This is an optimization exercise on Yosys and OpenROAD, whose aim is small area, not a production implementation. The RTL was checked by simulation tests, not by an equivalence proof against the original design. The series may have gaps, and a smaller design here may also do less where the tests do not look. The flow treats the clock pin as an ideal source, which a real chip does not have.

**flow/config.mk**
```make
export PLATFORM = sky130hd
export DESIGN_NAME = main
export DESIGN_NICKNAME = main
export VERILOG_FILES = /design/flow/design.v
export SDC_FILE = /design/flow/constraint.sdc
export NUM_CORES = 4
export LEC_CHECK = 0
export CAP_MARGIN = 20
export CORE_MARGIN = 2
export CORE_UTILIZATION = 40
export SLEW_MARGIN = 20
```
**flow/constraint.sdc**
```tcl
create_clock -name core_clock -period 10.0 [get_ports {clk}]
set_input_delay 2.0000 -clock core_clock [delete_from_list [all_inputs] [get_ports {clk}]]
set_output_delay 2.0000 -clock core_clock [all_outputs]
set_load 0.01 [all_outputs]
```
**flow/design.v**
```verilog
`timescale 1ns / 1ps
module FrequencyDividerController (
    input wire clk,
    input wire reset,
    input wire full,
    input wire open_door,
    output reg open_door_output,
    output reg full_output
);
  localparam TICK = 4000;
  reg [ 3:0] full_counter;
  reg [23:0] door_counter;
  reg [25:0] clk_divider_1Hz;
  reg [24:0] clk_divider_2Hz;
  always @(posedge clk or posedge reset) begin
    if (reset) begin
      clk_divider_1Hz <= 0;
      clk_divider_2Hz <= 0;
      full_counter <= 0;
      door_counter <= 0;
      full_output <= 0;
      open_door_output <= 0;
    end else begin
      if (full) begin
        open_door_output <= 0;
        door_counter <= 0;
        if (full_counter < 6) begin  
          if (clk_divider_1Hz == TICK) begin  
            full_counter <= full_counter + 1;
            full_output <= ~full_output;
            clk_divider_1Hz <= 0;
          end else begin
            clk_divider_1Hz <= clk_divider_1Hz + 1;
          end
        end else begin
          full_output <= 0;
        end
      end else if (open_door) begin
        full_output  <= 0;
        full_counter <= 0;
        if (door_counter < 40) begin  
          if (clk_divider_2Hz == TICK / 4) begin  
            door_counter <= door_counter + 1;
            open_door_output <= ~open_door_output;
            clk_divider_2Hz <= 0;
          end else begin
            clk_divider_2Hz <= clk_divider_2Hz + 1;
          end
        end else begin
          open_door_output <= 0;
        end
      end else begin
        open_door_output <= 0;
        full_counter <= 0;
        door_counter <= 0;
        full_output <= 0;
      end
    end
  end
endmodule
module seven_segment_display (
    input wire clk,
    input wire reset,
    input wire [5:0] s1a,
    output reg [7:0] set_Data,
    output reg [4:0] see_sel
);
  reg [ 3:0] digit;
  reg [ 1:0] digit_select;
  reg [21:0] refresh_counter;
  always @(posedge clk or posedge reset) begin   
    if (reset) refresh_counter <= 0;
    else if (refresh_counter[9] == 1) refresh_counter <= 0;
    else refresh_counter <= refresh_counter + 1;
  end
  always @(digit) begin
    case (digit)
      4'd0: set_Data = 8'b00111111;
      4'd1: set_Data = 8'b00000110;
      4'd2: set_Data = 8'b01011011;
      4'd3: set_Data = 8'b01001111;
      4'd4: set_Data = 8'b01100110;
      4'd5: set_Data = 8'b01101101;
      4'd6: set_Data = 8'b01111101;
      4'd7: set_Data = 8'b01000000;
      4'd8: set_Data = 8'b01111111;
      4'd9: set_Data = 8'b01101111;
      default: set_Data = 8'b00000000;
    endcase
  end
  always @(posedge clk or posedge reset) begin  
    if (reset) begin
      digit_select <= 0;
      digit <= 0;
      see_sel <= 0;
    end else if (refresh_counter[9] == 1) begin
      if (digit_select < 3) digit_select <= digit_select + 1;
      else digit_select <= 0;
      case (digit_select)
        2'b11: begin
          digit   <= s1a[2:0];
          see_sel <= 5'b00001;
        end
        2'b10: begin
          digit   <= 4'b0000;
          see_sel <= 5'b00010;
        end
        2'b01: begin
          digit   <= s1a[5:3];
          see_sel <= 5'b00100;
        end
        2'b00: begin
          digit   <= 4'b0000;
          see_sel <= 5'b01000;
        end
      endcase
    end
  end
endmodule
module main (
    input wire clk,
    input wire reset,
    input wire Entry_sensor,
    input wire Exit_sensor,
    input wire [1:0] Exit_parking,
    output wire Full_light,
    output wire Door_Open_light,
    output reg [3:0] parkings,
    output [4:0] seven_seg,
    output [7:0] seg_data
);
  localparam TICK = 4000;
  parameter IDLE = 3'b000,
CHECK_ENTRY = 3'b001,
CHECK_EXIT = 3'b010,
FULL = 3'b011,
DOOR_OPEN = 3'b100;
  reg [2:0] current_state, next_state;
  reg [2:0] location, next_location;
  reg [2:0] capacity, next_capacity;
  reg internal_full, internal_open_door;
  reg next_full, next_open_door;
  reg [31:0] delay_counter;
  reg [3:0] next_parkings;
  reg [5:0] data7;
  wire open_door;
  wire full;
  wire [5:0] data;
  assign data = data7;
  assign full = internal_full;
  assign open_door = internal_open_door;
  seven_segment_display display (
      .clk(clk),
      .reset(reset),
      .s1a(data),
      .set_Data(seg_data),
      .see_sel(seven_seg)
  );
  FrequencyDividerController controller (
      .clk(clk),
      .reset(reset),
      .full(full),
      .open_door(open_door),
      .open_door_output(Door_Open_light),
      .full_output(Full_light)
  );
  always @(posedge clk) begin
    data7[2:0] <= location;
    data7[5:3] <= capacity;
  end
  always @(posedge clk) begin  
    if (reset) begin
      delay_counter <= 0;
    end else if (internal_full) begin
      if (delay_counter <= 6 * TICK) delay_counter <= delay_counter + 1;
      else delay_counter <= 0;
    end else if (internal_open_door) begin
      if (delay_counter <= 10 * TICK) delay_counter <= delay_counter + 1;
      else delay_counter <= 0;
    end else begin
      delay_counter <= 0;
    end
  end
  always @(posedge clk or posedge reset) begin  
    if (reset) begin
      current_state <= IDLE;
      parkings <= 4'b0000;
      location <= 3'b000;
      capacity <= 3'b100;
      internal_full <= 0;
      internal_open_door <= 0;
    end else begin
      current_state <= next_state;
      capacity <= next_capacity;
      parkings <= next_parkings;
      location <= next_location;
      internal_full <= next_full;
      internal_open_door <= next_open_door;
    end
  end
  always @(*) begin
    next_state = current_state;
    next_capacity = capacity;
    next_parkings = parkings;
    next_full = internal_full;
    next_open_door = internal_open_door;
    case (current_state)
      IDLE: begin
        next_full = 0;
        next_open_door = 0;
        if (~Entry_sensor) next_state = CHECK_ENTRY;
        else if (~Exit_sensor) next_state = CHECK_EXIT;
      end
      CHECK_ENTRY: begin
        if (capacity == 0 || location == 3'b111) begin
          next_state = FULL;
        end else begin
          next_parkings[location[1:0]] = 1;
          next_capacity = capacity - 1;
          next_state = DOOR_OPEN;
        end
      end
      FULL: begin
        next_full = 1;
        if (delay_counter == 6 * TICK - 2) begin
          next_full = 0;
          next_state = IDLE;
        end
      end
      DOOR_OPEN: begin
        next_open_door = 1;
        if (delay_counter == 10 * TICK - 2) begin
          next_open_door = 0;
          next_state = IDLE;
        end
      end
      CHECK_EXIT: begin
        if (capacity == 3'b100 || parkings[Exit_parking] == 0) begin
          next_state = IDLE;
        end else begin
          next_parkings[Exit_parking] = 0;
          next_capacity = capacity + 1;
          next_state = DOOR_OPEN;
        end
      end
      default: ;
    endcase
  end
  always @(*) begin
    next_location = (parkings[0] == 0) ? 3'b000 :
                    (parkings[1] == 0) ? 3'b001 :
                    (parkings[2] == 0) ? 3'b010 :
                    (parkings[3] == 0) ? 3'b011 : 3'b111;
  end
endmodule
```
**flow/run.sh**
```bash
#!/bin/bash
# synth_recipe.tcl (not shown) runs the flow's synth.tcl, then flattens the netlist and writes it again
# the make line also repeats each setting of config.mk as NAME=value (left out here)
make -C /OpenROAD-flow-scripts/flow DESIGN_CONFIG=/design/flow/config.mk WORK_HOME=/design/flow/orfs CLKGATE_MAP_FILE= SYNTH_SCRIPT=/design/flow/synth_recipe.tcl finish
```
**Run 1: metal 1**

Supply wires on this layer in gray.
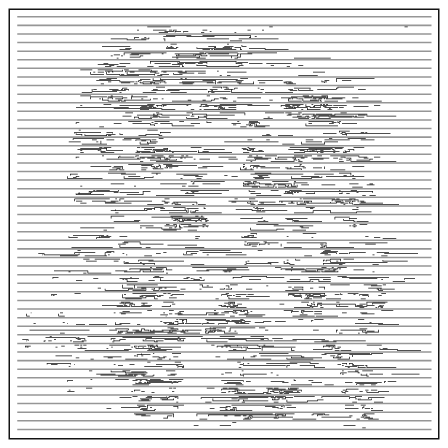
wire length on this layer = 5820 um
nets with wire on the layer = 665
longest straight run = 36.3 um
share of all routed wire = 47%
main direction = horizontal

**Run 1: M2 wires**

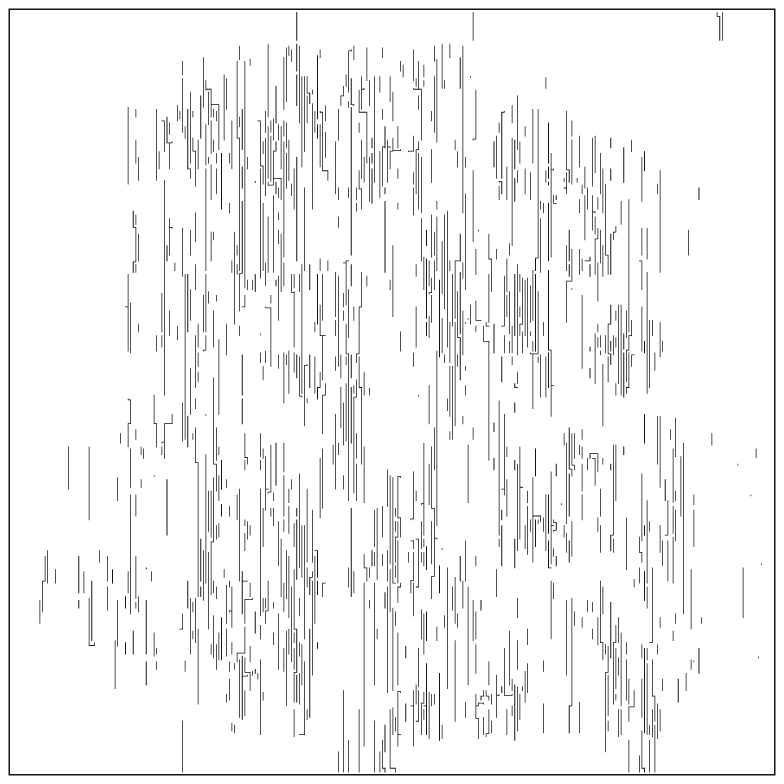
wire length on this layer = 6000 um
nets with wire on the layer = 608
longest straight run = 40.1 um
share of all routed wire = 49%

==> impl_results.md, run 1 <==
* Status: no timing/DRC/antenna violations
* Hold Buf Count CTS at 0
* Crit Path Category: reg -> out
* Mapped Cells at 653
* Num ports at 25
* CORE AREA at 0.0171 sq mm
* CP Launch Type: flip-flop
* Max incr delay on CP at 590 ps
* Register Area at 0.00364 sq mm
* Worst-Margin Slew at 747 ps
* Share of layout cells above drive strength 1 at 9.44%
* CTS tree: built
* Clock period minus worst slack at 3930 ps
* Register bit total from synthesis at 153
* Top-count cell post-synth: dfrtp_1
* Clock root buffer: clkbuf_16
* Part of the Yosys area used for sequential elements at 52.7%
* # fillers at 1574
* Post-route setup TNS at 0 ps
* # diodes at 0
* CP delay by family, top: buffers and inverters
* Worst-Skew Late Latency at 420 ps
* Port Buffers at 22
* Clk buf depth at 2
* Crit-path slowest cell: clkdlybuf4s50_1
* DRC at 0
* Global route overflow at 0
* Die width at 135 um
* Final Skew at 7.03 ps
* Synth top area share at 41.3%
* Arrival @ worst endpoint at 1930 ps
* Leading cell types in the layout, fill and taps excluded: 114 x dfrtp_1, 57 x nand2_1, 51 x nor2_1, 40 x xnor2_1, 38 x dfxtp_1
* Post-layout util at 46.4%
* Die H at 135 um
* Post-DRT Antenna Nets at 0
**Run 1: metal 3**

Bar = 50 um. Cells faint in the background.
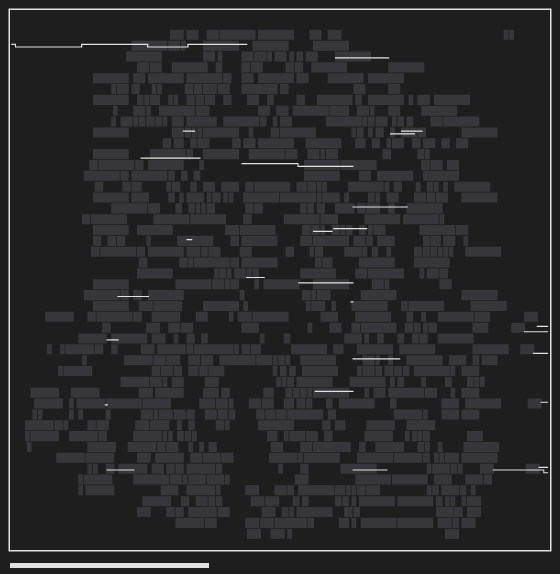
nets with wire on the layer = 13
share of all routed wire = 2.1%

**Run 1: met4 routing**

Supply wires on this layer in gray.
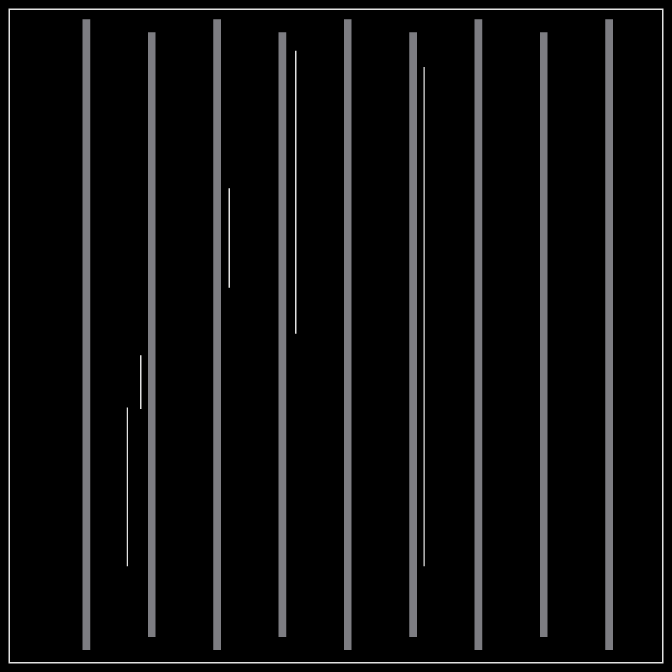
longest straight run = 103 um
share of all routed wire = 1.8%
main direction = vertical
nets with wire on the layer = 2

-- run 1: metal layers --
layer	wire [um]	share of wire, %	global-route usage [%]
met4	225	1.8	6.25
met1	5820	47	19.0
met5	0	0	0
met2	6000	49	24.3
met3	254	2.1	3.52
-- run 1: logic make-up after synthesis --
family                   after synthesis  share of synthesized area, %
AND/OR/NAND/NOR                      290                          23.8
flip-flops                           153                          52.7
XOR/XNOR                              68                          8.62
AO/OA/AOI/OAI                         67                          6.14
buffers and inverters                 40                          2.61
adder cells (fa/ha/maj)               22                          4.09
multiplexers                          12                          2.03
other                                  1                        0.0543
-- run 1: path summary, 6_finish.rpt --
path	from	to	slack (ps)	cells after the start
setup / recovery	display.digit[1]$_DFFE_PP0P_	seg_data[3]	6070	5
hold / removal	location[2]$_DFF_PP0_	data7[2]$_DFF_P_	390	0
setup reg to reg	controller.clk_divider_1Hz[0]$_DFFE_PP0P_	controller.clk_divider_1Hz[20]$_DFFE_PP0P_	7680	6
hold reg to reg	location[2]$_DFF_PP0_	data7[2]$_DFF_P_	390	0
max in group asynchronous	reset	controller.clk_divider_1Hz[18]$_DFFE_PP0P_	6550	3
min in group asynchronous	reset	controller.door_counter[1]$_DFFE_PP0P_	2260	2
-- run 1: worst register-to-register path, cell delays in order, from the launching register on --
cell and delay (ps):
dfrtp_1 410, ha_1 220, and2_1 140, nand4_1 230, or4_1 650, or4_1 520, nand2_1 80
-- run 1: registers in the layout (all words and copies together) (netlist names) --
name / flops
capacity: 3
controller.clk_divider_1Hz: 26
controller.clk_divider_2Hz: 25
controller.door_counter: 24
controller.full_counter: 4
controller.full_output: 1
controller.open_door_output: 1
current_state: 3
data7: 6
delay_counter: 32
display.digit: 3
display.digit_select: 2
display.refresh_counter: 10
display.see_sel: 4
internal_full: 1
internal_open_door: 1
location: 3
parkings: 4
-- run 1: final cells by class --
type	count	area share [%]
well taps	225	3.54
multi-input cells	477	39.7
repair buffers	24	2.96
inverters	24	1.17
flip-flops and latches	153	45.8
clock buffers	22	5.97
clock inverters	10	0.882
==> run 2: changes to the inputs <==
==> flow/design.v (replaced) <==
`timescale 1ns / 1ps
module main (
    input wire clk,
    input wire reset,
    input wire Entry_sensor,
    input wire Exit_sensor,
    input wire [1:0] Exit_parking,
    output wire Full_light,
    output wire Door_Open_light,
    output reg [3:0] parkings,
    output [4:0] seven_seg,
    output [7:0] seg_data
);
  localparam IDLE = 3'd0, CHECK_ENTRY = 3'd1, CHECK_EXIT = 3'd2, FULL = 3'd3, DOOR_OPEN = 3'd4;
  reg [2:0] state;
  reg internal_full, internal_open_door;
  reg [15:0] delay_counter;
  reg [11:0] div_full;
  reg [9:0] div_door;
  reg full_light_q, door_light_q;
  reg [9:0] refresh_counter;
  reg [3:0] sel;
  reg [2:0] shown;
  assign Full_light = full_light_q;
  assign Door_Open_light = door_light_q;
  wire [2:0] location = ~parkings[0] ? 3'd0 : ~parkings[1] ? 3'd1 : ~parkings[2] ? 3'd2 :
                        ~parkings[3] ? 3'd3 : 3'd7;
  wire [2:0] free_count = 3'd4 - (parkings[0] + parkings[1] + parkings[2] + parkings[3]);
  reg [2:0] next_state;
  reg [3:0] next_parkings;
  always @(*) begin
    next_state = state;
    next_parkings = parkings;
    case (state)
      IDLE: begin
        if (~Entry_sensor) next_state = CHECK_ENTRY;
        else if (~Exit_sensor) next_state = CHECK_EXIT;
      end
      CHECK_ENTRY: begin
        if (&parkings) next_state = FULL;
        else begin
          next_parkings[location[1:0]] = 1'b1;
          next_state = DOOR_OPEN;
        end
      end
      CHECK_EXIT: begin
        if (parkings[Exit_parking] == 1'b0) next_state = IDLE;
        else begin
          next_parkings[Exit_parking] = 1'b0;
          next_state = DOOR_OPEN;
        end
      end
      FULL: if (delay_counter == 16'd23998) next_state = IDLE;
      DOOR_OPEN: if (delay_counter == 16'd39998) next_state = IDLE;
      default: next_state = IDLE;
    endcase
  end
  always @(posedge clk or posedge reset) begin
    if (reset) begin
      state <= IDLE;
      parkings <= 4'b0000;
      internal_full <= 1'b0;
      internal_open_door <= 1'b0;
    end else begin
      state <= next_state;
      parkings <= next_parkings;
      internal_full <= (state == FULL) && (next_state == FULL);
      internal_open_door <= (state == DOOR_OPEN) && (next_state == DOOR_OPEN);
    end
  end
  always @(posedge clk) begin
    if (reset || !(internal_full || internal_open_door)) delay_counter <= 16'd0;
    else delay_counter <= delay_counter + 16'd1;
  end
  wire full_stopped = (div_full == 12'd0) && (delay_counter >= 16'd20006);
  wire door_stopped = (div_door == 10'd0) && (delay_counter >= 16'd39040);
  wire full_wrap = (div_full == 12'd4000);
  wire door_wrap = (div_door == 10'd1000);
  always @(posedge clk or posedge reset) begin
    if (reset) begin
      div_full <= 12'd0;
      div_door <= 10'd0;
      full_light_q <= 1'b0;
      door_light_q <= 1'b0;
    end else begin
      full_light_q <= internal_full & (full_light_q ^ full_wrap);
      door_light_q <= internal_open_door & (door_light_q ^ door_wrap);
      if (internal_full && !full_stopped) div_full <= full_wrap ? 12'd0 : div_full + 12'd1;
      if (internal_open_door && !door_stopped) div_door <= door_wrap ? 10'd0 : div_door + 10'd1;
    end
  end
  wire tick = refresh_counter[9];
  always @(posedge clk or posedge reset) begin
    if (reset) refresh_counter <= 10'd0;
    else if (tick) refresh_counter <= 10'd0;
    else refresh_counter <= refresh_counter + 10'd1;
  end
  always @(posedge clk or posedge reset) begin
    if (reset) sel <= 4'b0000;
    else if (tick) sel <= (sel[3:1] == 3'b000) ? 4'b1000 : {1'b0, sel[3:1]};
  end
  always @(posedge clk) begin
    if (refresh_counter == 10'd511 && sel[3]) shown <= free_count;
    else if (refresh_counter == 10'd510 && sel[1]) shown <= location;
  end
  wire [2:0] digit = (sel[2] | sel[0]) ? shown : 3'd0;
  assign seven_seg = {1'b0, sel};
  reg [7:0] seg;
  always @(*) begin
    case (digit)
      3'd0: seg = 8'b00111111;
      3'd1: seg = 8'b00000110;
      3'd2: seg = 8'b01011011;
      3'd3: seg = 8'b01001111;
      3'd4: seg = 8'b01100110;
      3'd5: seg = 8'b01101101;
      3'd6: seg = 8'b01111101;
      default: seg = 8'b01000000;
    endcase
  end
  assign seg_data = seg;
endmodule
**Run 2: M2 wires**

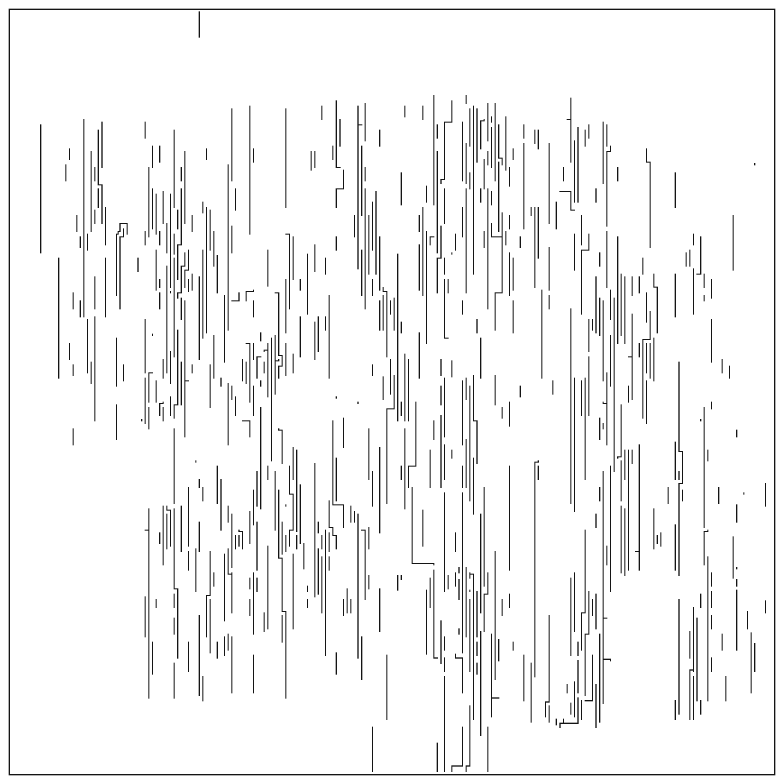
wire length on this layer = 3100 um
share of all routed wire = 46%

**Run 2: signal routing as the flow saved it**

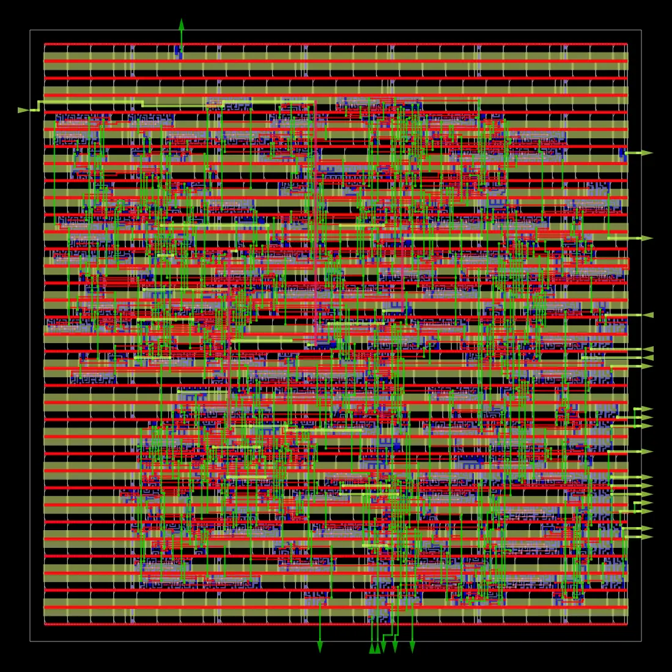
WL final: 6730 um
DR WL/cell: 13.4 um

**Run 2: I/O nets highlighted**

Bar = 20 um.
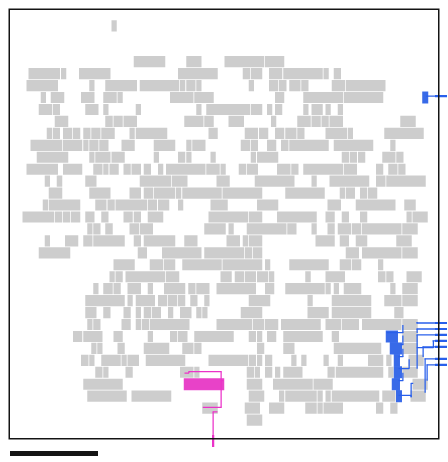
blue -> seg_data  # bits 8, direction output, end cells 7, buffers 7, wire 75.0 um
magenta -> Door_Open_light  # bits 1, direction output, end cells 1, buffers 1, wire 27.9 um

==> run 2 against run 1 <==
  * Count of clock-buffer cells in the layout down 8
  * Critical path depth down 1
  * Highest routed layer unchanged
==> impl_results.md, run 2 <==
* Status: no timing/DRC/antenna violations
* Max reg flops at 16 (-50%)
* Commonest non-fill, non-tap cell in the layout: dfrtp_1
* CTS tree: built
* Clk buf depth at 2 (unchanged)
* Fin area at 0.00397 sq mm
* Die H at 97.5 um (-28%)
* Number of clock sinks at 66
* Clock period minus worst slack at 3780 ps (-146 ps)
* Clock root buffer: clkbuf_8
* Part of the Yosys area used for sequential elements at 45.4% (-7.3 points)
* Area Growth Syn to Fin at 13.7%
* Share of layout cells above drive strength 1 at 8.35% (-1.1 points)
* Largest Register: delay_counter
* GRT Overall Usage at 15.0%
* CP Launch Type: flip-flop
* CORE AREA at 0.00859 sq mm (-50%)
* Hold Buf Count CTS at 0 (unchanged)
* Global route overflow at 0 (unchanged)
* Crit Path Category: reg -> out
* Final Cycle Share at 37.8%
* Register bit total from synthesis at 66 (-57%)
* Post-layout util at 46.2% (-0.21 points)
* CP delay by family, top: buffers and inverters
* Final Skew at 7.25 ps (+0.216 ps)
* DRC at 0 (unchanged)
* # diodes at 0 (unchanged)
* Max incr delay on CP at 520 ps (-70 ps)
* Worst-Margin Slew at 946 ps (+199 ps)
* Top flop regs: delay_counter (16), div_full (12)
* Avg Cell Area, Syn at 9.42 sq um
* Num ports at 25 (unchanged)
* Synth top area share at 33.7% (-7.6 points)
* Leading cell types in the layout, fill and taps excluded: 47 x dfrtp_1, 34 x o21ai_0, 32 x nand2_1, 28 x nor2_1, 22 x clkdlybuf4s50_1
* Worst-Skew Late Latency at 330 ps (-90 ps)
* Top-count cell post-synth: dfrtp_1
* Synth unique cells at 63
* Mapped Cells at 371 (-43%)
* Post-DRT Antenna Nets at 0 (unchanged)
* Worst Hold Class: reg -> reg
* Die width at 97.5 um (-28%)
* First-pass GRT wire length at 11900 um
* Port Buffers at 22 (unchanged)
* Starting Density at 40.7%
* Drt via density at 5.45
* Ys async rst share at 71.2%
* Arrival @ worst endpoint at 1780 ps (-150 ps)
* Final Hold Fails at 0
* Post-route setup TNS at 0 ps (unchanged)
* Crit-path slowest cell: clkdlybuf4s50_1
-- run 2: cells by family (layout without fill, tap and decap cells) --
logic type	after synthesis	count (layout)	synth area share [%]
flops	66	66	45.4
other cells	1	2	0.107
buf+inv	38	61	4.48
compound gates	77	77	14.6
fa+ha+maj	13	13	4.80
simple gates	150	150	23.2
xor+xnor	20	20	5.01
mux	6	6	2.33
-- run 2: worst paths after layout --
check                      slack, ps                    startpoint                           end  depth (start not counted)
max                             6220            shown[2]$_DFFE_PP_                   seg_data[5]                          4
min                              510  refresh_counter[0]$_DFF_PP0_  refresh_counter[0]$_DFF_PP0_                          1
max reg2reg                     7440       div_full[1]$_DFFE_PP0P_      div_full[10]$_DFFE_PP0P_                          7
min reg2reg                      510  refresh_counter[0]$_DFF_PP0_  refresh_counter[0]$_DFF_PP0_                          1
max in group asynchronous       7440                         reset       div_door[7]$_DFFE_PP0P_                          3
min in group asynchronous       2150                         reset            sel[3]$_DFFE_PP0P_                          3
-- run 2: metal layers --
metal / part of all wire (%) / GRT usage, %
met4: 1.2 / 5.56
met3: 4.0 / 4.10
met2: 46 / 23.7
met1: 49 / 19.8
met5: 0 / 0
-- run 2: final cells by class --
type / instances / area, sq um
inverters: 22 / 82.6
flip-flops and latches: 66 / 1590
repair buffers: 23 / 228
clock inverters: 2 / 12.5
well taps: 108 / 135
clock buffers: 14 / 163
fillers: 845 / 4620
multi-input cells: 268 / 1760
-- run 2: metrics by stage --
step | hold slack, ps | worst slack, ps
5_1_grt | 537 | 6140
6_report | 506 | 6220
2_1_floorplan | 460 | 6180
3_5_place_dp | 500 | 6050
3_3_place_gp | 491 | 6100
4_1_cts | 511 | 6180
==> run 3: changes to the inputs <==
==> flow/design.v (replaced) <==
`timescale 1ns / 1ps
module main (
    input wire clk,
    input wire reset,
    input wire Entry_sensor,
    input wire Exit_sensor,
    input wire [1:0] Exit_parking,
    output wire Full_light,
    output wire Door_Open_light,
    output reg [3:0] parkings,
    output [4:0] seven_seg,
    output [7:0] seg_data
);
  localparam IDLE = 3'b000, CHECK_ENTRY = 3'b001, CHECK_EXIT = 3'b010,
             FULL_0 = 3'b101, FULL = 3'b100, DOOR_0 = 3'b111, DOOR = 3'b110;
  reg [2:0] state;
  reg [11:0] cnt;             
  reg [5:0] blocks;           
  reg full_phase, door_phase;
  reg full_light_q, door_light_q;
  reg [9:0] refresh_counter;
  reg [3:0] sel;
  reg [2:0] shown;
  assign Full_light = full_light_q;
  assign Door_Open_light = door_light_q;
  wire timing = state[2] & ~state[0];
  wire door = state[1];
  wire in_full = timing & ~door;
  wire in_door = timing & door;
  wire wrap = cnt[9] & cnt[8] & cnt[7] & cnt[5] &
              (door ? (cnt[6] & cnt[3]) : (cnt[11] & cnt[10]));
  wire period_end = blocks[2] & blocks[0] & cnt[9] & cnt[8] & cnt[7] & cnt[4] & cnt[3] & cnt[0] &
                    (door ? (blocks[5] & blocks[1] & cnt[5] & cnt[2] & cnt[1]) : (cnt[11] & cnt[10]));
  wire full_toggle = full_phase ? (cnt == 12'd6) : wrap;
  wire door_toggle = door_phase ? (cnt[9:0] == 10'd40) : wrap;
  reg [2:0] next_state;
  reg [3:0] next_parkings;
  always @(*) begin
    next_state = state;
    next_parkings = parkings;
    case (state)
      IDLE: begin
        if (~Entry_sensor) next_state = CHECK_ENTRY;
        else if (~Exit_sensor) next_state = CHECK_EXIT;
      end
      CHECK_ENTRY: begin
        next_parkings = parkings | {&parkings[2:0], &parkings[1:0], parkings[0], 1'b1};
        next_state = (&parkings) ? FULL_0 : DOOR_0;
      end
      CHECK_EXIT: begin
        next_parkings = parkings & ~(4'b0001 << Exit_parking);
        next_state = parkings[Exit_parking] ? DOOR_0 : IDLE;
      end
      FULL_0: next_state = FULL;
      DOOR_0: next_state = DOOR;
      FULL, DOOR: if (period_end) next_state = IDLE;
      default: next_state = IDLE;
    endcase
  end
  always @(posedge clk or posedge reset) begin
    if (reset) parkings <= 4'b0000;
    else parkings <= next_parkings;
  end
  always @(posedge clk) begin
    if (reset) state <= IDLE;
    else state <= next_state;
  end
  always @(posedge clk) begin
    if (timing) begin
      cnt <= wrap ? 12'd0 : cnt + 12'd1;
      blocks <= blocks + {5'd0, wrap};
    end else begin
      cnt <= 12'd0;
      blocks <= 6'd0;
    end
  end
  always @(posedge clk) begin
    if (reset) begin
      full_phase <= 1'b0;
      door_phase <= 1'b0;
    end else begin
      if (in_full & period_end) full_phase <= ~full_phase;
      if (in_door & period_end) door_phase <= ~door_phase;
    end
  end
  always @(posedge clk or posedge reset) begin
    if (reset) begin
      full_light_q <= 1'b0;
      door_light_q <= 1'b0;
    end else begin
      full_light_q <= in_full & (full_light_q ^ full_toggle);
      door_light_q <= in_door & (door_light_q ^ door_toggle);
    end
  end
  wire tick = refresh_counter[9];
  always @(posedge clk) begin
    if (reset | tick) refresh_counter <= 10'd0;
    else refresh_counter <= refresh_counter + 10'd1;
  end
  always @(posedge clk or posedge reset) begin
    if (reset) sel <= 4'b0000;
    else if (tick) sel <= (sel[3:1] == 3'b000) ? 4'b1000 : {1'b0, sel[3:1]};
  end
  wire [2:0] location = ~parkings[0] ? 3'd0 : ~parkings[1] ? 3'd1 : ~parkings[2] ? 3'd2 :
                        ~parkings[3] ? 3'd3 : 3'd7;
  wire [2:0] free_count = 3'd4 - (parkings[0] + parkings[1] + parkings[2] + parkings[3]);
  always @(posedge clk) begin
    if (&refresh_counter[8:0] && sel[3]) shown <= free_count;
    else if (&refresh_counter[8:1] && ~refresh_counter[0] && sel[1]) shown <= location;
  end
  wire [2:0] digit = (sel[2] | sel[0]) ? shown : 3'd0;
  assign seven_seg = {1'b0, sel};
  reg [7:0] seg;
  always @(*) begin
    case (digit)
      3'd0: seg = 8'b00111111;
      3'd1: seg = 8'b00000110;
      3'd2: seg = 8'b01011011;
      3'd3: seg = 8'b01001111;
      3'd4: seg = 8'b01100110;
      3'd5: seg = 8'b01101101;
      3'd6: seg = 8'b01111101;
      default: seg = 8'b01000000;
    endcase
  end
  assign seg_data = seg;
endmodule
**Run 3: the whole layout, all layers**

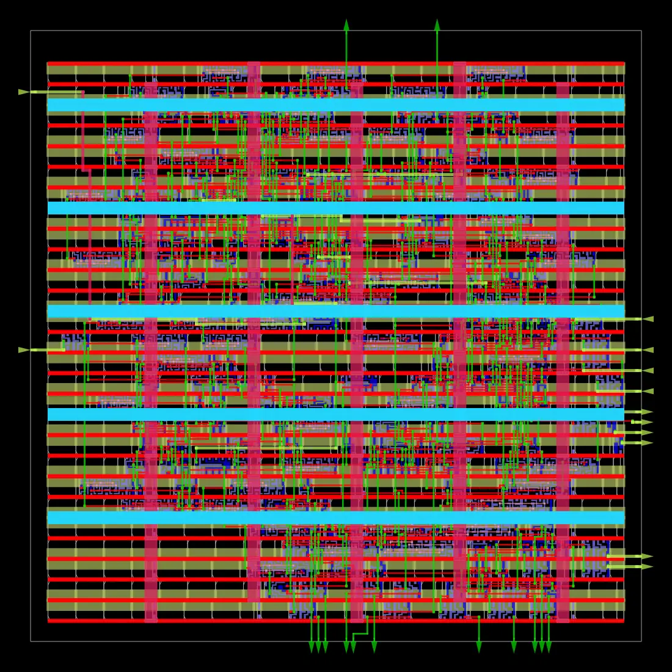
fin cells: 344
Die H: 80.5 um
WL final: 4210 um
fin area: 0.00267 sq mm

**Run 3: metal 3**

Bar = 20 um. Cells faint in the background.
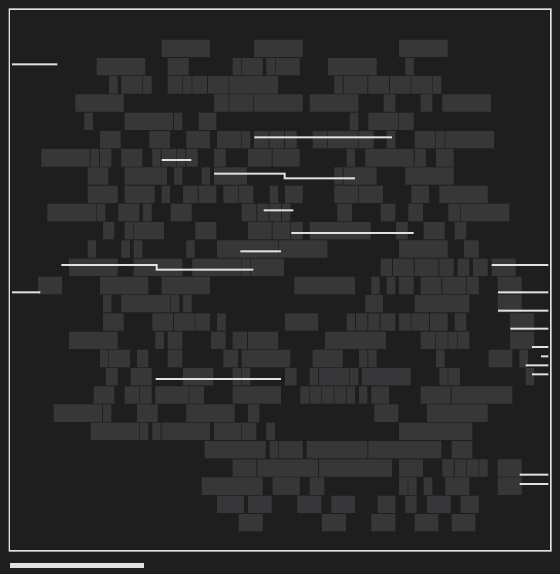
nets with wire on the layer = 17
wire length on this layer = 175 um
main direction = horizontal
longest straight run = 20.2 um
share of all routed wire = 4.2%

**Run 3: signal routing as the flow saved it**

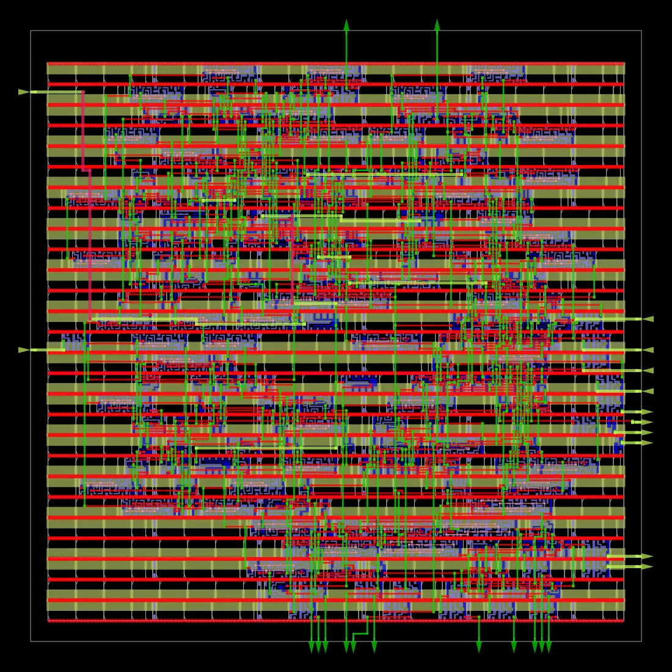
metal2 WL: 1790 um
max layer used: met4
Metal-1 WL: 2200 um
met3 routed WL: 175 um
GRT Overall Usage: 14.6%

==> run 3 against run 2 <==
  * Still clean on timing, DRC and antenna
  * Sequential share of layout area decreased by 2.4 points
  * Wire length shrank 37%
  * Cell count decreased by 32%
  * Synthesized cell count fell by 31%
  * Clock skew decreased by 3.6 ps
  * Critical path depth stayed put
  * Cell area is 33% lower
==> impl_results.md, run 3 <==
* Post-layout util at 47.9% (+1.7 points)
* Crit-path slowest cell: clkdlybuf4s50_1
* Largest Register: cnt
* CTS tree: built
* Avg Cell Area, Syn at 9.19 sq um (-2.5%)
* Worst Hold Class: reg -> reg
* Global route overflow at 0 (unchanged)
* Post-DRT Antenna Nets at 0 (unchanged)
* Die width at 80.5 um (-17%)
* Port Buffers at 22 (unchanged)
* Area Growth Syn to Fin at 13.9%
* Part of the Yosys area used for sequential elements at 42.7% (-2.7 points)
* Drt via density at 5.15 (-5.5%)
* Ys async rst share at 21.7% (-49 points)
* Arrival @ worst endpoint at 1750 ps (-30 ps)
* Reg2reg path depth at 7 (unchanged)
* Max reg flops at 12 (-4)
* Clock period minus worst slack at 3750 ps (-31.6 ps)
* DR WL/cell at 12.2 um (-8.5%)
* Number of clock sinks at 46 (-30%)
* Status: no timing/DRC/antenna violations
* Hold Buf Count CTS at 0 (unchanged)
* Crit Path Category: reg -> out
* # fillers at 544 (-36%)
* Post-route setup TNS at 0 ps (unchanged)
* CORE AREA at 0.00557 sq mm (-35%)
* Synth unique cells at 50 (-21%)
* Clock root buffer: clkbuf_8
* CP Launch Point: shown[2]$_DFFE_PP_
* # diodes at 0 (unchanged)
[run 3: cell count changes after synthesis, moves of 8 or more]
cell / delta
dfrtp_1: -37
o21ai_0: -27
dfxtp_1: +17
nand2_1: -14
inv_1: -8
o31ai_1: -8
[run 3: area by class of cell]
class	instances	area (sq um)	area share, %
clock buffer	5	68.8	2.58
clock inverter	2	10.0	0.375
inverter	14	52.6	1.97
multi-input combinational	183	1230	45.9
sequential	46	1000	37.5
tap	72	90.1	3.38
timing repair buffer	22	220	8.25
[run 3: cell families (layout without fill, tap and decap cells)]
family	count (synthesis)	after routing	synth area share, %
other	1	2	0.160
DFF	46	46	42.7
muxes	10	10	4.97
buffers and inverters	27	43	5.08
xor gates and xnor gates	20	20	7.48
and+or+nand+nor	113	113	26.1
AOI/OAI and AO/OA	26	26	6.89
adders and majority gates	12	12	6.62
[run 3: through the flow]
step	std cells	hold slack [ps]	setup slack [ps]
floorplan	256	450	6910
global placement	337	472	6330
detailed placement	337	480	6310
CTS	344	494	6240
global route	344	528	6170
finish	344	502	6250
[run 3: metal layers]
layer	track usage [%]	routed length [um]	part of all wire, %
met1	20.3	2200	52
met2	22.3	1790	43
met3	3.37	175	4.2
met4	4.58	42	1.0
met5	0	0	0
[run 3: worst min path at each step]
stage	start	to	slack, ps	depth (start not counted)
detailed placement	door_phase$_SDFFE_PP0P_	door_phase$_SDFFE_PP0P_	480	2
global placement	door_phase$_SDFFE_PP0P_	door_phase$_SDFFE_PP0P_	470	2
finish	full_phase$_SDFFE_PP0P_	full_phase$_SDFFE_PP0P_	500	2
CTS	door_phase$_SDFFE_PP0P_	door_phase$_SDFFE_PP0P_	490	2
floorplan	door_phase$_SDFFE_PP0P_	door_phase$_SDFFE_PP0P_	450	2
global route	door_phase$_SDFFE_PP0P_	door_phase$_SDFFE_PP0P_	530	2
[run 3: worst min-delay path, cell delays in order (launching register included)]
cell	delay, ps
dfxtp_1	340
o31ai_1	70
a21oi_1	60
## Run 4: files that changed since run 3, shown whole
removed: flow/run.sh
==> flow/design.v <==
`timescale 1ns / 1ps
module main (
    input wire clk,
    input wire reset,
    input wire Entry_sensor,
    input wire Exit_sensor,
    input wire [1:0] Exit_parking,
    output wire Full_light,
    output wire Door_Open_light,
    output reg [3:0] parkings,
    output [4:0] seven_seg,
    output [7:0] seg_data
);
  localparam IDLE_F = 3'b000, IDLE_D = 3'b010, CHECK_ENTRY = 3'b001, CHECK_EXIT = 3'b011,
             FULL_0 = 3'b101, FULL = 3'b100, DOOR_0 = 3'b111, DOOR = 3'b110;
  reg [2:0] state;
  reg [11:0] cnt;             
  reg [5:0] blocks;           
  reg full_phase, door_phase;
  reg [9:0] refresh_counter;
  reg [3:0] sel;
  reg [2:0] shown;
  wire timing = state[2] & ~state[0];
  wire door = state[1];
  wire in_full = timing & ~door;
  wire in_door = timing & door;
  assign Full_light = blocks[0] & ~door;
  assign Door_Open_light = blocks[0] & door;
  wire wrap = cnt[9] & cnt[8] & cnt[7] & cnt[5] &
              (door ? (cnt[6] & cnt[3]) : (cnt[11] & cnt[10]));
  wire period_end = cnt[9] & cnt[8] & cnt[7] & cnt[4] &
      (door ? (door_phase ? (blocks[5] & blocks[3] & cnt[2] & cnt[1])
                          : (blocks[5] & blocks[2] & blocks[1] & blocks[0] & cnt[5] & cnt[3] & cnt[2] & cnt[1] & cnt[0]))
            : (full_phase ? (blocks[2] & blocks[1] & cnt[11] & cnt[10] & cnt[1])
                          : (blocks[2] & blocks[0] & cnt[11] & cnt[10] & cnt[3] & cnt[0])));
  wire [11:0] start = door ? (door_phase ? 12'd960 : 12'd0) : (full_phase ? 12'd3994 : 12'd0);
  reg [2:0] next_state;
  reg [3:0] next_parkings;
  always @(*) begin
    next_state = state;
    next_parkings = parkings;
    case (state)
      IDLE_F, IDLE_D: begin
        if (~Entry_sensor) next_state = CHECK_ENTRY;
        else if (~Exit_sensor) next_state = CHECK_EXIT;
      end
      CHECK_ENTRY: begin
        next_parkings = parkings | {&parkings[2:0], &parkings[1:0], parkings[0], 1'b1};
        next_state = (&parkings) ? FULL_0 : DOOR_0;
      end
      CHECK_EXIT: begin
        next_parkings = parkings & ~(4'b0001 << Exit_parking);
        next_state = parkings[Exit_parking] ? DOOR_0 : IDLE_D;
      end
      FULL_0: next_state = FULL;
      DOOR_0: next_state = DOOR;
      FULL: if (period_end) next_state = IDLE_F;
      DOOR: if (period_end) next_state = IDLE_D;
      default: next_state = IDLE_F;
    endcase
  end
  always @(posedge clk or posedge reset) begin
    if (reset) parkings <= 4'b0000;
    else parkings <= next_parkings;
  end
  always @(posedge clk) begin
    if (reset) state <= IDLE_F;
    else state <= next_state;
  end
  always @(posedge clk) begin
    if (timing) cnt <= wrap ? 12'd0 : cnt + 12'd1;
    else cnt <= start;
  end
  always @(posedge clk or posedge reset) begin
    if (reset) blocks <= 6'd0;
    else if (timing) blocks <= blocks + {5'd0, wrap};
    else blocks <= 6'd0;
  end
  always @(posedge clk) begin
    if (reset) begin
      full_phase <= 1'b0;
      door_phase <= 1'b0;
    end else begin
      if (in_full & period_end) full_phase <= ~full_phase;
      if (in_door & period_end) door_phase <= ~door_phase;
    end
  end
  wire tick = refresh_counter[9];
  always @(posedge clk) begin
    if (reset | tick) refresh_counter <= 10'd0;
    else refresh_counter <= refresh_counter + 10'd1;
  end
  always @(posedge clk or posedge reset) begin
    if (reset) sel <= 4'b0000;
    else if (tick) sel <= (sel[3:1] == 3'b000) ? 4'b1000 : {1'b0, sel[3:1]};
  end
  wire [2:0] free_code, location_code;
  assign free_code[0] = (parkings == 4'd0) | (parkings == 4'd1) | (parkings == 4'd2) | (parkings == 4'd3) | (parkings == 4'd4) | (parkings == 4'd5) | (parkings == 4'd6) | (parkings == 4'd8) | (parkings == 4'd9) | (parkings == 4'd10) | (parkings == 4'd12);
  assign free_code[1] = (parkings == 4'd1) | (parkings == 4'd2) | (parkings == 4'd3) | (parkings == 4'd4) | (parkings == 4'd5) | (parkings == 4'd6) | (parkings == 4'd7) | (parkings == 4'd8) | (parkings == 4'd9) | (parkings == 4'd10) | (parkings == 4'd11) | (parkings == 4'd12) | (parkings == 4'd13) | (parkings == 4'd14);
  assign free_code[2] = (parkings == 4'd3) | (parkings == 4'd5) | (parkings == 4'd6) | (parkings == 4'd9) | (parkings == 4'd10) | (parkings == 4'd12);
  assign location_code[0] = (parkings == 4'd3) | (parkings == 4'd7) | (parkings == 4'd11);
  assign location_code[1] = (parkings == 4'd1) | (parkings == 4'd3) | (parkings == 4'd5) | (parkings == 4'd7) | (parkings == 4'd9) | (parkings == 4'd11) | (parkings == 4'd13) | (parkings == 4'd15);
  assign location_code[2] = (parkings == 4'd3) | (parkings == 4'd11) | (parkings == 4'd15);
  always @(posedge clk) begin
    if (&refresh_counter[8:0] && sel[3]) shown <= free_code;
    else if (&refresh_counter[8:1] && ~refresh_counter[0] && sel[1]) shown <= location_code;
  end
  assign seven_seg = {1'b0, sel};
  wire [7:0] seg =
    (~(sel[2] | sel[0])) ? 8'b00111111 :
    (shown == 3'd0) ? 8'b00111111 :
    (shown == 3'd1) ? 8'b01100110 :
    (shown == 3'd2) ? 8'b00000110 :
    (shown == 3'd3) ? 8'b01001111 :
    (shown == 3'd4) ? 8'b00000000 :
    (shown == 3'd5) ? 8'b00000000 :
    (shown == 3'd6) ? 8'b01000000 :
    8'b01011011;
  assign seg_data = seg;
endmodule
==> flow/flow/run.sh <==
#!/bin/bash
set -euo pipefail
here=$(pwd)
export AREA_ABC_SCRIPT="$here/flow/area.abc"
bash standard.sh \
  "SYNTH_SCRIPT=$here/flow/area_synth.tcl" \
  "ADDER_MAP_FILE=" \
  "BUFFER_PORTS_ARGS=-buffer_cell sky130_fd_sc_hd__buf_1" \
  finish > "$here/flow.log" 2>&1
==> flow/flow/area.abc <==
&get -n
&st
&dch -f
&if -K 4
&st
&dch -f
&nf -R 1000
&put
==> flow/flow/area_synth.tcl <==
# The standard synthesis script, with one change: abc maps the logic with
# an area-oriented script (flow/area.abc) instead of ORFS's speed script.
# Registers are mapped before abc runs, so they are the standard synthesis's.
proc synth {args} { yosys synth -nofsm -noshare {*}$args }
proc abc {args} {
  set i [lsearch -exact $args -script]
  if {$i >= 0} { lset args [expr {$i + 1}] $::env(AREA_ABC_SCRIPT) }
  yosys abc {*}$args
}
source $::env(SCRIPTS_DIR)/synth.tcl
# left out here: clear keep_hierarchy, flatten, clean up, hide names made inside functions, write 1_2_yosys.v
==> flow/standard.sh <==
#!/bin/bash
# synth_recipe.tcl (not shown) runs the flow's synth.tcl, then flattens the netlist and writes it again
# the make line also repeats each setting of config.mk as NAME=value (left out here)
make -C /OpenROAD-flow-scripts/flow DESIGN_CONFIG=/design/flow/config.mk WORK_HOME=/design/flow/orfs CLKGATE_MAP_FILE= SYNTH_SCRIPT=/design/flow/synth_recipe.tcl "${@:-finish}"
**Run 4: metal 3**

Bar = 20 um. Cells faint in the background.
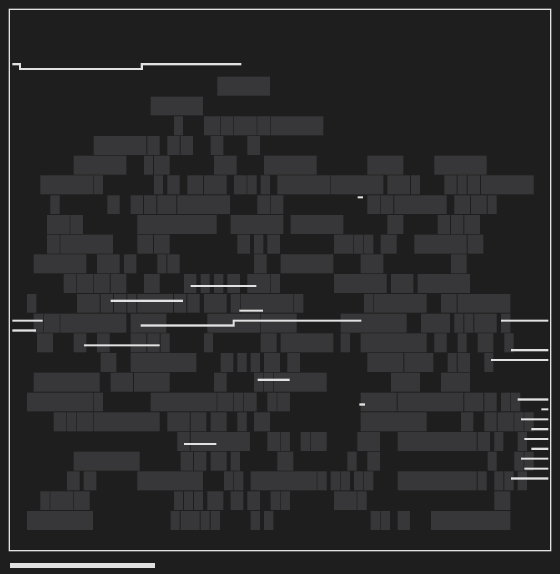
wire length on this layer = 156 um
longest straight run = 17.5 um
nets with wire on the layer = 21
share of all routed wire = 4.3%

**Run 4: M2 wires**

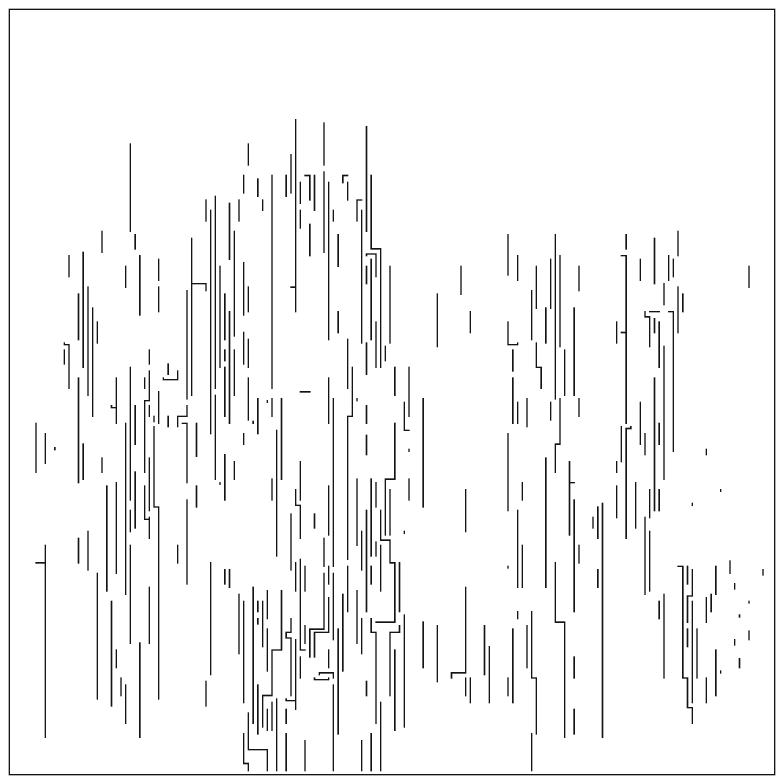
longest straight run = 22.8 um
nets with wire on the layer = 201

**Run 4: I/O nets highlighted**

Bar = 20 um.
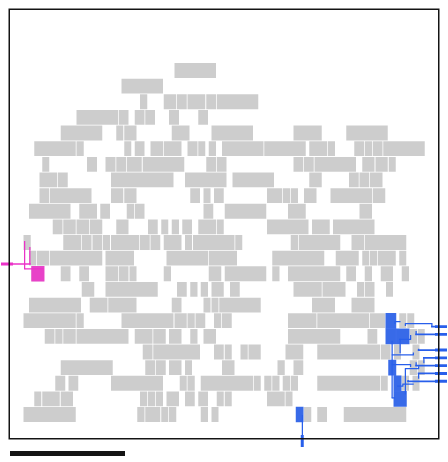
magenta -> Door_Open_light  # bits 1, direction output, end cells 1, buffers 1, wire 13.9 um
blue -> seg_data  # bits 8, direction output, end cells 7, buffers 7, wire 66.9 um

==> run 4 against run 3 <==
  * Still clean
  * Clock skew grew 2.2 ps
  * Register-to-register slack gained 310 ps
  * Synthesized cell count shrank 12%
  * First-iteration DRC count grew 11%
  * Cell count shrank 7.0%
  * Critical endpoint is now seg_data[3]
  * Highest routed layer unchanged
==> impl_results.md, run 4 <==
* Status: no timing/DRC/antenna violations
* Die H at 74.4 um (-7.6%)
* Arrival @ worst endpoint at 1300 ps (-450 ps)
* Post-synth EDFFs at 3
* Crit Path Category: reg -> out
* Synth unique cells at 33 (-34%)
* Crit-path slowest cell: dfrtp_1
* Avg Cell Area, Syn at 8.82 sq um (-4.0%)
* CTS tree: built
* Worst Hold Class: reg -> reg
* Post-route setup TNS at 0 ps (unchanged)
* RSZ-0062 raised after global routing: false
* Max reg flops at 12 (unchanged)
* Reg2reg path depth at 8 (+1)
* Largest Register: cnt
* DR WL/cell at 11.4 um (-7.1%)
* Post-DRT Antenna Nets at 0 (unchanged)
* # diodes at 0 (unchanged)
* Clock period minus worst slack at 3300 ps (-451 ps)
* CORE AREA at 0.00475 sq mm (-15%)
* Die width at 74.4 um (-7.6%)
* Clock root buffer: clkbuf_8
* Part of the Yosys area used for sequential elements at 49.4% (+6.7 points)
* Global route overflow at 0 (unchanged)
* Ys async rst share at 31.8% (+10 points)
* Number of clock sinks at 44 (-4.3%)
* Port Buffers at 22 (unchanged)
* Hold path depth at 1 (-1)
* Hold Buf Count CTS at 0 (unchanged)
[run 4: cell families after synthesis]
logic type / after synthesis / synth area share, %
AOI/OAI and AO/OA: 47 / 13.2
xor gates and xnor gates: 11 / 4.85
buffers and inverters: 7 / 1.89
DFF: 44 / 49.4
muxes: 5 / 3.40
other: 1 / 0.189
and+or+nand+nor: 110 / 27.0
[run 4: final timing paths]
path	start	end	slack [ps]
max in group asynchronous	reset	sel[0]$_DFFE_PP0P_	7930
worst max-delay path	sel[2]$_DFFE_PP0P_	seg_data[3]	6700
worst min register to register	cnt[0]$_SDFF_PP0_	cnt[0]$_SDFF_PP0_	490
worst min-delay path	cnt[0]$_SDFF_PP0_	cnt[0]$_SDFF_PP0_	490
worst max register to register	state[1]$_SDFFE_PP0P_	blocks[5]$_DFF_PP0_	7910
min in group asynchronous	reset	blocks[1]$_DFF_PP0_	1790
[run 4: worst max-delay path: cells and delay by family (launching register included)]
| kind | cells | cell delay, ps |
|---|---|---|
| buf+inv | 1 | 150 |
| compound gates | 1 | 230 |
| flops | 1 | 450 |
| simple gates | 2 | 180 |
[run 4: cell type report]
cell class	count	area, sq um
inverter	4	15.0
clock inverter	1	30.0
fill	483	2500
sequential	44	981
clock buffer	7	96.3
tap	67	83.8
timing repair buffer	22	82.6
multi-input combinational	175	970
[run 4: through the flow]
step / worst slack (ps) / hold WS, ps / area (sq um) / instances / utilization, %
finish: 6700 / 486 / 2260 / 320 / 47.5
global route: 6610 / 532 / 2260 / 320 / 47.5
CTS: 6690 / 495 / 2260 / 320 / 47.5
detailed placement: 6730 / 476 / 2130 / 312 / 44.8
global placement: 6760 / 470 / 2130 / 312 / 44.8
floorplan: 6880 / 445 / 1990 / 226 / -
[run 4: routing by layer]
metal	up-vias	global-route usage (%)	routed length (um)
li1	849	-	-
met1	735	21.0	1810
met2	29	23.7	1600
met3	5	4.07	155
met4	0	5.95	62
met5	-	0	0
==> run 5: changes to the inputs <==
--- a/flow/flow/run.sh
+++ b/flow/flow/run.sh
@@ -1,2 +1,9 @@
 #!/bin/bash
+# Own layout flow: the standard flow (standard.sh) with three changes:
+#  - synthesis maps logic with an area-oriented abc script (flow/area_synth.tcl,
+#    flow/area.abc) and without ORFS's adder extraction; registers are unchanged;
+#  - ports are buffered with sky130_fd_sc_hd__buf_1;
+#  - clock tree synthesis runs with the options in flow/cts.args.
+# make's full output goes to flow.log in the work folder; ORFS keeps each
+# step's own log under orfs/logs/.
 set -euo pipefail
@@ -8,2 +15,3 @@
   "BUFFER_PORTS_ARGS=-buffer_cell sky130_fd_sc_hd__buf_1" \
+  "CTS_ARGS=$(cat "$here/flow/cts.args")" \
   finish > "$here/flow.log" 2>&1
==> flow/flow/cts.args (new file) <==
-sink_clustering_enable -repair_clock_nets -dont_use_dummy_load -buf_list sky130_fd_sc_hd__clkbuf_8
**Run 5: I/O nets highlighted**

Bar = 20 um.
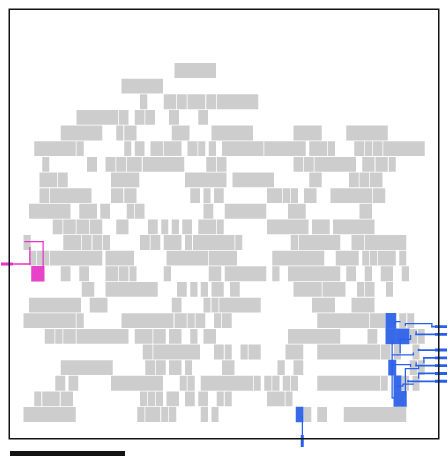
blue -> seg_data  # bits 8, direction output, end cells 7, buffers 7, wire 66.9 um
magenta -> Door_Open_light  # bits 1, direction output, end cells 1, buffers 1, wire 13.9 um

**Run 5: metal 3**

Bar = 20 um. Cells faint in the background.
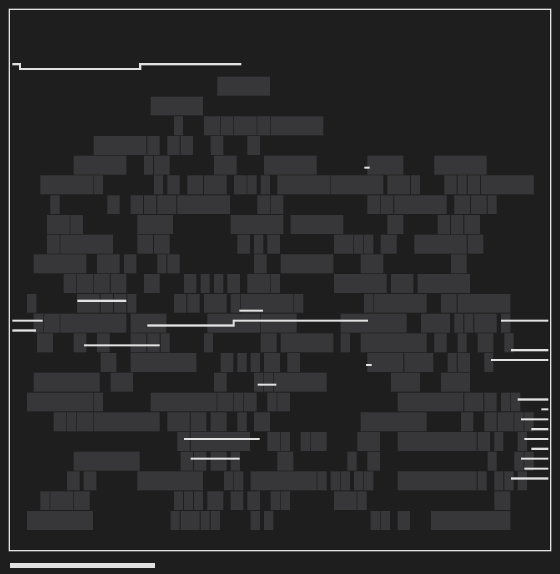
wire length on this layer = 154 um
main direction = horizontal
nets with wire on the layer = 21
share of all routed wire = 4.3%
longest straight run = 18.4 um

**Run 5: metal 1**

Supply wires on this layer in gray.
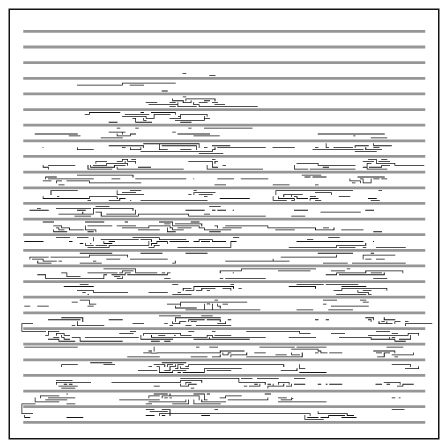
main direction = horizontal
share of all routed wire = 50%

==> run 5 against run 4 <==
  * Highest routed layer unchanged
  * Via count fell by 0.62%
  * Utilization fell by 1.2 points
  * Cell count fell by 0.94%
  * Worst setup slack improved by 5.4 ps
  * Hold slack got worse by 4.7 ps
  * Largest cell class unchanged
  * First-iteration DRC count rose by 12%
==> impl_results.md, run 5 <==
* # fillers at 487 (+0.83%)
* Fin area at 0.00220 sq mm (-2.5%)
* Arrival @ worst endpoint at 1290 ps (about the same)
* Area of the multi-input gates at 970 sq um (unchanged)
* CP Launch Type: flip-flop
* FF-to-FF End: blocks[5]$_DFF_PP0_
* Hold Buf Count CTS at 0 (unchanged)
* Post-DRT Antenna Nets at 0 (unchanged)
* Global route overflow at 0 (unchanged)
* Crit path to: seg_data[3]
* Register Area at 981 sq um (unchanged)
* GRT met3 Usage at 4.07% (unchanged)
* Hold slack at 481 ps (-4.67 ps)
* Reg2reg path depth at 8 (unchanged)
* Post-route setup TNS at 0 ps (unchanged)
* Post-synth EDFFs at 3 (unchanged)
* Global route hottest layer: met2
* DR WL/cell at 11.4 um (+0.61%)
* Placed Area at 0.00213 sq mm (unchanged)
* Final Setup Violations at 0
* Max reg flops at 12 (unchanged)
* Number of clock sinks at 44 (unchanged)
* # diodes at 0 (unchanged)
* RSZ-0062 raised after global routing: false
* Die H at 74.4 um (unchanged)
* CORE AREA at 0.00475 sq mm (unchanged)
* CP Launch Point: sel[2]$_DFFE_PP0P_
* RR Startpoint: state[1]$_SDFFE_PP0P_
* Port Buffers at 22 (unchanged)
* GR Util met1 at 21.1% (+0.085 points)
* Status: no timing/DRC/antenna violations
* Clock period minus worst slack at 3290 ps (-5.38 ps)
* Clock root buffer: clkbuf_8
* Drt via density at 5.07
* Synth unique cells at 33 (unchanged)
* CTS tree: built
* Die width at 74.4 um (unchanged)
* Top-count cell post-synth: nor2_1
* Largest Register: cnt
* GR Layer Usage met2 at 23.4% (-0.29 points)
* Crit Path Category: reg -> out
* Worst Hold Class: reg -> reg
* Hold Crit Start: cnt[0]$_SDFF_PP0_
[run 5: layout make-up]
| class | count | share of cell area [%] |
|---|---|---|
| Sequential cell | 44 | 44.6 |
| Multi-Input combinational cell | 175 | 44.1 |
| Tap cell | 67 | 3.81 |
| Timing Repair Buffer | 22 | 3.75 |
| Clock buffer | 5 | 3.13 |
| Inverter | 4 | 0.682 |
[run 5: through the flow]
stage	setup slack (ps)	instances	util, %
finish	6710	317	46.3
global route	6620	317	46.3
floorplan	6880	226	-
global placement	6760	312	44.8
detailed placement	6730	312	44.8
CTS	6690	317	46.3
[run 5: worst min-delay path by stage]
| stage | to | slack, ps | cells past startpoint |
|---|---|---|---|
| detailed placement | cnt[0]$_SDFF_PP0_ | 480 | 1 |
| CTS | cnt[0]$_SDFF_PP0_ | 490 | 1 |
| finish | cnt[0]$_SDFF_PP0_ | 480 | 1 |
| floorplan | cnt[0]$_SDFF_PP0_ | 450 | 1 |
| global placement | cnt[0]$_SDFF_PP0_ | 470 | 1 |
| global route | refresh_counter[0]$_SDFF_PP0_ | 530 | 1 |
[run 5: metal layers]
metal  part of all wire [%]  routed length [um]
met2                     44                1580
met3                    4.2                 154
met5                      0                   0
met4                    1.7                  61
met1                     50                1830
[run 5: worst max-delay path, stage by stage (launching register included)]
cell and delay [ps]:
dfrtp_1 450, o21ai_0 230, nand2_1 100, nand2_1 80, buf_1 150
[run 5: cells by family after synthesis]
group,count (synthesis),synth area share (%)
muxes,5,3.40
buffers and inverters,7,1.89
xor gates and xnor gates,11,4.85
AOI/OAI and AO/OA,47,13.2
DFF,44,49.4
other,1,0.189
and+or+nand+nor,110,27.0
==> run 6: changes to the inputs <==
==> flow/flow/cts.args (replaced) <==
-sink_clustering_enable -repair_clock_nets -dont_use_dummy_load -buf_list sky130_fd_sc_hd__clkbuf_4 -root_buf sky130_fd_sc_hd__clkbuf_8
**Run 6: M2 wires**

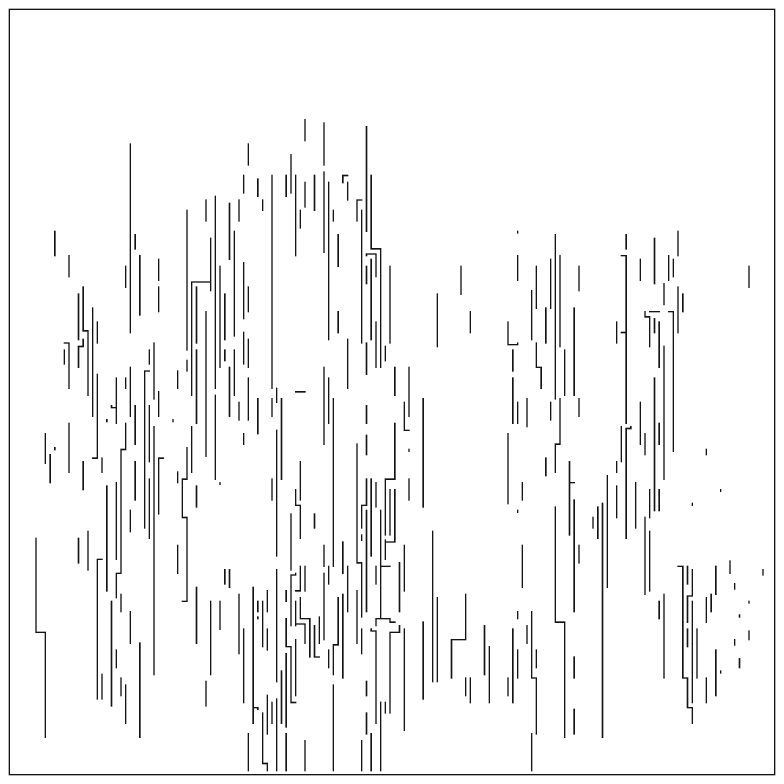
share of all routed wire = 44%
main direction = vertical
nets with wire on the layer = 200

**Run 6: signal routing as the flow saved it**

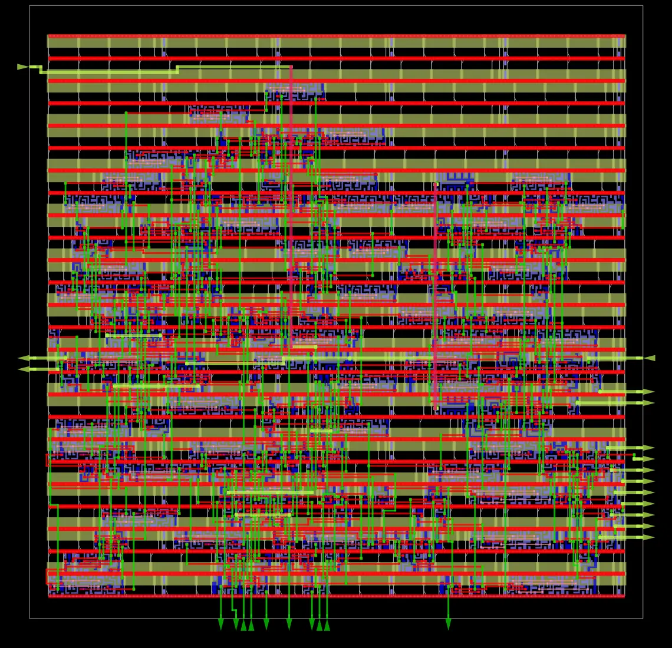
GRT Overall Usage: 15.5%
WL final: 3620 um

**Run 6: the whole layout, all layers**

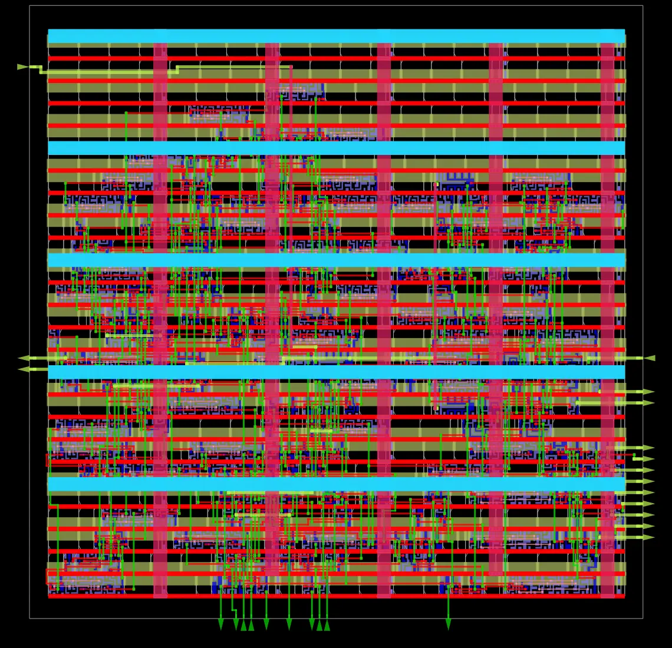
Die H: 74.4 um
fin cells: 317
post-layout util: 46.3%
die width: 74.4 um

==> run 6 against run 5 <==
  * Still clean on timing, DRC and antenna
  * Cell count stayed put
  * Count of clock-buffer cells in the layout stayed put
  * Sequential cell count unchanged
  * Critical path type unchanged
  * Largest cell class unchanged
==> impl_results.md, run 6 <==
* CP Launch Type: flip-flop
* Crit-path slowest cell: dfrtp_1
* GRT met3 Usage at 4.07% (unchanged)
* Hold Buf Count CTS at 0 (unchanged)
* # diodes at 0 (unchanged)
* Dpl cells at 312 (unchanged)
* Clock period minus worst slack at 3290 ps (unchanged)
* Status: no timing/DRC/antenna violations
* Global route overflow at 0 (unchanged)
* Synth unique cells at 33 (unchanged)
* Number of clock sinks at 44 (unchanged)
* Top FF cell, synth: dfxtp_1
* Drt via density at 5.07 (unchanged)
* Register bit total from synthesis at 44
* Largest Register: cnt
* Crit Path Category: reg -> out
* Most used cell, CP: nand2_1
* CTS tree: built
* Top-count cell post-synth: nor2_1
* DR WL/cell at 11.4 um (unchanged)
* Post-detail-place hpwl at 2680 um
* Arrival @ worst endpoint at 1290 ps (about the same)
* Global route hottest layer: met2
* # fillers at 487 (unchanged)
* Port Buffers at 22 (unchanged)
* GR Layer Usage met2 at 23.4% (unchanged)
* Max incr delay on CP at 450 ps (about the same)
* CP delay by family, top: flip-flops
* CP Cell Sequence: o21ai_0, nand2_1, nand2_1, buf_1
* RSZ-0062 raised after global routing: false
* Post-DRT Antenna Nets at 0 (unchanged)
* H-tree depth at 2
* Post-route setup TNS at 0 ps (unchanged)
* Max reg flops at 12 (unchanged)
* Post-synth EDFFs at 3 (unchanged)
## run 6: cell type report
type                       instances  area (sq um)  share of cell area (%)
multi-input combinational        175           970                    44.1
timing repair buffer              22          82.6                    3.75
inverter                           4          15.0                   0.682
clock buffer                       5          68.8                    3.13
sequential                        44           981                    44.6
tap                               67          83.8                    3.81
## run 6: metrics by stage
step	cell area (sq um)	hold WS, ps	setup WS [ps]	utilization [%]
6_report	2200	481	6710	46.3
5_1_grt	2200	530	6620	46.3
2_1_floorplan	1990	445	6880	-
4_1_cts	2200	492	6690	46.3
3_3_place_gp	2130	470	6760	44.8
3_5_place_dp	2130	476	6730	44.8
## run 6: path summary, 6_finish.rpt
kind | to | cells after the start | start | slack (ps)
worst min-delay path | cnt[0]$_SDFF_PP0_ | 1 | cnt[0]$_SDFF_PP0_ | 480
worst max register to register | blocks[5]$_DFF_PP0_ | 8 | state[1]$_SDFFE_PP0P_ | 7910
max in group asynchronous | sel[2]$_DFFE_PP0P_ | 2 | reset | 7920
worst max-delay path | seg_data[3] | 4 | sel[2]$_DFFE_PP0P_ | 6710
min in group asynchronous | parkings[1]$_DFFE_PP0N_ | 2 | reset | 1800
worst min register to register | cnt[0]$_SDFF_PP0_ | 1 | cnt[0]$_SDFF_PP0_ | 480
## run 6: per-layer routing
layer,vias up,wire length (um)
li1,843,-
met3,5,154
met5,-,0
met1,730,1830
met2,30,1580
met4,0,61
## run 6: logic make-up after synthesis
| logic type | share of synthesized area [%] |
|---|---|
| and+or+nand+nor | 27.0 |
| AOI/OAI and AO/OA | 13.2 |
| DFF | 49.4 |
| xor gates and xnor gates | 4.85 |
| buffers and inverters | 1.89 |
| muxes | 3.40 |
| other | 0.189 |
## run 6: worst register-to-register path, stage by stage, from the launching register on
cell and delay [ps]:
dfxtp_1 580, a21oi_1 80, nor2_1 170, and3_1 210, and2_0 240, and3_1 230
and2_0 240, and3_1 180, nor3_1 40
==> run 7: changes to the inputs <==
==> flow/flow/cts.args (replaced) <==
-dont_use_dummy_load -buf_list sky130_fd_sc_hd__clkbuf_4 -root_buf sky130_fd_sc_hd__clkbuf_4
**Run 7: the whole layout, all layers**

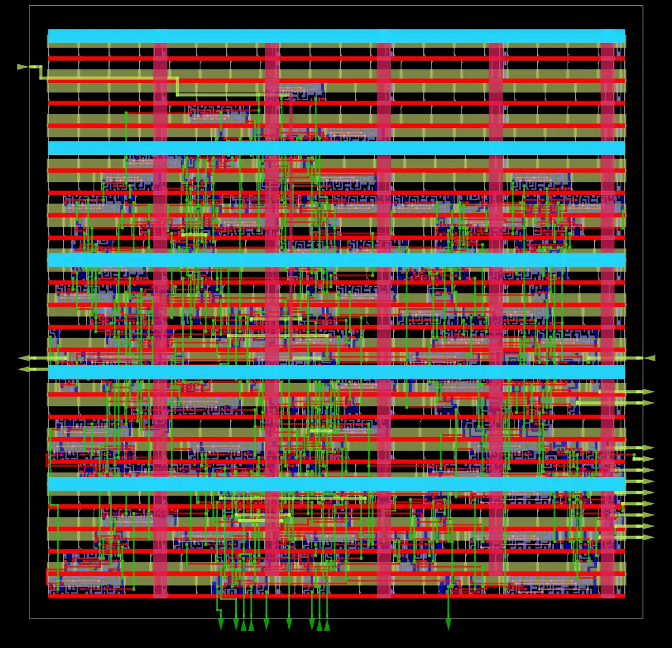
post-layout util: 45.6%
die area: 0.00554 sq mm
num ports: 25
fin area: 0.00217 sq mm

**Run 7: signal routing as the flow saved it**

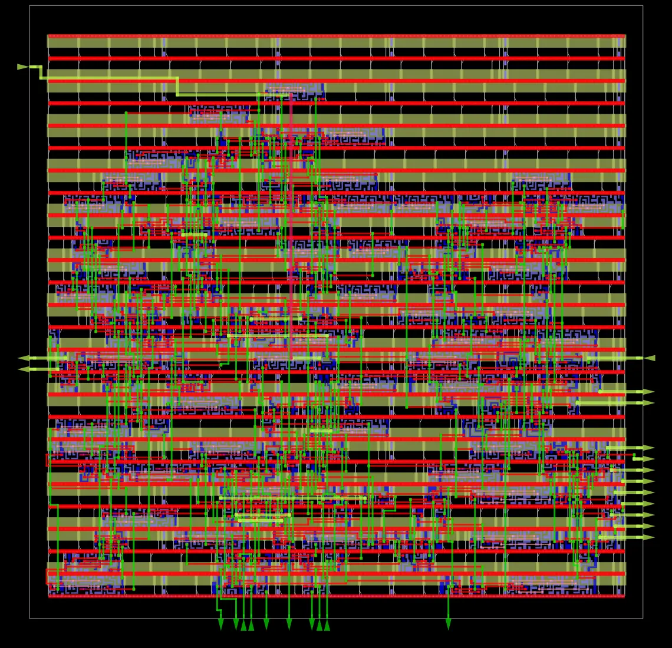
WL final: 3610 um
met3 routed WL: 142 um
vias post-DR: 1611

**Run 7: metal 1**

Supply wires on this layer in gray.
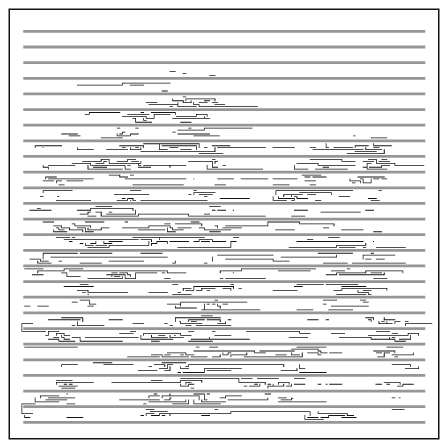
longest straight run = 20.2 um
wire length on this layer = 1830 um

==> run 7 against run 6 <==
  * Still clean
  * Utilization down 0.66 points
  * Cell count unchanged
  * Cell area down 1.4%
  * Clock skew up 11 ps
  * Count of clock-buffer cells in the layout unchanged
  * Critical path depth unchanged
  * Via count up 0.19%
  * Sequential share of layout area up 0.64 points
  * Area after synthesis unchanged
  * Non-clock buffer count unchanged
==> impl_results.md, run 7 <==
* Top-count cell post-synth: nor2_1
* CP Launch Type: flip-flop
* RR Startpoint: state[1]$_SDFFE_PP0P_
* Post-route setup TNS at 0 ps (unchanged)
* Mapped Cells at 225
* Synth unique cells at 33 (unchanged)
* Drt via density at 5.08 (+0.19%)
* CORE AREA at 0.00475 sq mm
* Setup slack, reg-to-reg at 7900 ps (about the same)
* Largest Register: cnt
* Die width at 74.4 um (unchanged)
* Share of layout cells above drive strength 1 at 2.40%
* Hold Buf Count CTS at 0 (unchanged)
* Die H at 74.4 um (unchanged)
* First-pass GRT wire length at 6580 um
* Post-detail-place hpwl at 2680 um (unchanged)
* Max reg flops at 12 (unchanged)
* Placed Area at 0.00213 sq mm (unchanged)
* H-tree depth at 2 (unchanged)
* Worst-Skew Late Latency at 340 ps
* CP Launch Point: sel[2]$_DFFE_PP0P_
* FF-to-FF End: blocks[5]$_DFF_PP0_
* Crit path to: seg_data[3]
* Starting Density at 41.7%
* Hold Crit Start: cnt[0]$_SDFF_PP0_
* Arrival @ worst endpoint at 1360 ps (+70 ps)
* Leading cell types in the layout, fill and taps excluded: 28 x nor2_1, 27 x dfxtp_1, 24 x nand2_1, 22 x buf_1, 20 x o21ai_0
* Port Buffers at 22 (unchanged)
* Reg2reg path depth at 8 (unchanged)
* Register bit total from synthesis at 44 (unchanged)
* # diodes at 0 (unchanged)
* DR iter-0 viols at 95
* Top FF cell, synth: dfxtp_1
* Clock period minus worst slack at 3360 ps (+61.2 ps)
* CTS tree: built
* DR WL/cell at 11.4 um (-0.30%)
* GRT Overall Usage at 15.4% (-0.11 points)
* Post-DRT Antenna Nets at 0 (unchanged)
* Commonest non-fill, non-tap cell in the layout: nor2_1
* Final RePlAce weighted congestion at 0.793
* Status: no timing/DRC/antenna violations
* Post-synth EDFFs at 3 (unchanged)
* Clk buf depth at 2
* Global route overflow at 0 (unchanged)
* RSZ-0062 raised after global routing: false
* Part of the Yosys area used for sequential elements at 49.4%
* Synth area leaders: dfxtp_1 27%, dfrtp_1 18%, nor2_1 5.3%
* Crit Path Category: reg -> out
* Number of clock sinks at 44 (unchanged)
[run 7: changes by cell type in the layout (fill, tap and decap cells not counted)]
cell / previous run / this run
clkbuf_4: 0 / 5
clkbuf_8: 5 / 0
[run 7: metrics by stage]
step           util [%]  setup slack (ps)  instances  hold slack (ps)
2_1_floorplan         -              6880        226              445
3_3_place_gp       44.8              6760        312              470
3_5_place_dp       44.8              6730        312              476
4_1_cts            45.6              6620        317              500
5_1_grt            45.6              6550        317              540
6_report           45.6              6640        317              491
[run 7: worst min path at each step]
stage | endpoint | cells past startpoint
final | cnt[0]$_SDFF_PP0_ | 1
after global routing | refresh_counter[0]$_SDFF_PP0_ | 1
after CTS | cnt[0]$_SDFF_PP0_ | 1
after detailed placement | cnt[0]$_SDFF_PP0_ | 1
after global placement | cnt[0]$_SDFF_PP0_ | 1
after floorplan | cnt[0]$_SDFF_PP0_ | 1
[run 7: critical path: stages, from the launching register on]
cell     delay (ps)
dfrtp_1         460
o21ai_0         230
nand2_1         100
nand2_1          80
buf_1           150
[run 7: logic make-up after synthesis]
group	count (synthesis)	synth area share (%)
compound gates	47	13.2
xor+xnor	11	4.85
other cells	1	0.189
flops	44	49.4
buf+inv	7	1.89
simple gates	110	27.0
mux	5	3.40
[run 7: per-layer routing]
| metal | GRT usage, % | part of all wire [%] | up-vias |
|---|---|---|---|
| met3 | 4.07 | 3.9 | 2 |
| met4 | 5.95 | 0.86 | 0 |
| met2 | 23.5 | 44 | 29 |
| met1 | 21.0 | 51 | 738 |
| met5 | 0 | 0 | - |
| li1 | - | - | 842 |
[run 7: cell type report]
cell class / instances / area [sq um]
multi-input combinational: 175 / 970
inverter: 4 / 15.0
tap: 67 / 83.8
clock buffer: 5 / 37.5
fill: 494 / 2580
timing repair buffer: 22 / 82.6
sequential: 44 / 981
==> run 8: changes to the inputs <==
==> flow/flow/cts.args (replaced) <==
-sink_clustering_enable -sink_clustering_size 50 -sink_clustering_max_diameter 500 -dont_use_dummy_load -buf_list sky130_fd_sc_hd__clkbuf_16 -root_buf sky130_fd_sc_hd__clkbuf_16
**Run 8: metal 3**

Bar = 20 um. Cells faint in the background.
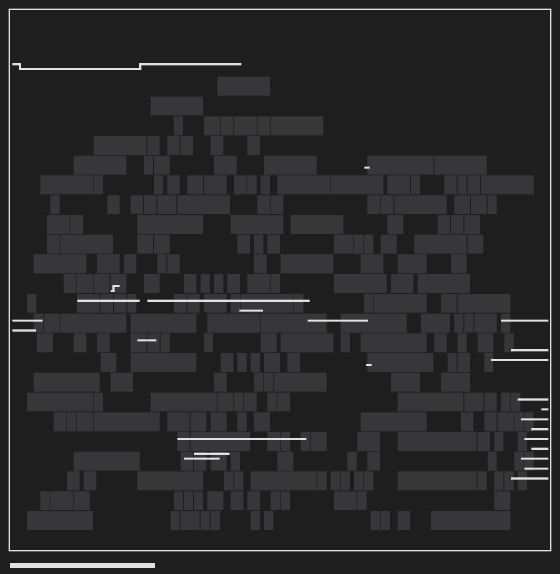
longest straight run = 22.1 um
nets with wire on the layer = 22
main direction = horizontal

**Run 8: metal 1**

Supply wires on this layer in gray.
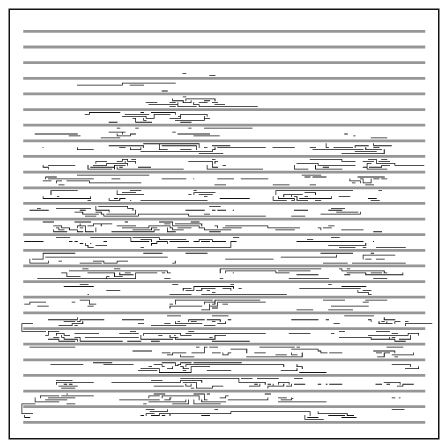
wire length on this layer = 1830 um
main direction = horizontal
share of all routed wire = 50%
longest straight run = 21.2 um

**Run 8: signal routing as the flow saved it**

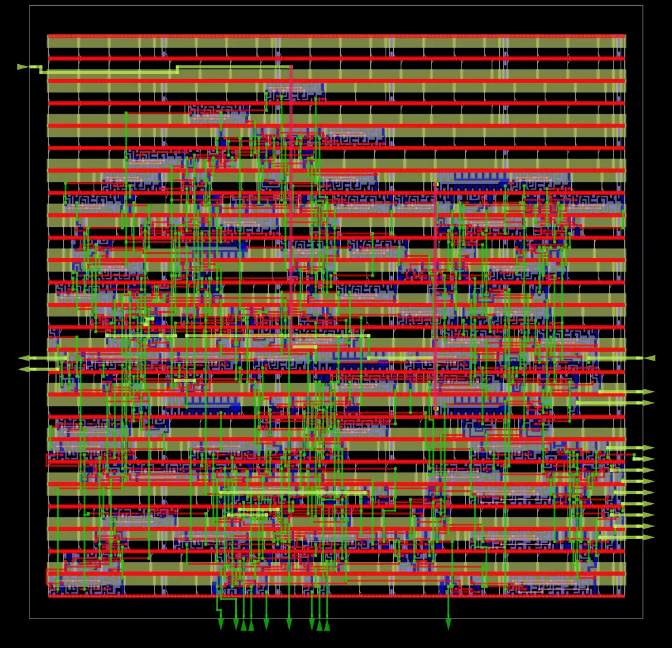
metal2 WL: 1640 um
WL final: 3690 um
DR WL/cell: 11.6 um

==> run 8 against run 7 <==
  * Die area stayed put
  * Cell area is 4.0% higher
  * Wire length is 2.0% higher
  * Sequential cell count stayed put
  * Hold slack worse by 12 ps
  * Synthesized cell count stayed put
  * Utilization is 1.8 points higher
==> impl_results.md, run 8 <==
* Status: no timing/DRC/antenna violations
* Reg2reg path depth at 8 (unchanged)
* RSZ-0062 raised after global routing: false
* Commonest non-fill, non-tap cell in the layout: nor2_1
* # diodes at 0 (unchanged)
* Part of the Yosys area used for sequential elements at 49.4% (unchanged)
* Arrival @ worst endpoint at 1290 ps (-70 ps)
* Post-DRT Antenna Nets at 0 (unchanged)
* Min-Delay Endpoint: cnt[0]$_SDFF_PP0_
* Hold Crit Start: cnt[0]$_SDFF_PP0_
* Hold Buf Count CTS at 0 (unchanged)
* Final Hold Fails at 0
* Largest Register: cnt
* Die H at 74.4 um (unchanged)
* First-pass GRT wire length at 6630 um (+0.84%)
* Top-count cell post-synth: nor2_1
* Die area at 0.00554 sq mm (unchanged)
* Mapped Cells at 225 (unchanged)
* Clk buf depth at 2 (unchanged)
* Post-detail-place hpwl at 2680 um (unchanged)
* Synth area leaders: dfxtp_1 27%, dfrtp_1 18%, nor2_1 5.3%
* Port Buffers at 22 (unchanged)
* Top flop regs: cnt (12), refresh_counter (10), blocks (6)
* GRT Overall Usage at 15.6% (+0.25 points)
* CP Launch Point: sel[2]$_DFFE_PP0P_
* Vias post-DR at 1615 (+0.25%)
* CTS tree: built
* Post-synth EDFFs at 3 (unchanged)
* Worst-Skew Late Latency at 280 ps (-60 ps)
* RR Startpoint: state[1]$_SDFFE_PP0P_
* Top FF cell, synth: dfxtp_1
* CP Launch Type: flip-flop
* Share of layout cells above drive strength 1 at 2.40% (unchanged)
* Number of clock sinks at 44 (unchanged)
* Starting Density at 41.7% (unchanged)
* Setup slack after placement at 6730 ps (unchanged)
* Clock period minus worst slack at 3290 ps (-61.7 ps)
* Hold path depth at 1 (unchanged)
* Synth unique cells at 33 (unchanged)
* Setup slack, reg-to-reg at 7900 ps (about the same)
* Max reg flops at 12 (unchanged)
* Drt via density at 5.09 (+0.25%)
* Leading cell types in the layout, fill and taps excluded: 28 x nor2_1, 27 x dfxtp_1, 24 x nand2_1, 22 x buf_1, 20 x o21ai_0
* Post-route setup TNS at 0 ps (unchanged)
* Final worst slack at 6710 ps (+61.7 ps)
* Crit Path Category: reg -> out
* DR iter-0 viols at 110 (+16%)
* Rel. slew slack at 60.3%
* Die width at 74.4 um (unchanged)
* Num ports at 25 (unchanged)
* Vias in the first global route at 1466
* Final RePlAce weighted congestion at 0.793 (unchanged)
run 8: cell counts after synthesis:
Identical to the previous run, type by type.
run 8: logic make-up (layout without fill, tap and decap cells):
group,count (synthesis),after routing,synth area share (%)
AOI/OAI and AO/OA,47,47,13.2
xor gates and xnor gates,11,11,4.85
buffers and inverters,7,31,1.89
DFF,44,44,49.4
muxes,5,5,3.40
other,1,2,0.189
and+or+nand+nor,110,110,27.0
run 8: cell type report:
cell class / count / area, sq um
Clock buffer: 5 / 125
Fill cell: 482 / 2500
Inverter: 4 / 15.0
Multi-Input combinational cell: 175 / 970
Sequential cell: 44 / 981
Tap cell: 67 / 83.8
Timing Repair Buffer: 22 / 82.6
run 8: metal layers:
layer / global-route usage, % / vias up / wire [um]
met5: 0 / - / 0
met1: 21.1 / 732 / 1830
met2: 23.6 / 33 / 1640
li1: - / 845 / -
met4: 7.14 / 0 / 61
met3: 4.07 / 5 / 157
run 8: critical path, cell delays in order, from the launching register on:
cell	delay, ps
dfrtp_1	450
o21ai_0	240
nand2_1	100
nand2_1	80
buf_1	150
run 8: worst max path at each step:
stage / to / depth (start not counted)
floorplan: seg_data[3] / 4
global placement: state[0]$_SDFFE_PP0P_ / 5
detailed placement: state[0]$_SDFFE_PP0P_ / 5
CTS: seg_data[3] / 4
global route: seg_data[0] / 4
finish: seg_data[3] / 4
run 8: through the flow:
step	std cells	area (sq um)	hold slack, ps	util (%)
2_1_floorplan	226	1990	445	-
3_3_place_gp	312	2130	470	44.8
3_5_place_dp	312	2130	476	44.8
4_1_cts	317	2260	488	47.5
5_1_grt	317	2260	525	47.5
6_report	317	2260	479	47.5
==> run 9: changes to the inputs <==
==> flow/run.sh (new file) <==
#!/bin/bash
# synth_recipe.tcl (not shown) runs the flow's synth.tcl, then flattens the netlist and writes it again
# the make line also repeats each setting of config.mk as NAME=value (left out here)
make -C /OpenROAD-flow-scripts/flow DESIGN_CONFIG=/design/flow/config.mk WORK_HOME=/design/flow/orfs CLKGATE_MAP_FILE= SYNTH_SCRIPT=/design/flow/synth_recipe.tcl finish
removed: flow/flow/run.sh
removed: flow/flow/area.abc
removed: flow/flow/area_synth.tcl
removed: flow/flow/cts.args
removed: flow/standard.sh
**Run 9: signal routing as the flow saved it**

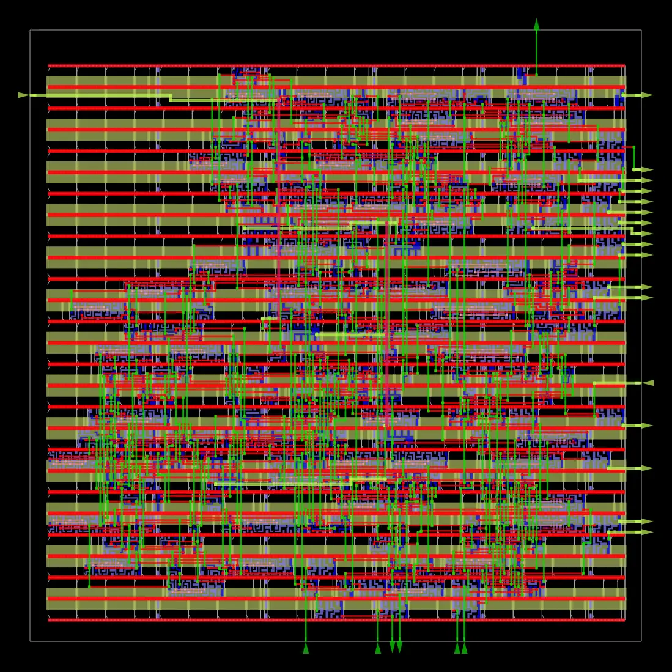
metal2 WL: 2010 um
vias post-DR: 1767
WL final: 4340 um

**Run 9: M2 wires**

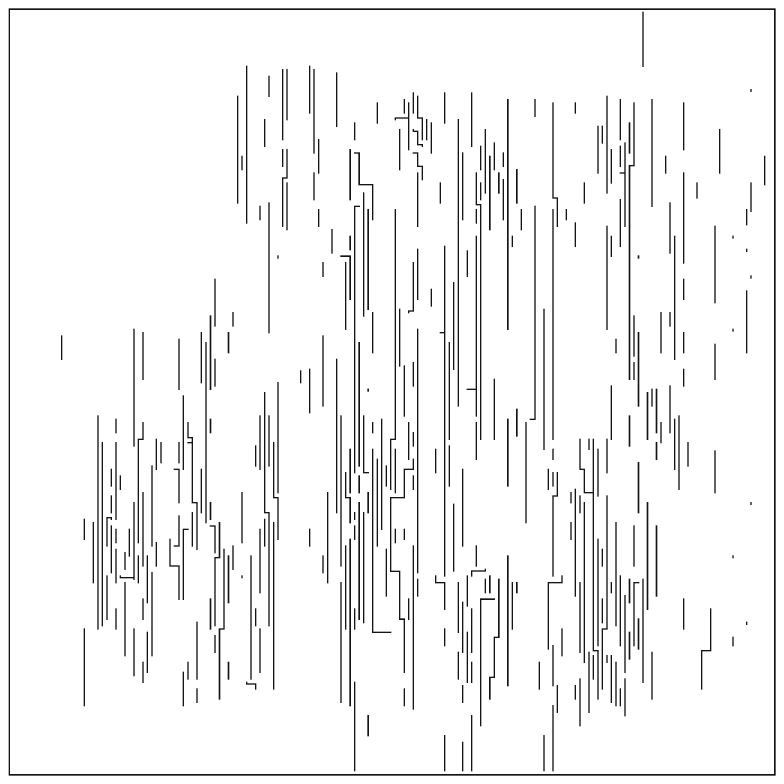
main direction = vertical
share of all routed wire = 46%
wire length on this layer = 2010 um
longest straight run = 33.7 um
nets with wire on the layer = 221

**Run 9: metal 1**

Supply wires on this layer in gray.
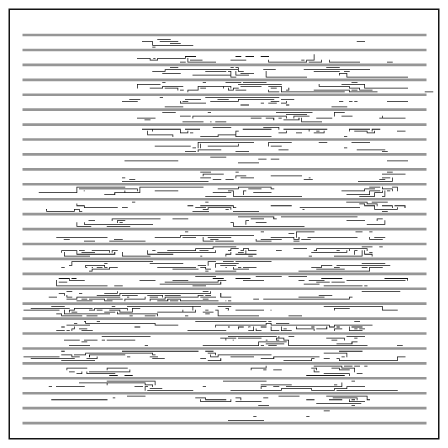
share of all routed wire = 49%
wire length on this layer = 2110 um
nets with wire on the layer = 247

==> run 9 against run 8 <==
  * Still clean
  * Global-route usage is 0.25 points higher
  * Critical path depth decreased by 1
  * Cell count increased by 6.3%
  * Sequential cell count did not move
  * Wire length grew 18%
  * Sequential share of layout area decreased by 4.9 points
  * Die area increased by 9.8%
  * Critical path type unchanged
==> impl_results.md, run 9 <==
* Crit Path Category: reg -> out
* Worst-Skew Late Latency at 300 ps (+20 ps)
* DR iter-0 viols at 76 (-31%)
* Placed Area at 0.00245 sq mm (+15%)
* Post-route setup TNS at 0 ps (unchanged)
* Crit-path slowest cell: clkdlybuf4s50_1
* RSZ-0062 raised after global routing: false
* Rel. slew slack at 52.6% (-7.7 points)
* CP Cell Sequence: or3_1, nand3_1, clkdlybuf4s50_1
* Clock period minus worst slack at 3850 ps (+560 ps)
* Final RePlAce weighted congestion at 0.787 (-0.78%)
* Drt via density at 5.24 (+2.9%)
* Post-synth EDFFs at 3 (unchanged)
* Die area at 0.00608 sq mm (+9.8%)
* Top flop regs: cnt (12), refresh_counter (10), blocks (6)
* Post-layout util at 48.9% (+1.4 points)
* GRT Overall Usage at 15.9% (+0.25 points)
* Starting Density at 42.1% (+0.35 points)
* Final Hold Fails at 0 (unchanged)
* Vias in the first global route at 1616 (+10%)
* CTS tree: built
* CP Launch Type: flip-flop
* Mapped Cells at 246 (+9.3%)
* Top FF cell, synth: dfxtp_1
* Max reg flops at 12 (unchanged)
* Clk buf depth at 2 (unchanged)
* Status: no timing/DRC/antenna violations
* Register Area at 981 sq um (unchanged)
* Fin area at 0.00254 sq mm (+13%)
* Number of clock sinks at 44 (unchanged)
* Top-count cell post-synth: dfxtp_1
* # fillers at 520 (+7.9%)
* Leading cell types in the layout, fill and taps excluded: 27 x dfxtp_1, 24 x nor2_1, 23 x nand2_1, 22 x clkdlybuf4s50_1, 20 x o21ai_0
* Die width at 78.0 um (+4.8%)
* DR WL/cell at 12.9 um (+11%)
* Part of the Yosys area used for sequential elements at 44.8% (-4.7 points)
* Share of layout cells above drive strength 1 at 7.12% (+4.7 points)
==> run 9: logic make-up (layout without fill, tap and decap cells) <==
family          Yosys count  after routing  share of synthesized area [%]
other cells               1              2                          0.171
fa+ha+maj                 5              5                           2.86
simple gates            104            104                           23.8
mux                       5              5                           3.03
xor+xnor                 18             18                           7.20
compound gates           52             52                           14.7
buf+inv                  17             37                           3.54
flops                    44             44                           44.8
==> run 9: through the flow <==
| stage | instances | worst slack, ps |
|---|---|---|
| global placement | 329 | 6490 |
| detailed placement | 329 | 6480 |
| global route | 337 | 6050 |
| CTS | 337 | 6140 |
| finish | 337 | 6150 |
| floorplan | 247 | 6880 |
==> run 9: final timing paths <==
check,to,slack (ps),cells past startpoint,from
max,seg_data[0],6150,3,shown[2]$_DFFE_PP_
min,refresh_counter[5]$_SDFF_PP0_,490,2,refresh_counter[5]$_SDFF_PP0_
max reg2reg,blocks[5]$_DFF_PP0_,8100,8,state[1]$_SDFFE_PP0P_
min reg2reg,refresh_counter[5]$_SDFF_PP0_,490,2,refresh_counter[5]$_SDFF_PP0_
max in group asynchronous,parkings[2]$_DFFE_PP0N_,7330,2,reset
min in group asynchronous,blocks[2]$_DFF_PP0_,2270,2,reset
==> run 9: area by class of cell <==
| cell class | count | share of cell area, % |
|---|---|---|
| multi-input cells | 186 | 44.7 |
| clock inverters | 3 | 0.935 |
| flip-flops and latches | 44 | 38.6 |
| inverters | 7 | 1.03 |
| repair buffers | 22 | 8.66 |
| clock buffers | 5 | 2.71 |
| well taps | 70 | 3.44 |
==> run 9: critical path: cells and delay by family (launching register included) <==
kind | cells | cell delay [ps]
flip-flops | 1 | 470
AND/OR/NAND/NOR | 2 | 530
buffers and inverters | 1 | 540
==> run 9: metal layers <==
layer	global-route usage, %	share of wire (%)	up-vias
li1	-	-	900
met1	21.6	49	838
met2	24.7	46	24
met3	3.95	3.5	5
met4	5.26	1.2	0
met5	0	0	-
==> run 10: changes to the inputs <==
--- a/flow/design.v
+++ b/flow/design.v
@@ -20,3 +20,5 @@
   reg [9:0] refresh_counter;
-  reg [3:0] sel;
+  reg [1:0] digit_select;
+  reg started;
+  wire [3:0] sel;
   reg [2:0] shown;
@@ -73,7 +75,8 @@
   end
+  wire [5:0] next_blocks = timing ? blocks + {5'd0, wrap} : 6'd0;
   always @(posedge clk or posedge reset) begin
-    if (reset) blocks <= 6'd0;
-    else if (timing) blocks <= blocks + {5'd0, wrap};
-    else blocks <= 6'd0;
+    if (reset) blocks[0] <= 1'b0;
+    else blocks[0] <= next_blocks[0];
   end
+  always @(posedge clk) blocks[5:1] <= next_blocks[5:1];
   always @(posedge clk) begin
@@ -87,11 +90,20 @@
   end
-  wire tick = refresh_counter[9];
+  wire tick = refresh_counter == 10'd496;
+  wire strobe_free = refresh_counter == 10'd248;
+  wire strobe_location = refresh_counter == 10'd124;
   always @(posedge clk) begin
     if (reset | tick) refresh_counter <= 10'd0;
-    else refresh_counter <= refresh_counter + 10'd1;
+    else refresh_counter <= {refresh_counter[8:0], ~(refresh_counter[9] ^ refresh_counter[6])};
   end
   always @(posedge clk or posedge reset) begin
-    if (reset) sel <= 4'b0000;
-    else if (tick) sel <= (sel[3:1] == 3'b000) ? 4'b1000 : {1'b0, sel[3:1]};
+    if (reset) begin
+      digit_select <= 2'd0;
+      started <= 1'b0;
+    end else begin
+      digit_select <= digit_select + {1'b0, tick};
+      started <= started | tick;
+    end
   end
+  assign sel = {digit_select == 2'd1, digit_select == 2'd2, digit_select == 2'd3,
+                started & (digit_select == 2'd0)};
   wire [2:0] free_code, location_code;
@@ -104,4 +116,4 @@
   always @(posedge clk) begin
-    if (&refresh_counter[8:0] && sel[3]) shown <= free_code;
-    else if (&refresh_counter[8:1] && ~refresh_counter[0] && sel[1]) shown <= location_code;
+    if (strobe_free && sel[3]) shown <= free_code;
+    else if (strobe_location && sel[1]) shown <= location_code;
   end
==> flow/flow/run.sh (new file) <==
#!/bin/bash
# Own layout flow: the standard flow (standard.sh) with three changes:
#  - synthesis maps logic with an area-oriented abc script (flow/area_synth.tcl,
#    flow/area.abc) and without ORFS's adder extraction; registers are unchanged;
#  - ports are buffered with sky130_fd_sc_hd__buf_1;
#  - clock tree synthesis runs with the options in flow/cts.args.
# make's full output goes to flow.log in the work folder; ORFS keeps each
# step's own log under orfs/logs/.
set -euo pipefail
here=$(pwd)
export AREA_ABC_SCRIPT="$here/flow/area.abc"
bash standard.sh \
  "SYNTH_SCRIPT=$here/flow/area_synth.tcl" \
  "ADDER_MAP_FILE=" \
  "BUFFER_PORTS_ARGS=-buffer_cell sky130_fd_sc_hd__buf_1" \
  "CTS_ARGS=$(cat "$here/flow/cts.args")" \
  finish > "$here/flow.log" 2>&1
==> flow/flow/area.abc (new file) <==
&get -n
&st
&dch -f
&if -K 4
&st
&dch -f
&nf -R 1000
&put
==> flow/flow/area_synth.tcl (new file) <==
# The standard synthesis script, with one change: abc maps the logic with
# an area-oriented script (flow/area.abc) instead of ORFS's speed script.
# Registers are mapped before abc runs, so they are the standard synthesis's.
proc synth {args} { yosys synth -nofsm -noshare {*}$args }
proc abc {args} {
  set i [lsearch -exact $args -script]
  if {$i >= 0} { lset args [expr {$i + 1}] $::env(AREA_ABC_SCRIPT) }
  yosys abc {*}$args
}
source $::env(SCRIPTS_DIR)/synth.tcl
# left out here: clear keep_hierarchy, flatten, clean up, hide names made inside functions, write 1_2_yosys.v
==> flow/flow/cts.args (new file) <==
-dont_use_dummy_load -buf_list sky130_fd_sc_hd__clkbuf_4 -root_buf sky130_fd_sc_hd__clkbuf_4
==> flow/standard.sh (new file) <==
#!/bin/bash
# synth_recipe.tcl (not shown) runs the flow's synth.tcl, then flattens the netlist and writes it again
# the make line also repeats each setting of config.mk as NAME=value (left out here)
make -C /OpenROAD-flow-scripts/flow DESIGN_CONFIG=/design/flow/config.mk WORK_HOME=/design/flow/orfs CLKGATE_MAP_FILE= SYNTH_SCRIPT=/design/flow/synth_recipe.tcl "${@:-finish}"
--- a/flow/config.mk
+++ b/flow/config.mk
@@ -10,2 +10,3 @@
 export CORE_UTILIZATION = 40
+export PLACE_DENSITY = 0.85
 export SLEW_MARGIN = 20
removed: flow/run.sh
**Run 10: the whole layout, all layers**

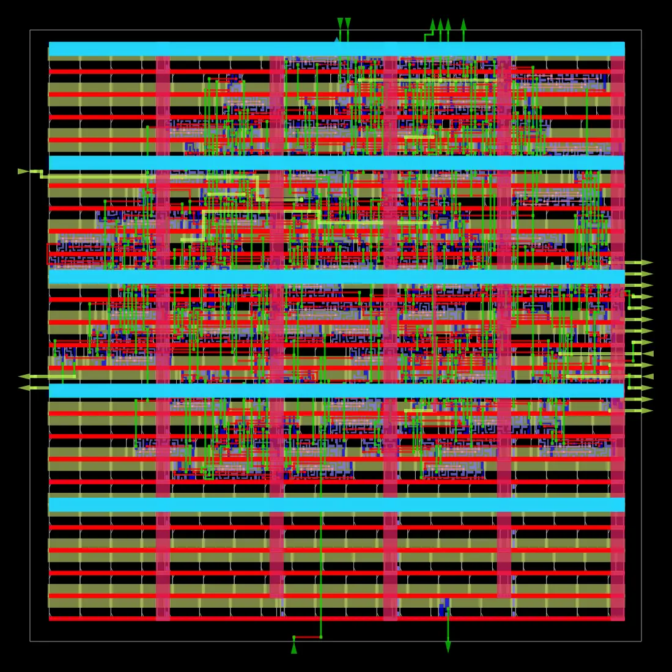
post-layout util: 44.5%
WL final: 3530 um
row cnt: 25
die area: 0.00533 sq mm

**Run 10: I/O nets highlighted**

Bar = 20 um.
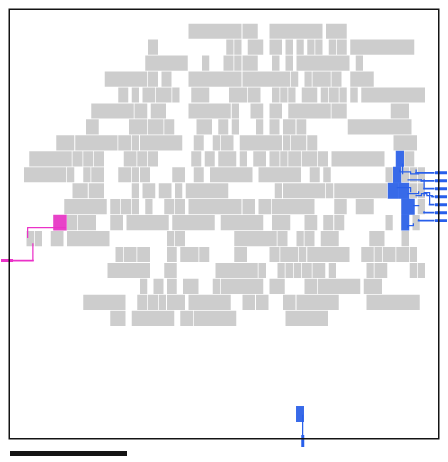
blue -> seg_data  # bits 8, direction output, end cells 7, buffers 7, wire 40.5 um
magenta -> Door_Open_light  # bits 1, direction output, end cells 1, buffers 1, wire 14.5 um

**Run 10: M2 wires**

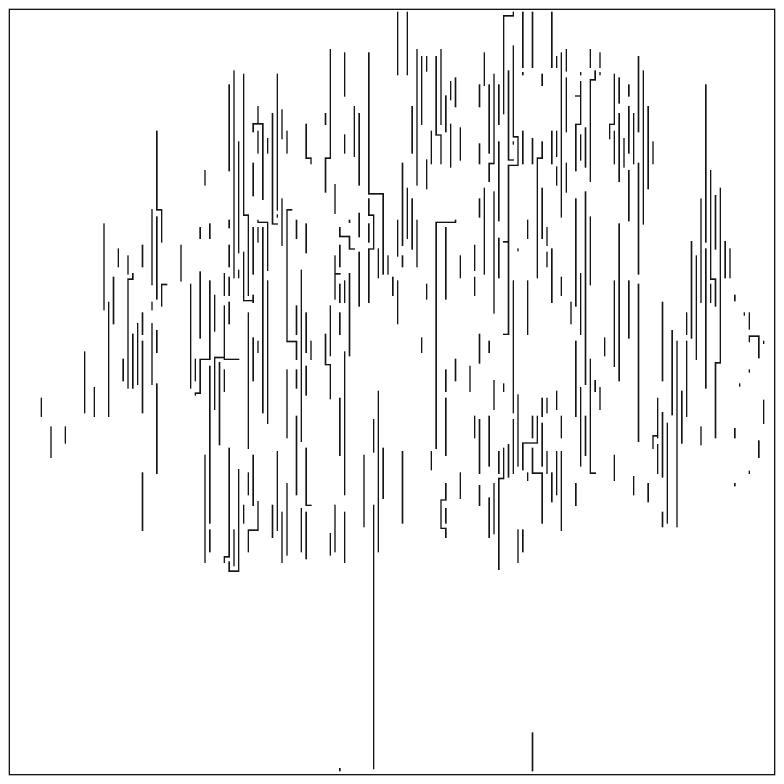
share of all routed wire = 48%
wire length on this layer = 1680 um
nets with wire on the layer = 201

==> run 10 against run 9 <==
  * Die area decreased by 12%
  * Cell count decreased by 13%
  * Wire length decreased by 19%
  * Count of clock-buffer cells in the layout unchanged
==> impl_results.md, run 10 <==
* DR WL/cell at 12.0 um (-6.4%)
* Share of layout cells above drive strength 1 at 2.51% (-4.6 points)
* Top-count cell post-synth: dfxtp_1
* CP Launch Type: flip-flop
* Vias post-DR at 1566 (-11%)
* DR iter-0 viols at 110 (+45%)
* Leading cell types in the layout, fill and taps excluded: 32 x dfxtp_1, 24 x nand2_1, 22 x buf_1, 21 x nor2_1, 14 x a21oi_1
* Register Area at 931 sq um (-5.1%)
* Rel. slew slack at 59.7% (+7.1 points)
* Starting Density at 40.8% (-1.3 points)
* CTS tree: built
* Setup slack after placement at 6650 ps (+165 ps)
* Max reg flops at 12 (unchanged)
* Worst-Skew Late Latency at 350 ps (+50 ps)
* Mapped Cells at 214 (-13%)
* Final worst slack at 6280 ps (+135 ps)
* Post-synth EDFFs at 3 (unchanged)
* CP Cell Sequence: nor3b_1, or2_0, o31a_1, nand2_1, buf_1
* # fillers at 459 (-12%)
* Final RePlAce weighted congestion at 0.777 (-1.3%)
* Crit Path Category: reg -> out
* Status: no timing/DRC/antenna violations
* Clock period minus worst slack at 3720 ps (-135 ps)
-- run 10: stage by stage --
step,cells,cell area (sq um)
after floorplan,215,1910
after global placement,288,2030
after detailed placement,288,2030
after CTS,293,2070
after global routing,293,2070
final,293,2070
-- run 10: area by class of cell --
type	count	share of cell area, %
Multi-Input combinational cell	165	45.3
Inverter	4	0.725
Timing Repair Buffer	22	3.99
Clock buffer	5	1.81
Tap cell	54	3.26
Sequential cell	43	44.9
-- run 10: per-layer routing --
metal	GRT usage, %	up-vias	wire, um
li1	-	808	-
met1	18.6	727	1680
met2	22.5	29	1680
met3	3.87	2	143
met4	4.94	0	22
met5	0	-	0
-- run 10: path summary, 6_finish.rpt --
check	slack, ps	startpoint	depth (start not counted)	endpoint
min	460	blocks[4]$_SDFF_PN0_	1	blocks[4]$_SDFF_PN0_
min in group asynchronous	1720	reset	2	started$_DFF_PP0_
max in group asynchronous	8040	reset	2	parkings[2]$_DFFE_PP0N_
min reg2reg	460	blocks[4]$_SDFF_PN0_	1	blocks[4]$_SDFF_PN0_
max reg2reg	7870	state[1]$_SDFFE_PP0P_	9	blocks[5]$_SDFF_PN0_
max	6280	digit_select[0]$_DFF_PP0_	5	seg_data[3]
-- run 10: kinds of logic after synthesis --
family,synth area share (%)
DFF,48.9
AOI/OAI and AO/OA,13.2
adders and majority gates,0.526
buffers and inverters,1.97
other,0.197
and+or+nand+nor,28.7
muxes,2.37
xor gates and xnor gates,4.14
-- run 10: worst max-delay path: cells and delay by family (launching register included) --
family | cells | cell delay [ps]
and+or+nand+nor | 3 | 590
DFF | 1 | 450
buffers and inverters | 1 | 120
AOI/OAI and AO/OA | 1 | 200
==> run 11: changes to the inputs <==
==> flow/flow/cts.args (replaced) <==
-dont_use_dummy_load -buf_list sky130_fd_sc_hd__clkbuf_8 -root_buf sky130_fd_sc_hd__clkbuf_8
--- a/flow/config.mk
+++ b/flow/config.mk
@@ -10,3 +10,2 @@
 export CORE_UTILIZATION = 40
-export PLACE_DENSITY = 0.85
 export SLEW_MARGIN = 20
**Run 11: metal 1**

Supply wires on this layer in gray.
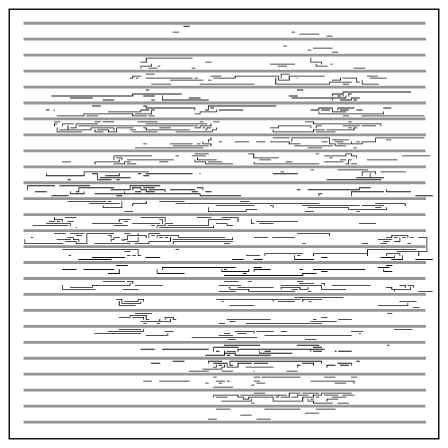
share of all routed wire = 49%
wire length on this layer = 1770 um
main direction = horizontal
nets with wire on the layer = 224
longest straight run = 24.4 um

**Run 11: signal routing as the flow saved it**

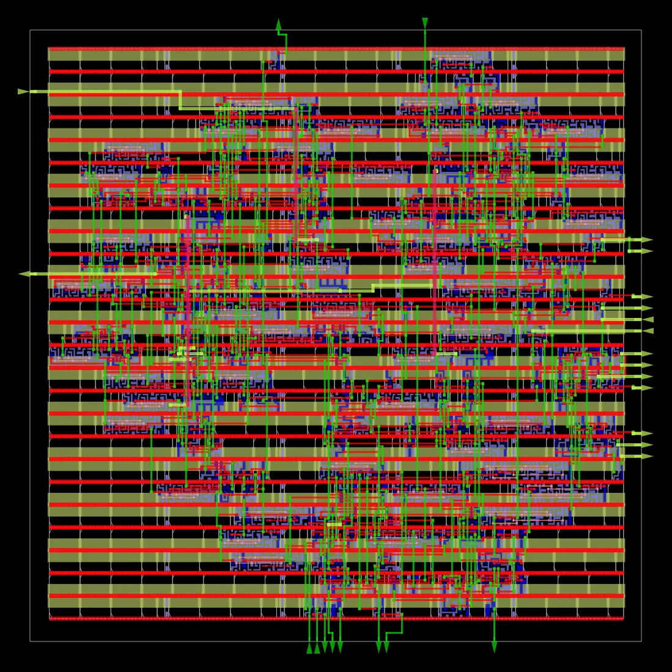
DR WL/cell: 12.3 um
GRT Overall Usage: 14.3%
metal2 WL: 1630 um
vias post-DR: 1556
WL final: 3590 um

**Run 11: I/O nets highlighted**

Bar = 20 um.
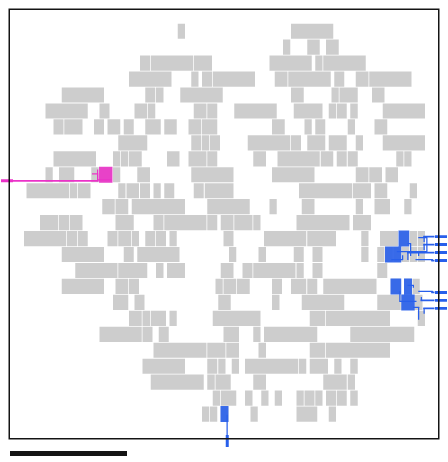
magenta -> Door_Open_light  # bits 1, direction output, end cells 1, buffers 1, wire 20.6 um
blue -> seg_data  # bits 8, direction output, end cells 7, buffers 7, wire 48.1 um

==> run 11 against run 10 <==
  * Synthesized cell count unchanged
  * Critical path depth unchanged
  * Register-to-register slack improved by 30 ps
  * Wire length grew 1.8%
  * Maximum frequency up 2.7%
  * Critical path type unchanged
  * Critical endpoint is now seg_data[0]
  * Largest cell class unchanged
==> impl_results.md, run 11 <==
* DRC at 0
* Final RePlAce weighted congestion at 0.814 (+4.7%)
* Cts bufs inserted at 5
* Mapped Cells at 214 (unchanged)
* Post-synth EDFFs at 3 (unchanged)
* Die area at 0.00533 sq mm (unchanged)
* Crit Path Category: reg -> out
* Vias in the first global route at 1378
* Max reg flops at 12 (unchanged)
* Row cnt at 25 (unchanged)
* Status: no timing/DRC/antenna violations
* Placed Area at 0.00203 sq mm (unchanged)
* Worst-Skew Late Latency at 290 ps (-60 ps)
* Top-count cell post-synth: dfxtp_1
* Clk buf depth at 2
* DR iter-0 viols at 62 (-44%)
* Leading cell types in the layout, fill and taps excluded: 32 x dfxtp_1, 24 x nand2_1, 22 x buf_1, 21 x nor2_1, 14 x a21oi_1
* FMAX at 276 MHz
* Setup slack after placement at 6630 ps (-12.5 ps)
* Fin area at 0.00210 sq mm (+1.5%)
* Clock period minus worst slack at 3620 ps (-97.2 ps)
* Post-layout util at 45.1% (+0.67 points)
* CP Launch Type: flip-flop
* Share of layout cells above drive strength 1 at 2.51% (unchanged)
* CTS tree: built
* Post-detail-place hpwl at 2620 um
* Starting Density at 40.8% (unchanged)
[run 11: layer usage]
layer | routed length, um | track usage [%] | vias up
met1 | 1770 | 17.2 | 715
met3 | 130 | 4.14 | 8
met5 | 0 | 0 | -
met2 | 1630 | 23.8 | 28
li1 | - | - | 805
met4 | 59 | 6.17 | 0
[run 11: final timing paths]
check,startpoint,endpoint,slack [ps],depth (start not counted)
setup / recovery,digit_select[0]$_DFF_PP0_,seg_data[0],6380,5
hold / removal,blocks[4]$_SDFF_PN0_,blocks[4]$_SDFF_PN0_,460,1
setup reg to reg,state[1]$_SDFFE_PP0P_,blocks[5]$_SDFF_PN0_,7900,9
hold reg to reg,blocks[4]$_SDFF_PN0_,blocks[4]$_SDFF_PN0_,460,1
max in group asynchronous,reset,blocks[0]$_DFF_PP0_,7990,2
min in group asynchronous,reset,digit_select[0]$_DFF_PP0_,1780,2
[run 11: kinds of logic (layout without fill, tap and decap cells)]
group	Yosys count	count (layout)	synth area share, %
DFF	43	43	48.9
adders and majority gates	1	1	0.526
other	1	2	0.197
xor gates and xnor gates	9	9	4.14
buffers and inverters	7	31	1.97
and+or+nand+nor	108	108	28.7
muxes	3	3	2.37
AOI/OAI and AO/OA	42	42	13.2
[run 11: cell type report]
type / instances / area (sq um)
Clock buffer: 5 / 68.8
Fill cell: 477 / 2560
Timing Repair Buffer: 22 / 82.6
Inverter: 4 / 15.0
Multi-Input combinational cell: 165 / 938
Tap cell: 54 / 67.6
Sequential cell: 43 / 931
[run 11: worst max-delay path: stages (launching register included)]
cell and delay, ps:
dfrtp_1 430, nor3b_1 260, or2_0 250, o31a_1 190, nand2_1 70, buf_1 120
[run 11: metrics by stage]
step,std cells,hold WS [ps]
4_1_cts,293,466
2_1_floorplan,215,427
3_5_place_dp,288,446
6_report,293,456
5_1_grt,293,480
3_3_place_gp,288,436
==> run 12: changes to the inputs <==
--- a/flow/flow/run.sh
+++ b/flow/flow/run.sh
@@ -5,3 +5,4 @@
 #  - ports are buffered with sky130_fd_sc_hd__buf_1;
-#  - clock tree synthesis runs with the options in flow/cts.args.
+#  - clock tree synthesis runs with the options in flow/cts.args, and
+#    flow/post_cts.tcl then upsizes any clock buffer whose sinks see a slow edge.
 # make's full output goes to flow.log in the work folder; ORFS keeps each
@@ -16,2 +17,3 @@
   "CTS_ARGS=$(cat "$here/flow/cts.args")" \
+  "POST_CTS_TCL=$here/flow/post_cts.tcl" \
   finish > "$here/flow.log" 2>&1
==> flow/flow/cts.args (replaced) <==
-dont_use_dummy_load -buf_list sky130_fd_sc_hd__clkbuf_4 -root_buf sky130_fd_sc_hd__clkbuf_4
==> flow/flow/post_cts.tcl (new file) <==
# Runs at the end of the clock tree step (POST_CTS_TCL): a clock-tree buffer
# whose flip-flops would see a clock edge slower than 100 ps (placement
# estimate) is upsized to clkbuf_8, then placement is legalised again.
estimate_parasitics -placement
set upsized 0
foreach inst [get_cells clkbuf_*] {
  set out [get_pins -of_objects $inst -filter "direction==output"]
  set net [get_nets -of_objects $out]
  set worst 0.0
  foreach pin [get_pins -of_objects $net -filter "direction==input"] {
    foreach edge {rise fall} {
      set s [expr {[sta::time_ui_sta [get_property $pin slew_max_$edge]] * 1e12}]
      if {$s > $worst} { set worst $s }
    }
  }
  puts "clock buffer [get_full_name $inst] [get_property $inst ref_name]: slowest sink edge [format %.1f $worst] ps"
  if {$worst > 100.0} {
    replace_cell $inst sky130_fd_sc_hd__clkbuf_8
    incr upsized
  }
}
puts "upsized $upsized clock buffers"
if {$upsized > 0} {
  detailed_placement
  check_placement -verbose
  estimate_parasitics -placement
}
--- a/flow/config.mk
+++ b/flow/config.mk
@@ -10,2 +10,3 @@
 export CORE_UTILIZATION = 40
+export PLACE_DENSITY = 0.85
 export SLEW_MARGIN = 20
**Run 12: I/O nets highlighted**

Bar = 20 um.
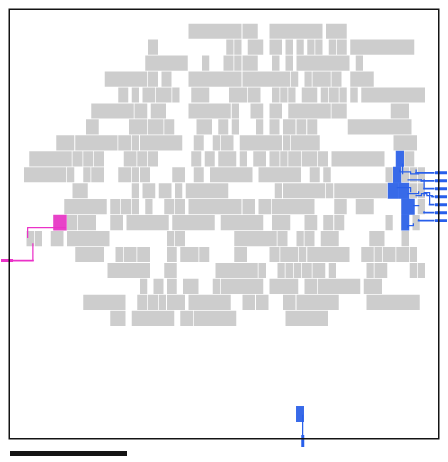
magenta -> Door_Open_light  # bits 1, direction output, end cells 1, buffers 1, wire 14.5 um
blue -> seg_data  # bits 8, direction output, end cells 7, buffers 7, wire 40.5 um

**Run 12: M2 wires**

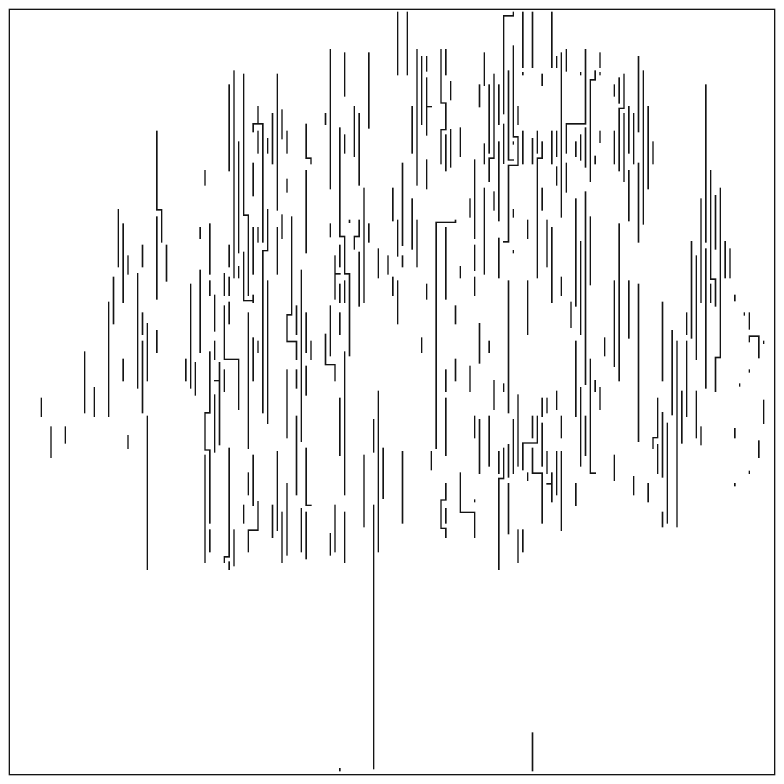
main direction = vertical
nets with wire on the layer = 200
share of all routed wire = 47%
longest straight run = 25.2 um

**Run 12: metal 1**

Supply wires on this layer in gray.
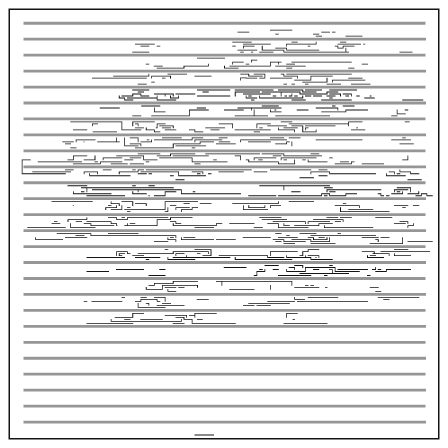
longest straight run = 17.9 um
share of all routed wire = 48%
wire length on this layer = 1690 um
main direction = horizontal

==> run 12 against run 11 <==
  * Still clean on timing, DRC and antenna
  * Clock skew rose by 17 ps
  * Die area is the same
  * Count of clock-buffer cells in the layout stayed put
  * Wire length down 1.5%
  * Register-to-register slack better by 30 ps
  * First-iteration DRC count up 23%
  * Cell area is 0.59% lower
  * Maximum frequency down 2.1%
  * Hold slack better by 4.1 ps
  * Worst setup slack worse by 78 ps
==> impl_results.md, run 12 <==
* Post-Synth Adder-Cell Area at 0.526% (unchanged)
* Die area at 0.00533 sq mm (unchanged)
* Post-detail-place hpwl at 2610 um (-0.56%)
* Vias in the first global route at 1407 (+2.1%)
* DRC at 0 (unchanged)
* Met3 routed WL at 167 um (+28%)
* Crit Path Category: reg -> out
* Synth Area in XOR/XNOR at 4.14% (unchanged)
* WL final at 3540 um (-1.5%)
* Max reg flops at 12 (unchanged)
* Share of layout cells above drive strength 1 at 2.51% (unchanged)
* Fin area at 0.00209 sq mm (-0.59%)
* Compound-cell area share of the yosys netlist at 13.2% (unchanged)
* Vias post-DR at 1573 (+1.1%)
* Hold path depth at 1 (unchanged)
* RR Startpoint: state[1]$_SDFFE_PP0P_
* DR WL/cell at 12.1 um (-1.5%)
* Simple-gate share of the synthesized area at 28.7% (unchanged)
* GRT met3 Usage at 5.11% (+0.97 points)
* Max layer used: met4
* # fillers at 456 (-4.4%)
* CP Launch Type: flip-flop
* Status: no timing/DRC/antenna violations
* Global route hottest layer: met2
* FMAX at 270 MHz (-2.1%)
run 12: cell counts after synthesis:
Identical to the previous run, type by type.
run 12: worst max path at each step:
| stage | from | end | slack (ps) | cells past startpoint |
|---|---|---|---|---|
| global route | digit_select[0]$_DFF_PP0_ | seg_data[0] | 6160 | 5 |
| finish | digit_select[0]$_DFF_PP0_ | seg_data[3] | 6300 | 5 |
| global placement | Exit_parking[0] | state[2]$_SDFFE_PP0P_ | 6670 | 5 |
| detailed placement | Exit_parking[0] | state[2]$_SDFFE_PP0P_ | 6650 | 5 |
| floorplan | digit_select[0]$_DFF_PP0_ | seg_data[3] | 6540 | 5 |
run 12: worst max-delay path, stage by stage, from the launching register on:
cell and delay (ps):
dfrtp_1 440, nor3b_1 260, or2_0 270, o31a_1 200, nand2_1 70, buf_1 120
run 12: stage by stage:
| stage | cells | util (%) | hold slack [ps] | setup slack [ps] |
|---|---|---|---|---|
| 3_5_place_dp | 288 | 43.7 | 448 | 6650 |
| 3_3_place_gp | 288 | 43.7 | 439 | 6670 |
| 5_1_grt | 293 | 44.9 | 499 | 6160 |
| 6_report | 293 | 44.9 | 461 | 6300 |
| 2_1_floorplan | 215 | - | 427 | 6540 |
run 12: cell type report:
type / instances / area, sq um / share of cell area [%]
Clock buffer: 5 / 56.3 / 2.69
Inverter: 4 / 15.0 / 0.718
Multi-Input combinational cell: 165 / 938 / 44.9
Sequential cell: 43 / 931 / 44.5
Tap cell: 54 / 67.6 / 3.23
Timing Repair Buffer: 22 / 82.6 / 3.95

==> gallery <==
I/O nets highlighted.
Bar = 20 um.
shot_01.png
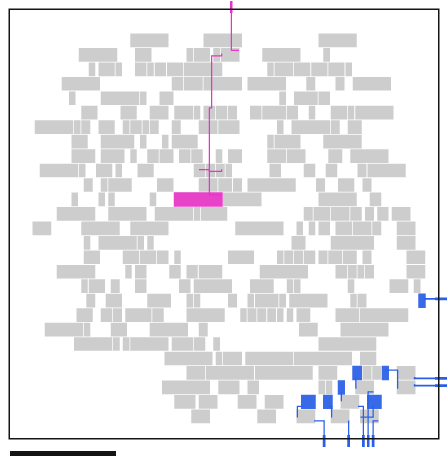
shot_02.png
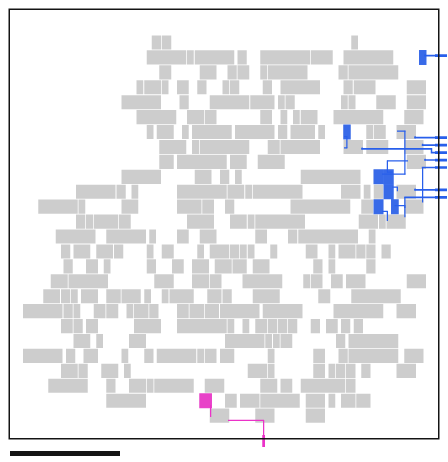
shot_03.png
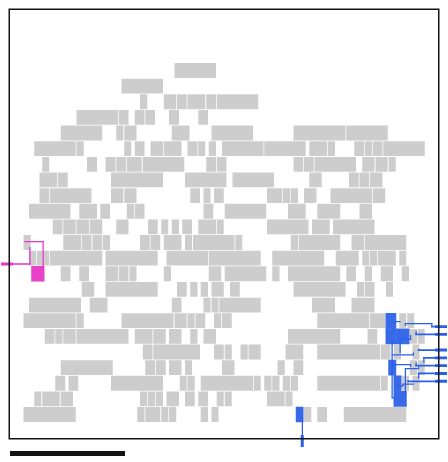
Run 9 is shot_02.png.
Run 8 is shot_03.png.
Run 3 is shot_01.png.

Key to shot_02.png:
magenta -> Door_Open_light  # bits 1, direction output, end cells 1, buffers 1, wire 11.4 um
blue -> seg_data  # bits 8, direction output, end cells 7, buffers 7, wire 77.2 um


==> layout pictures side by side <==
Metal 1.
Supply wires on this layer in gray.
Plate I
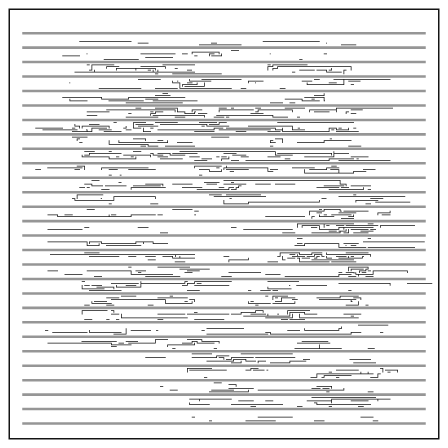
Plate II
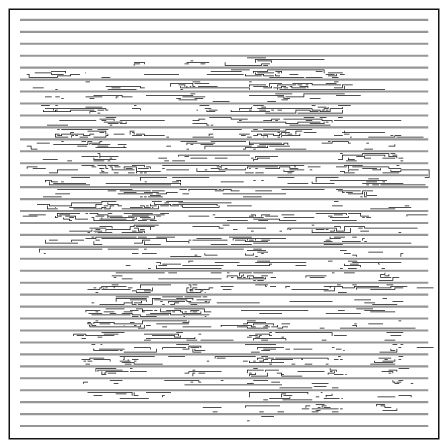
Plate III
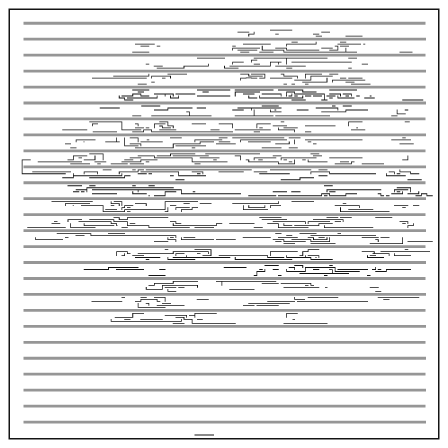
Plate IV
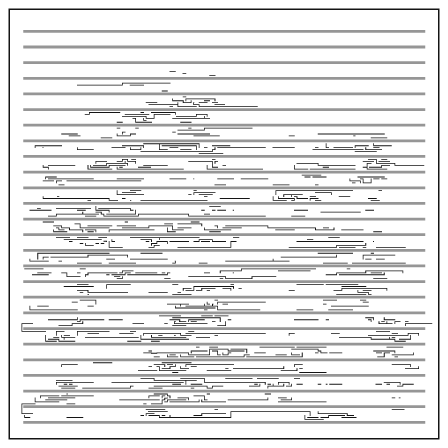
Plate I: run 3
Plate IV: run 4
Plate III: run 10
Plate II: run 2

separate check: timing with driven ports:
No port has a modelled driver above. Below, the same layouts with a new extraction and two added sets of constraints. Step 1: set_driving_cell puts a clkbuf_16 on clk and a buf_2 on each other input, an assumption about the parent block. Step 2 times the ports against the registers' clock, not the clock port: input delays grow and output delays shrink by t, the midpoint of the rising clock arrivals with the driver on. Three values: ideal, step 1, step 2; two values: the first two.
| run | shift t [ns] | setup WS [ns] | worst hold slack (ns) | worst register clock-pin slew, ns |
|---|---|---|---|---|
| run 1 | 0.460 | 6.072 / 6.028 / 5.954 | 0.386 / 0.386 / 0.386 | 0.06 / 0.06 |
| run 2 | 0.360 | 6.218 / 6.187 / 6.370 | 0.506 / 0.506 / 0.506 | 0.07 / 0.07 |
| run 3 | 0.314 | 6.250 / 6.223 / 6.315 | 0.502 / 0.502 / 0.502 | 0.08 / 0.08 |
| run 4 | 0.316 | 6.701 / 6.672 / 6.735 | 0.486 / 0.486 / 0.486 | 0.08 / 0.08 |
| run 5 | 0.309 | 6.706 / 6.678 / 6.731 | 0.481 / 0.481 / 0.481 | 0.08 / 0.08 |
| run 6 | 0.309 | 6.706 / 6.678 / 6.731 | 0.481 / 0.481 / 0.481 | 0.08 / 0.08 |
| run 7 | 0.357 | 6.645 / 6.618 / 6.743 | 0.491 / 0.491 / 0.491 | 0.12 / 0.12 |
| run 8 | 0.307 | 6.707 / 6.674 / 6.725 | 0.479 / 0.479 / 0.479 | 0.06 / 0.06 |
| run 9 | 0.327 | 6.146 / 6.119 / 6.446 | 0.488 / 0.488 / 0.488 | 0.09 / 0.09 |
| run 10 | 0.360 | 6.282 / 6.262 / 6.622 | 0.460 / 0.460 / 0.460 | 0.12 / 0.12 |
| run 11 | 0.311 | 6.379 / 6.353 / 6.621 | 0.456 / 0.456 / 0.456 | 0.08 / 0.08 |
| run 12 | 0.357 | 6.301 / 6.281 / 6.630 | 0.461 / 0.461 / 0.461 | 0.09 / 0.09 |
After both steps every run listed still meets setup and hold. The setup slack of run 1, which loses most, moves by -0.044 ns with the drivers and by -0.118 ns with both steps.
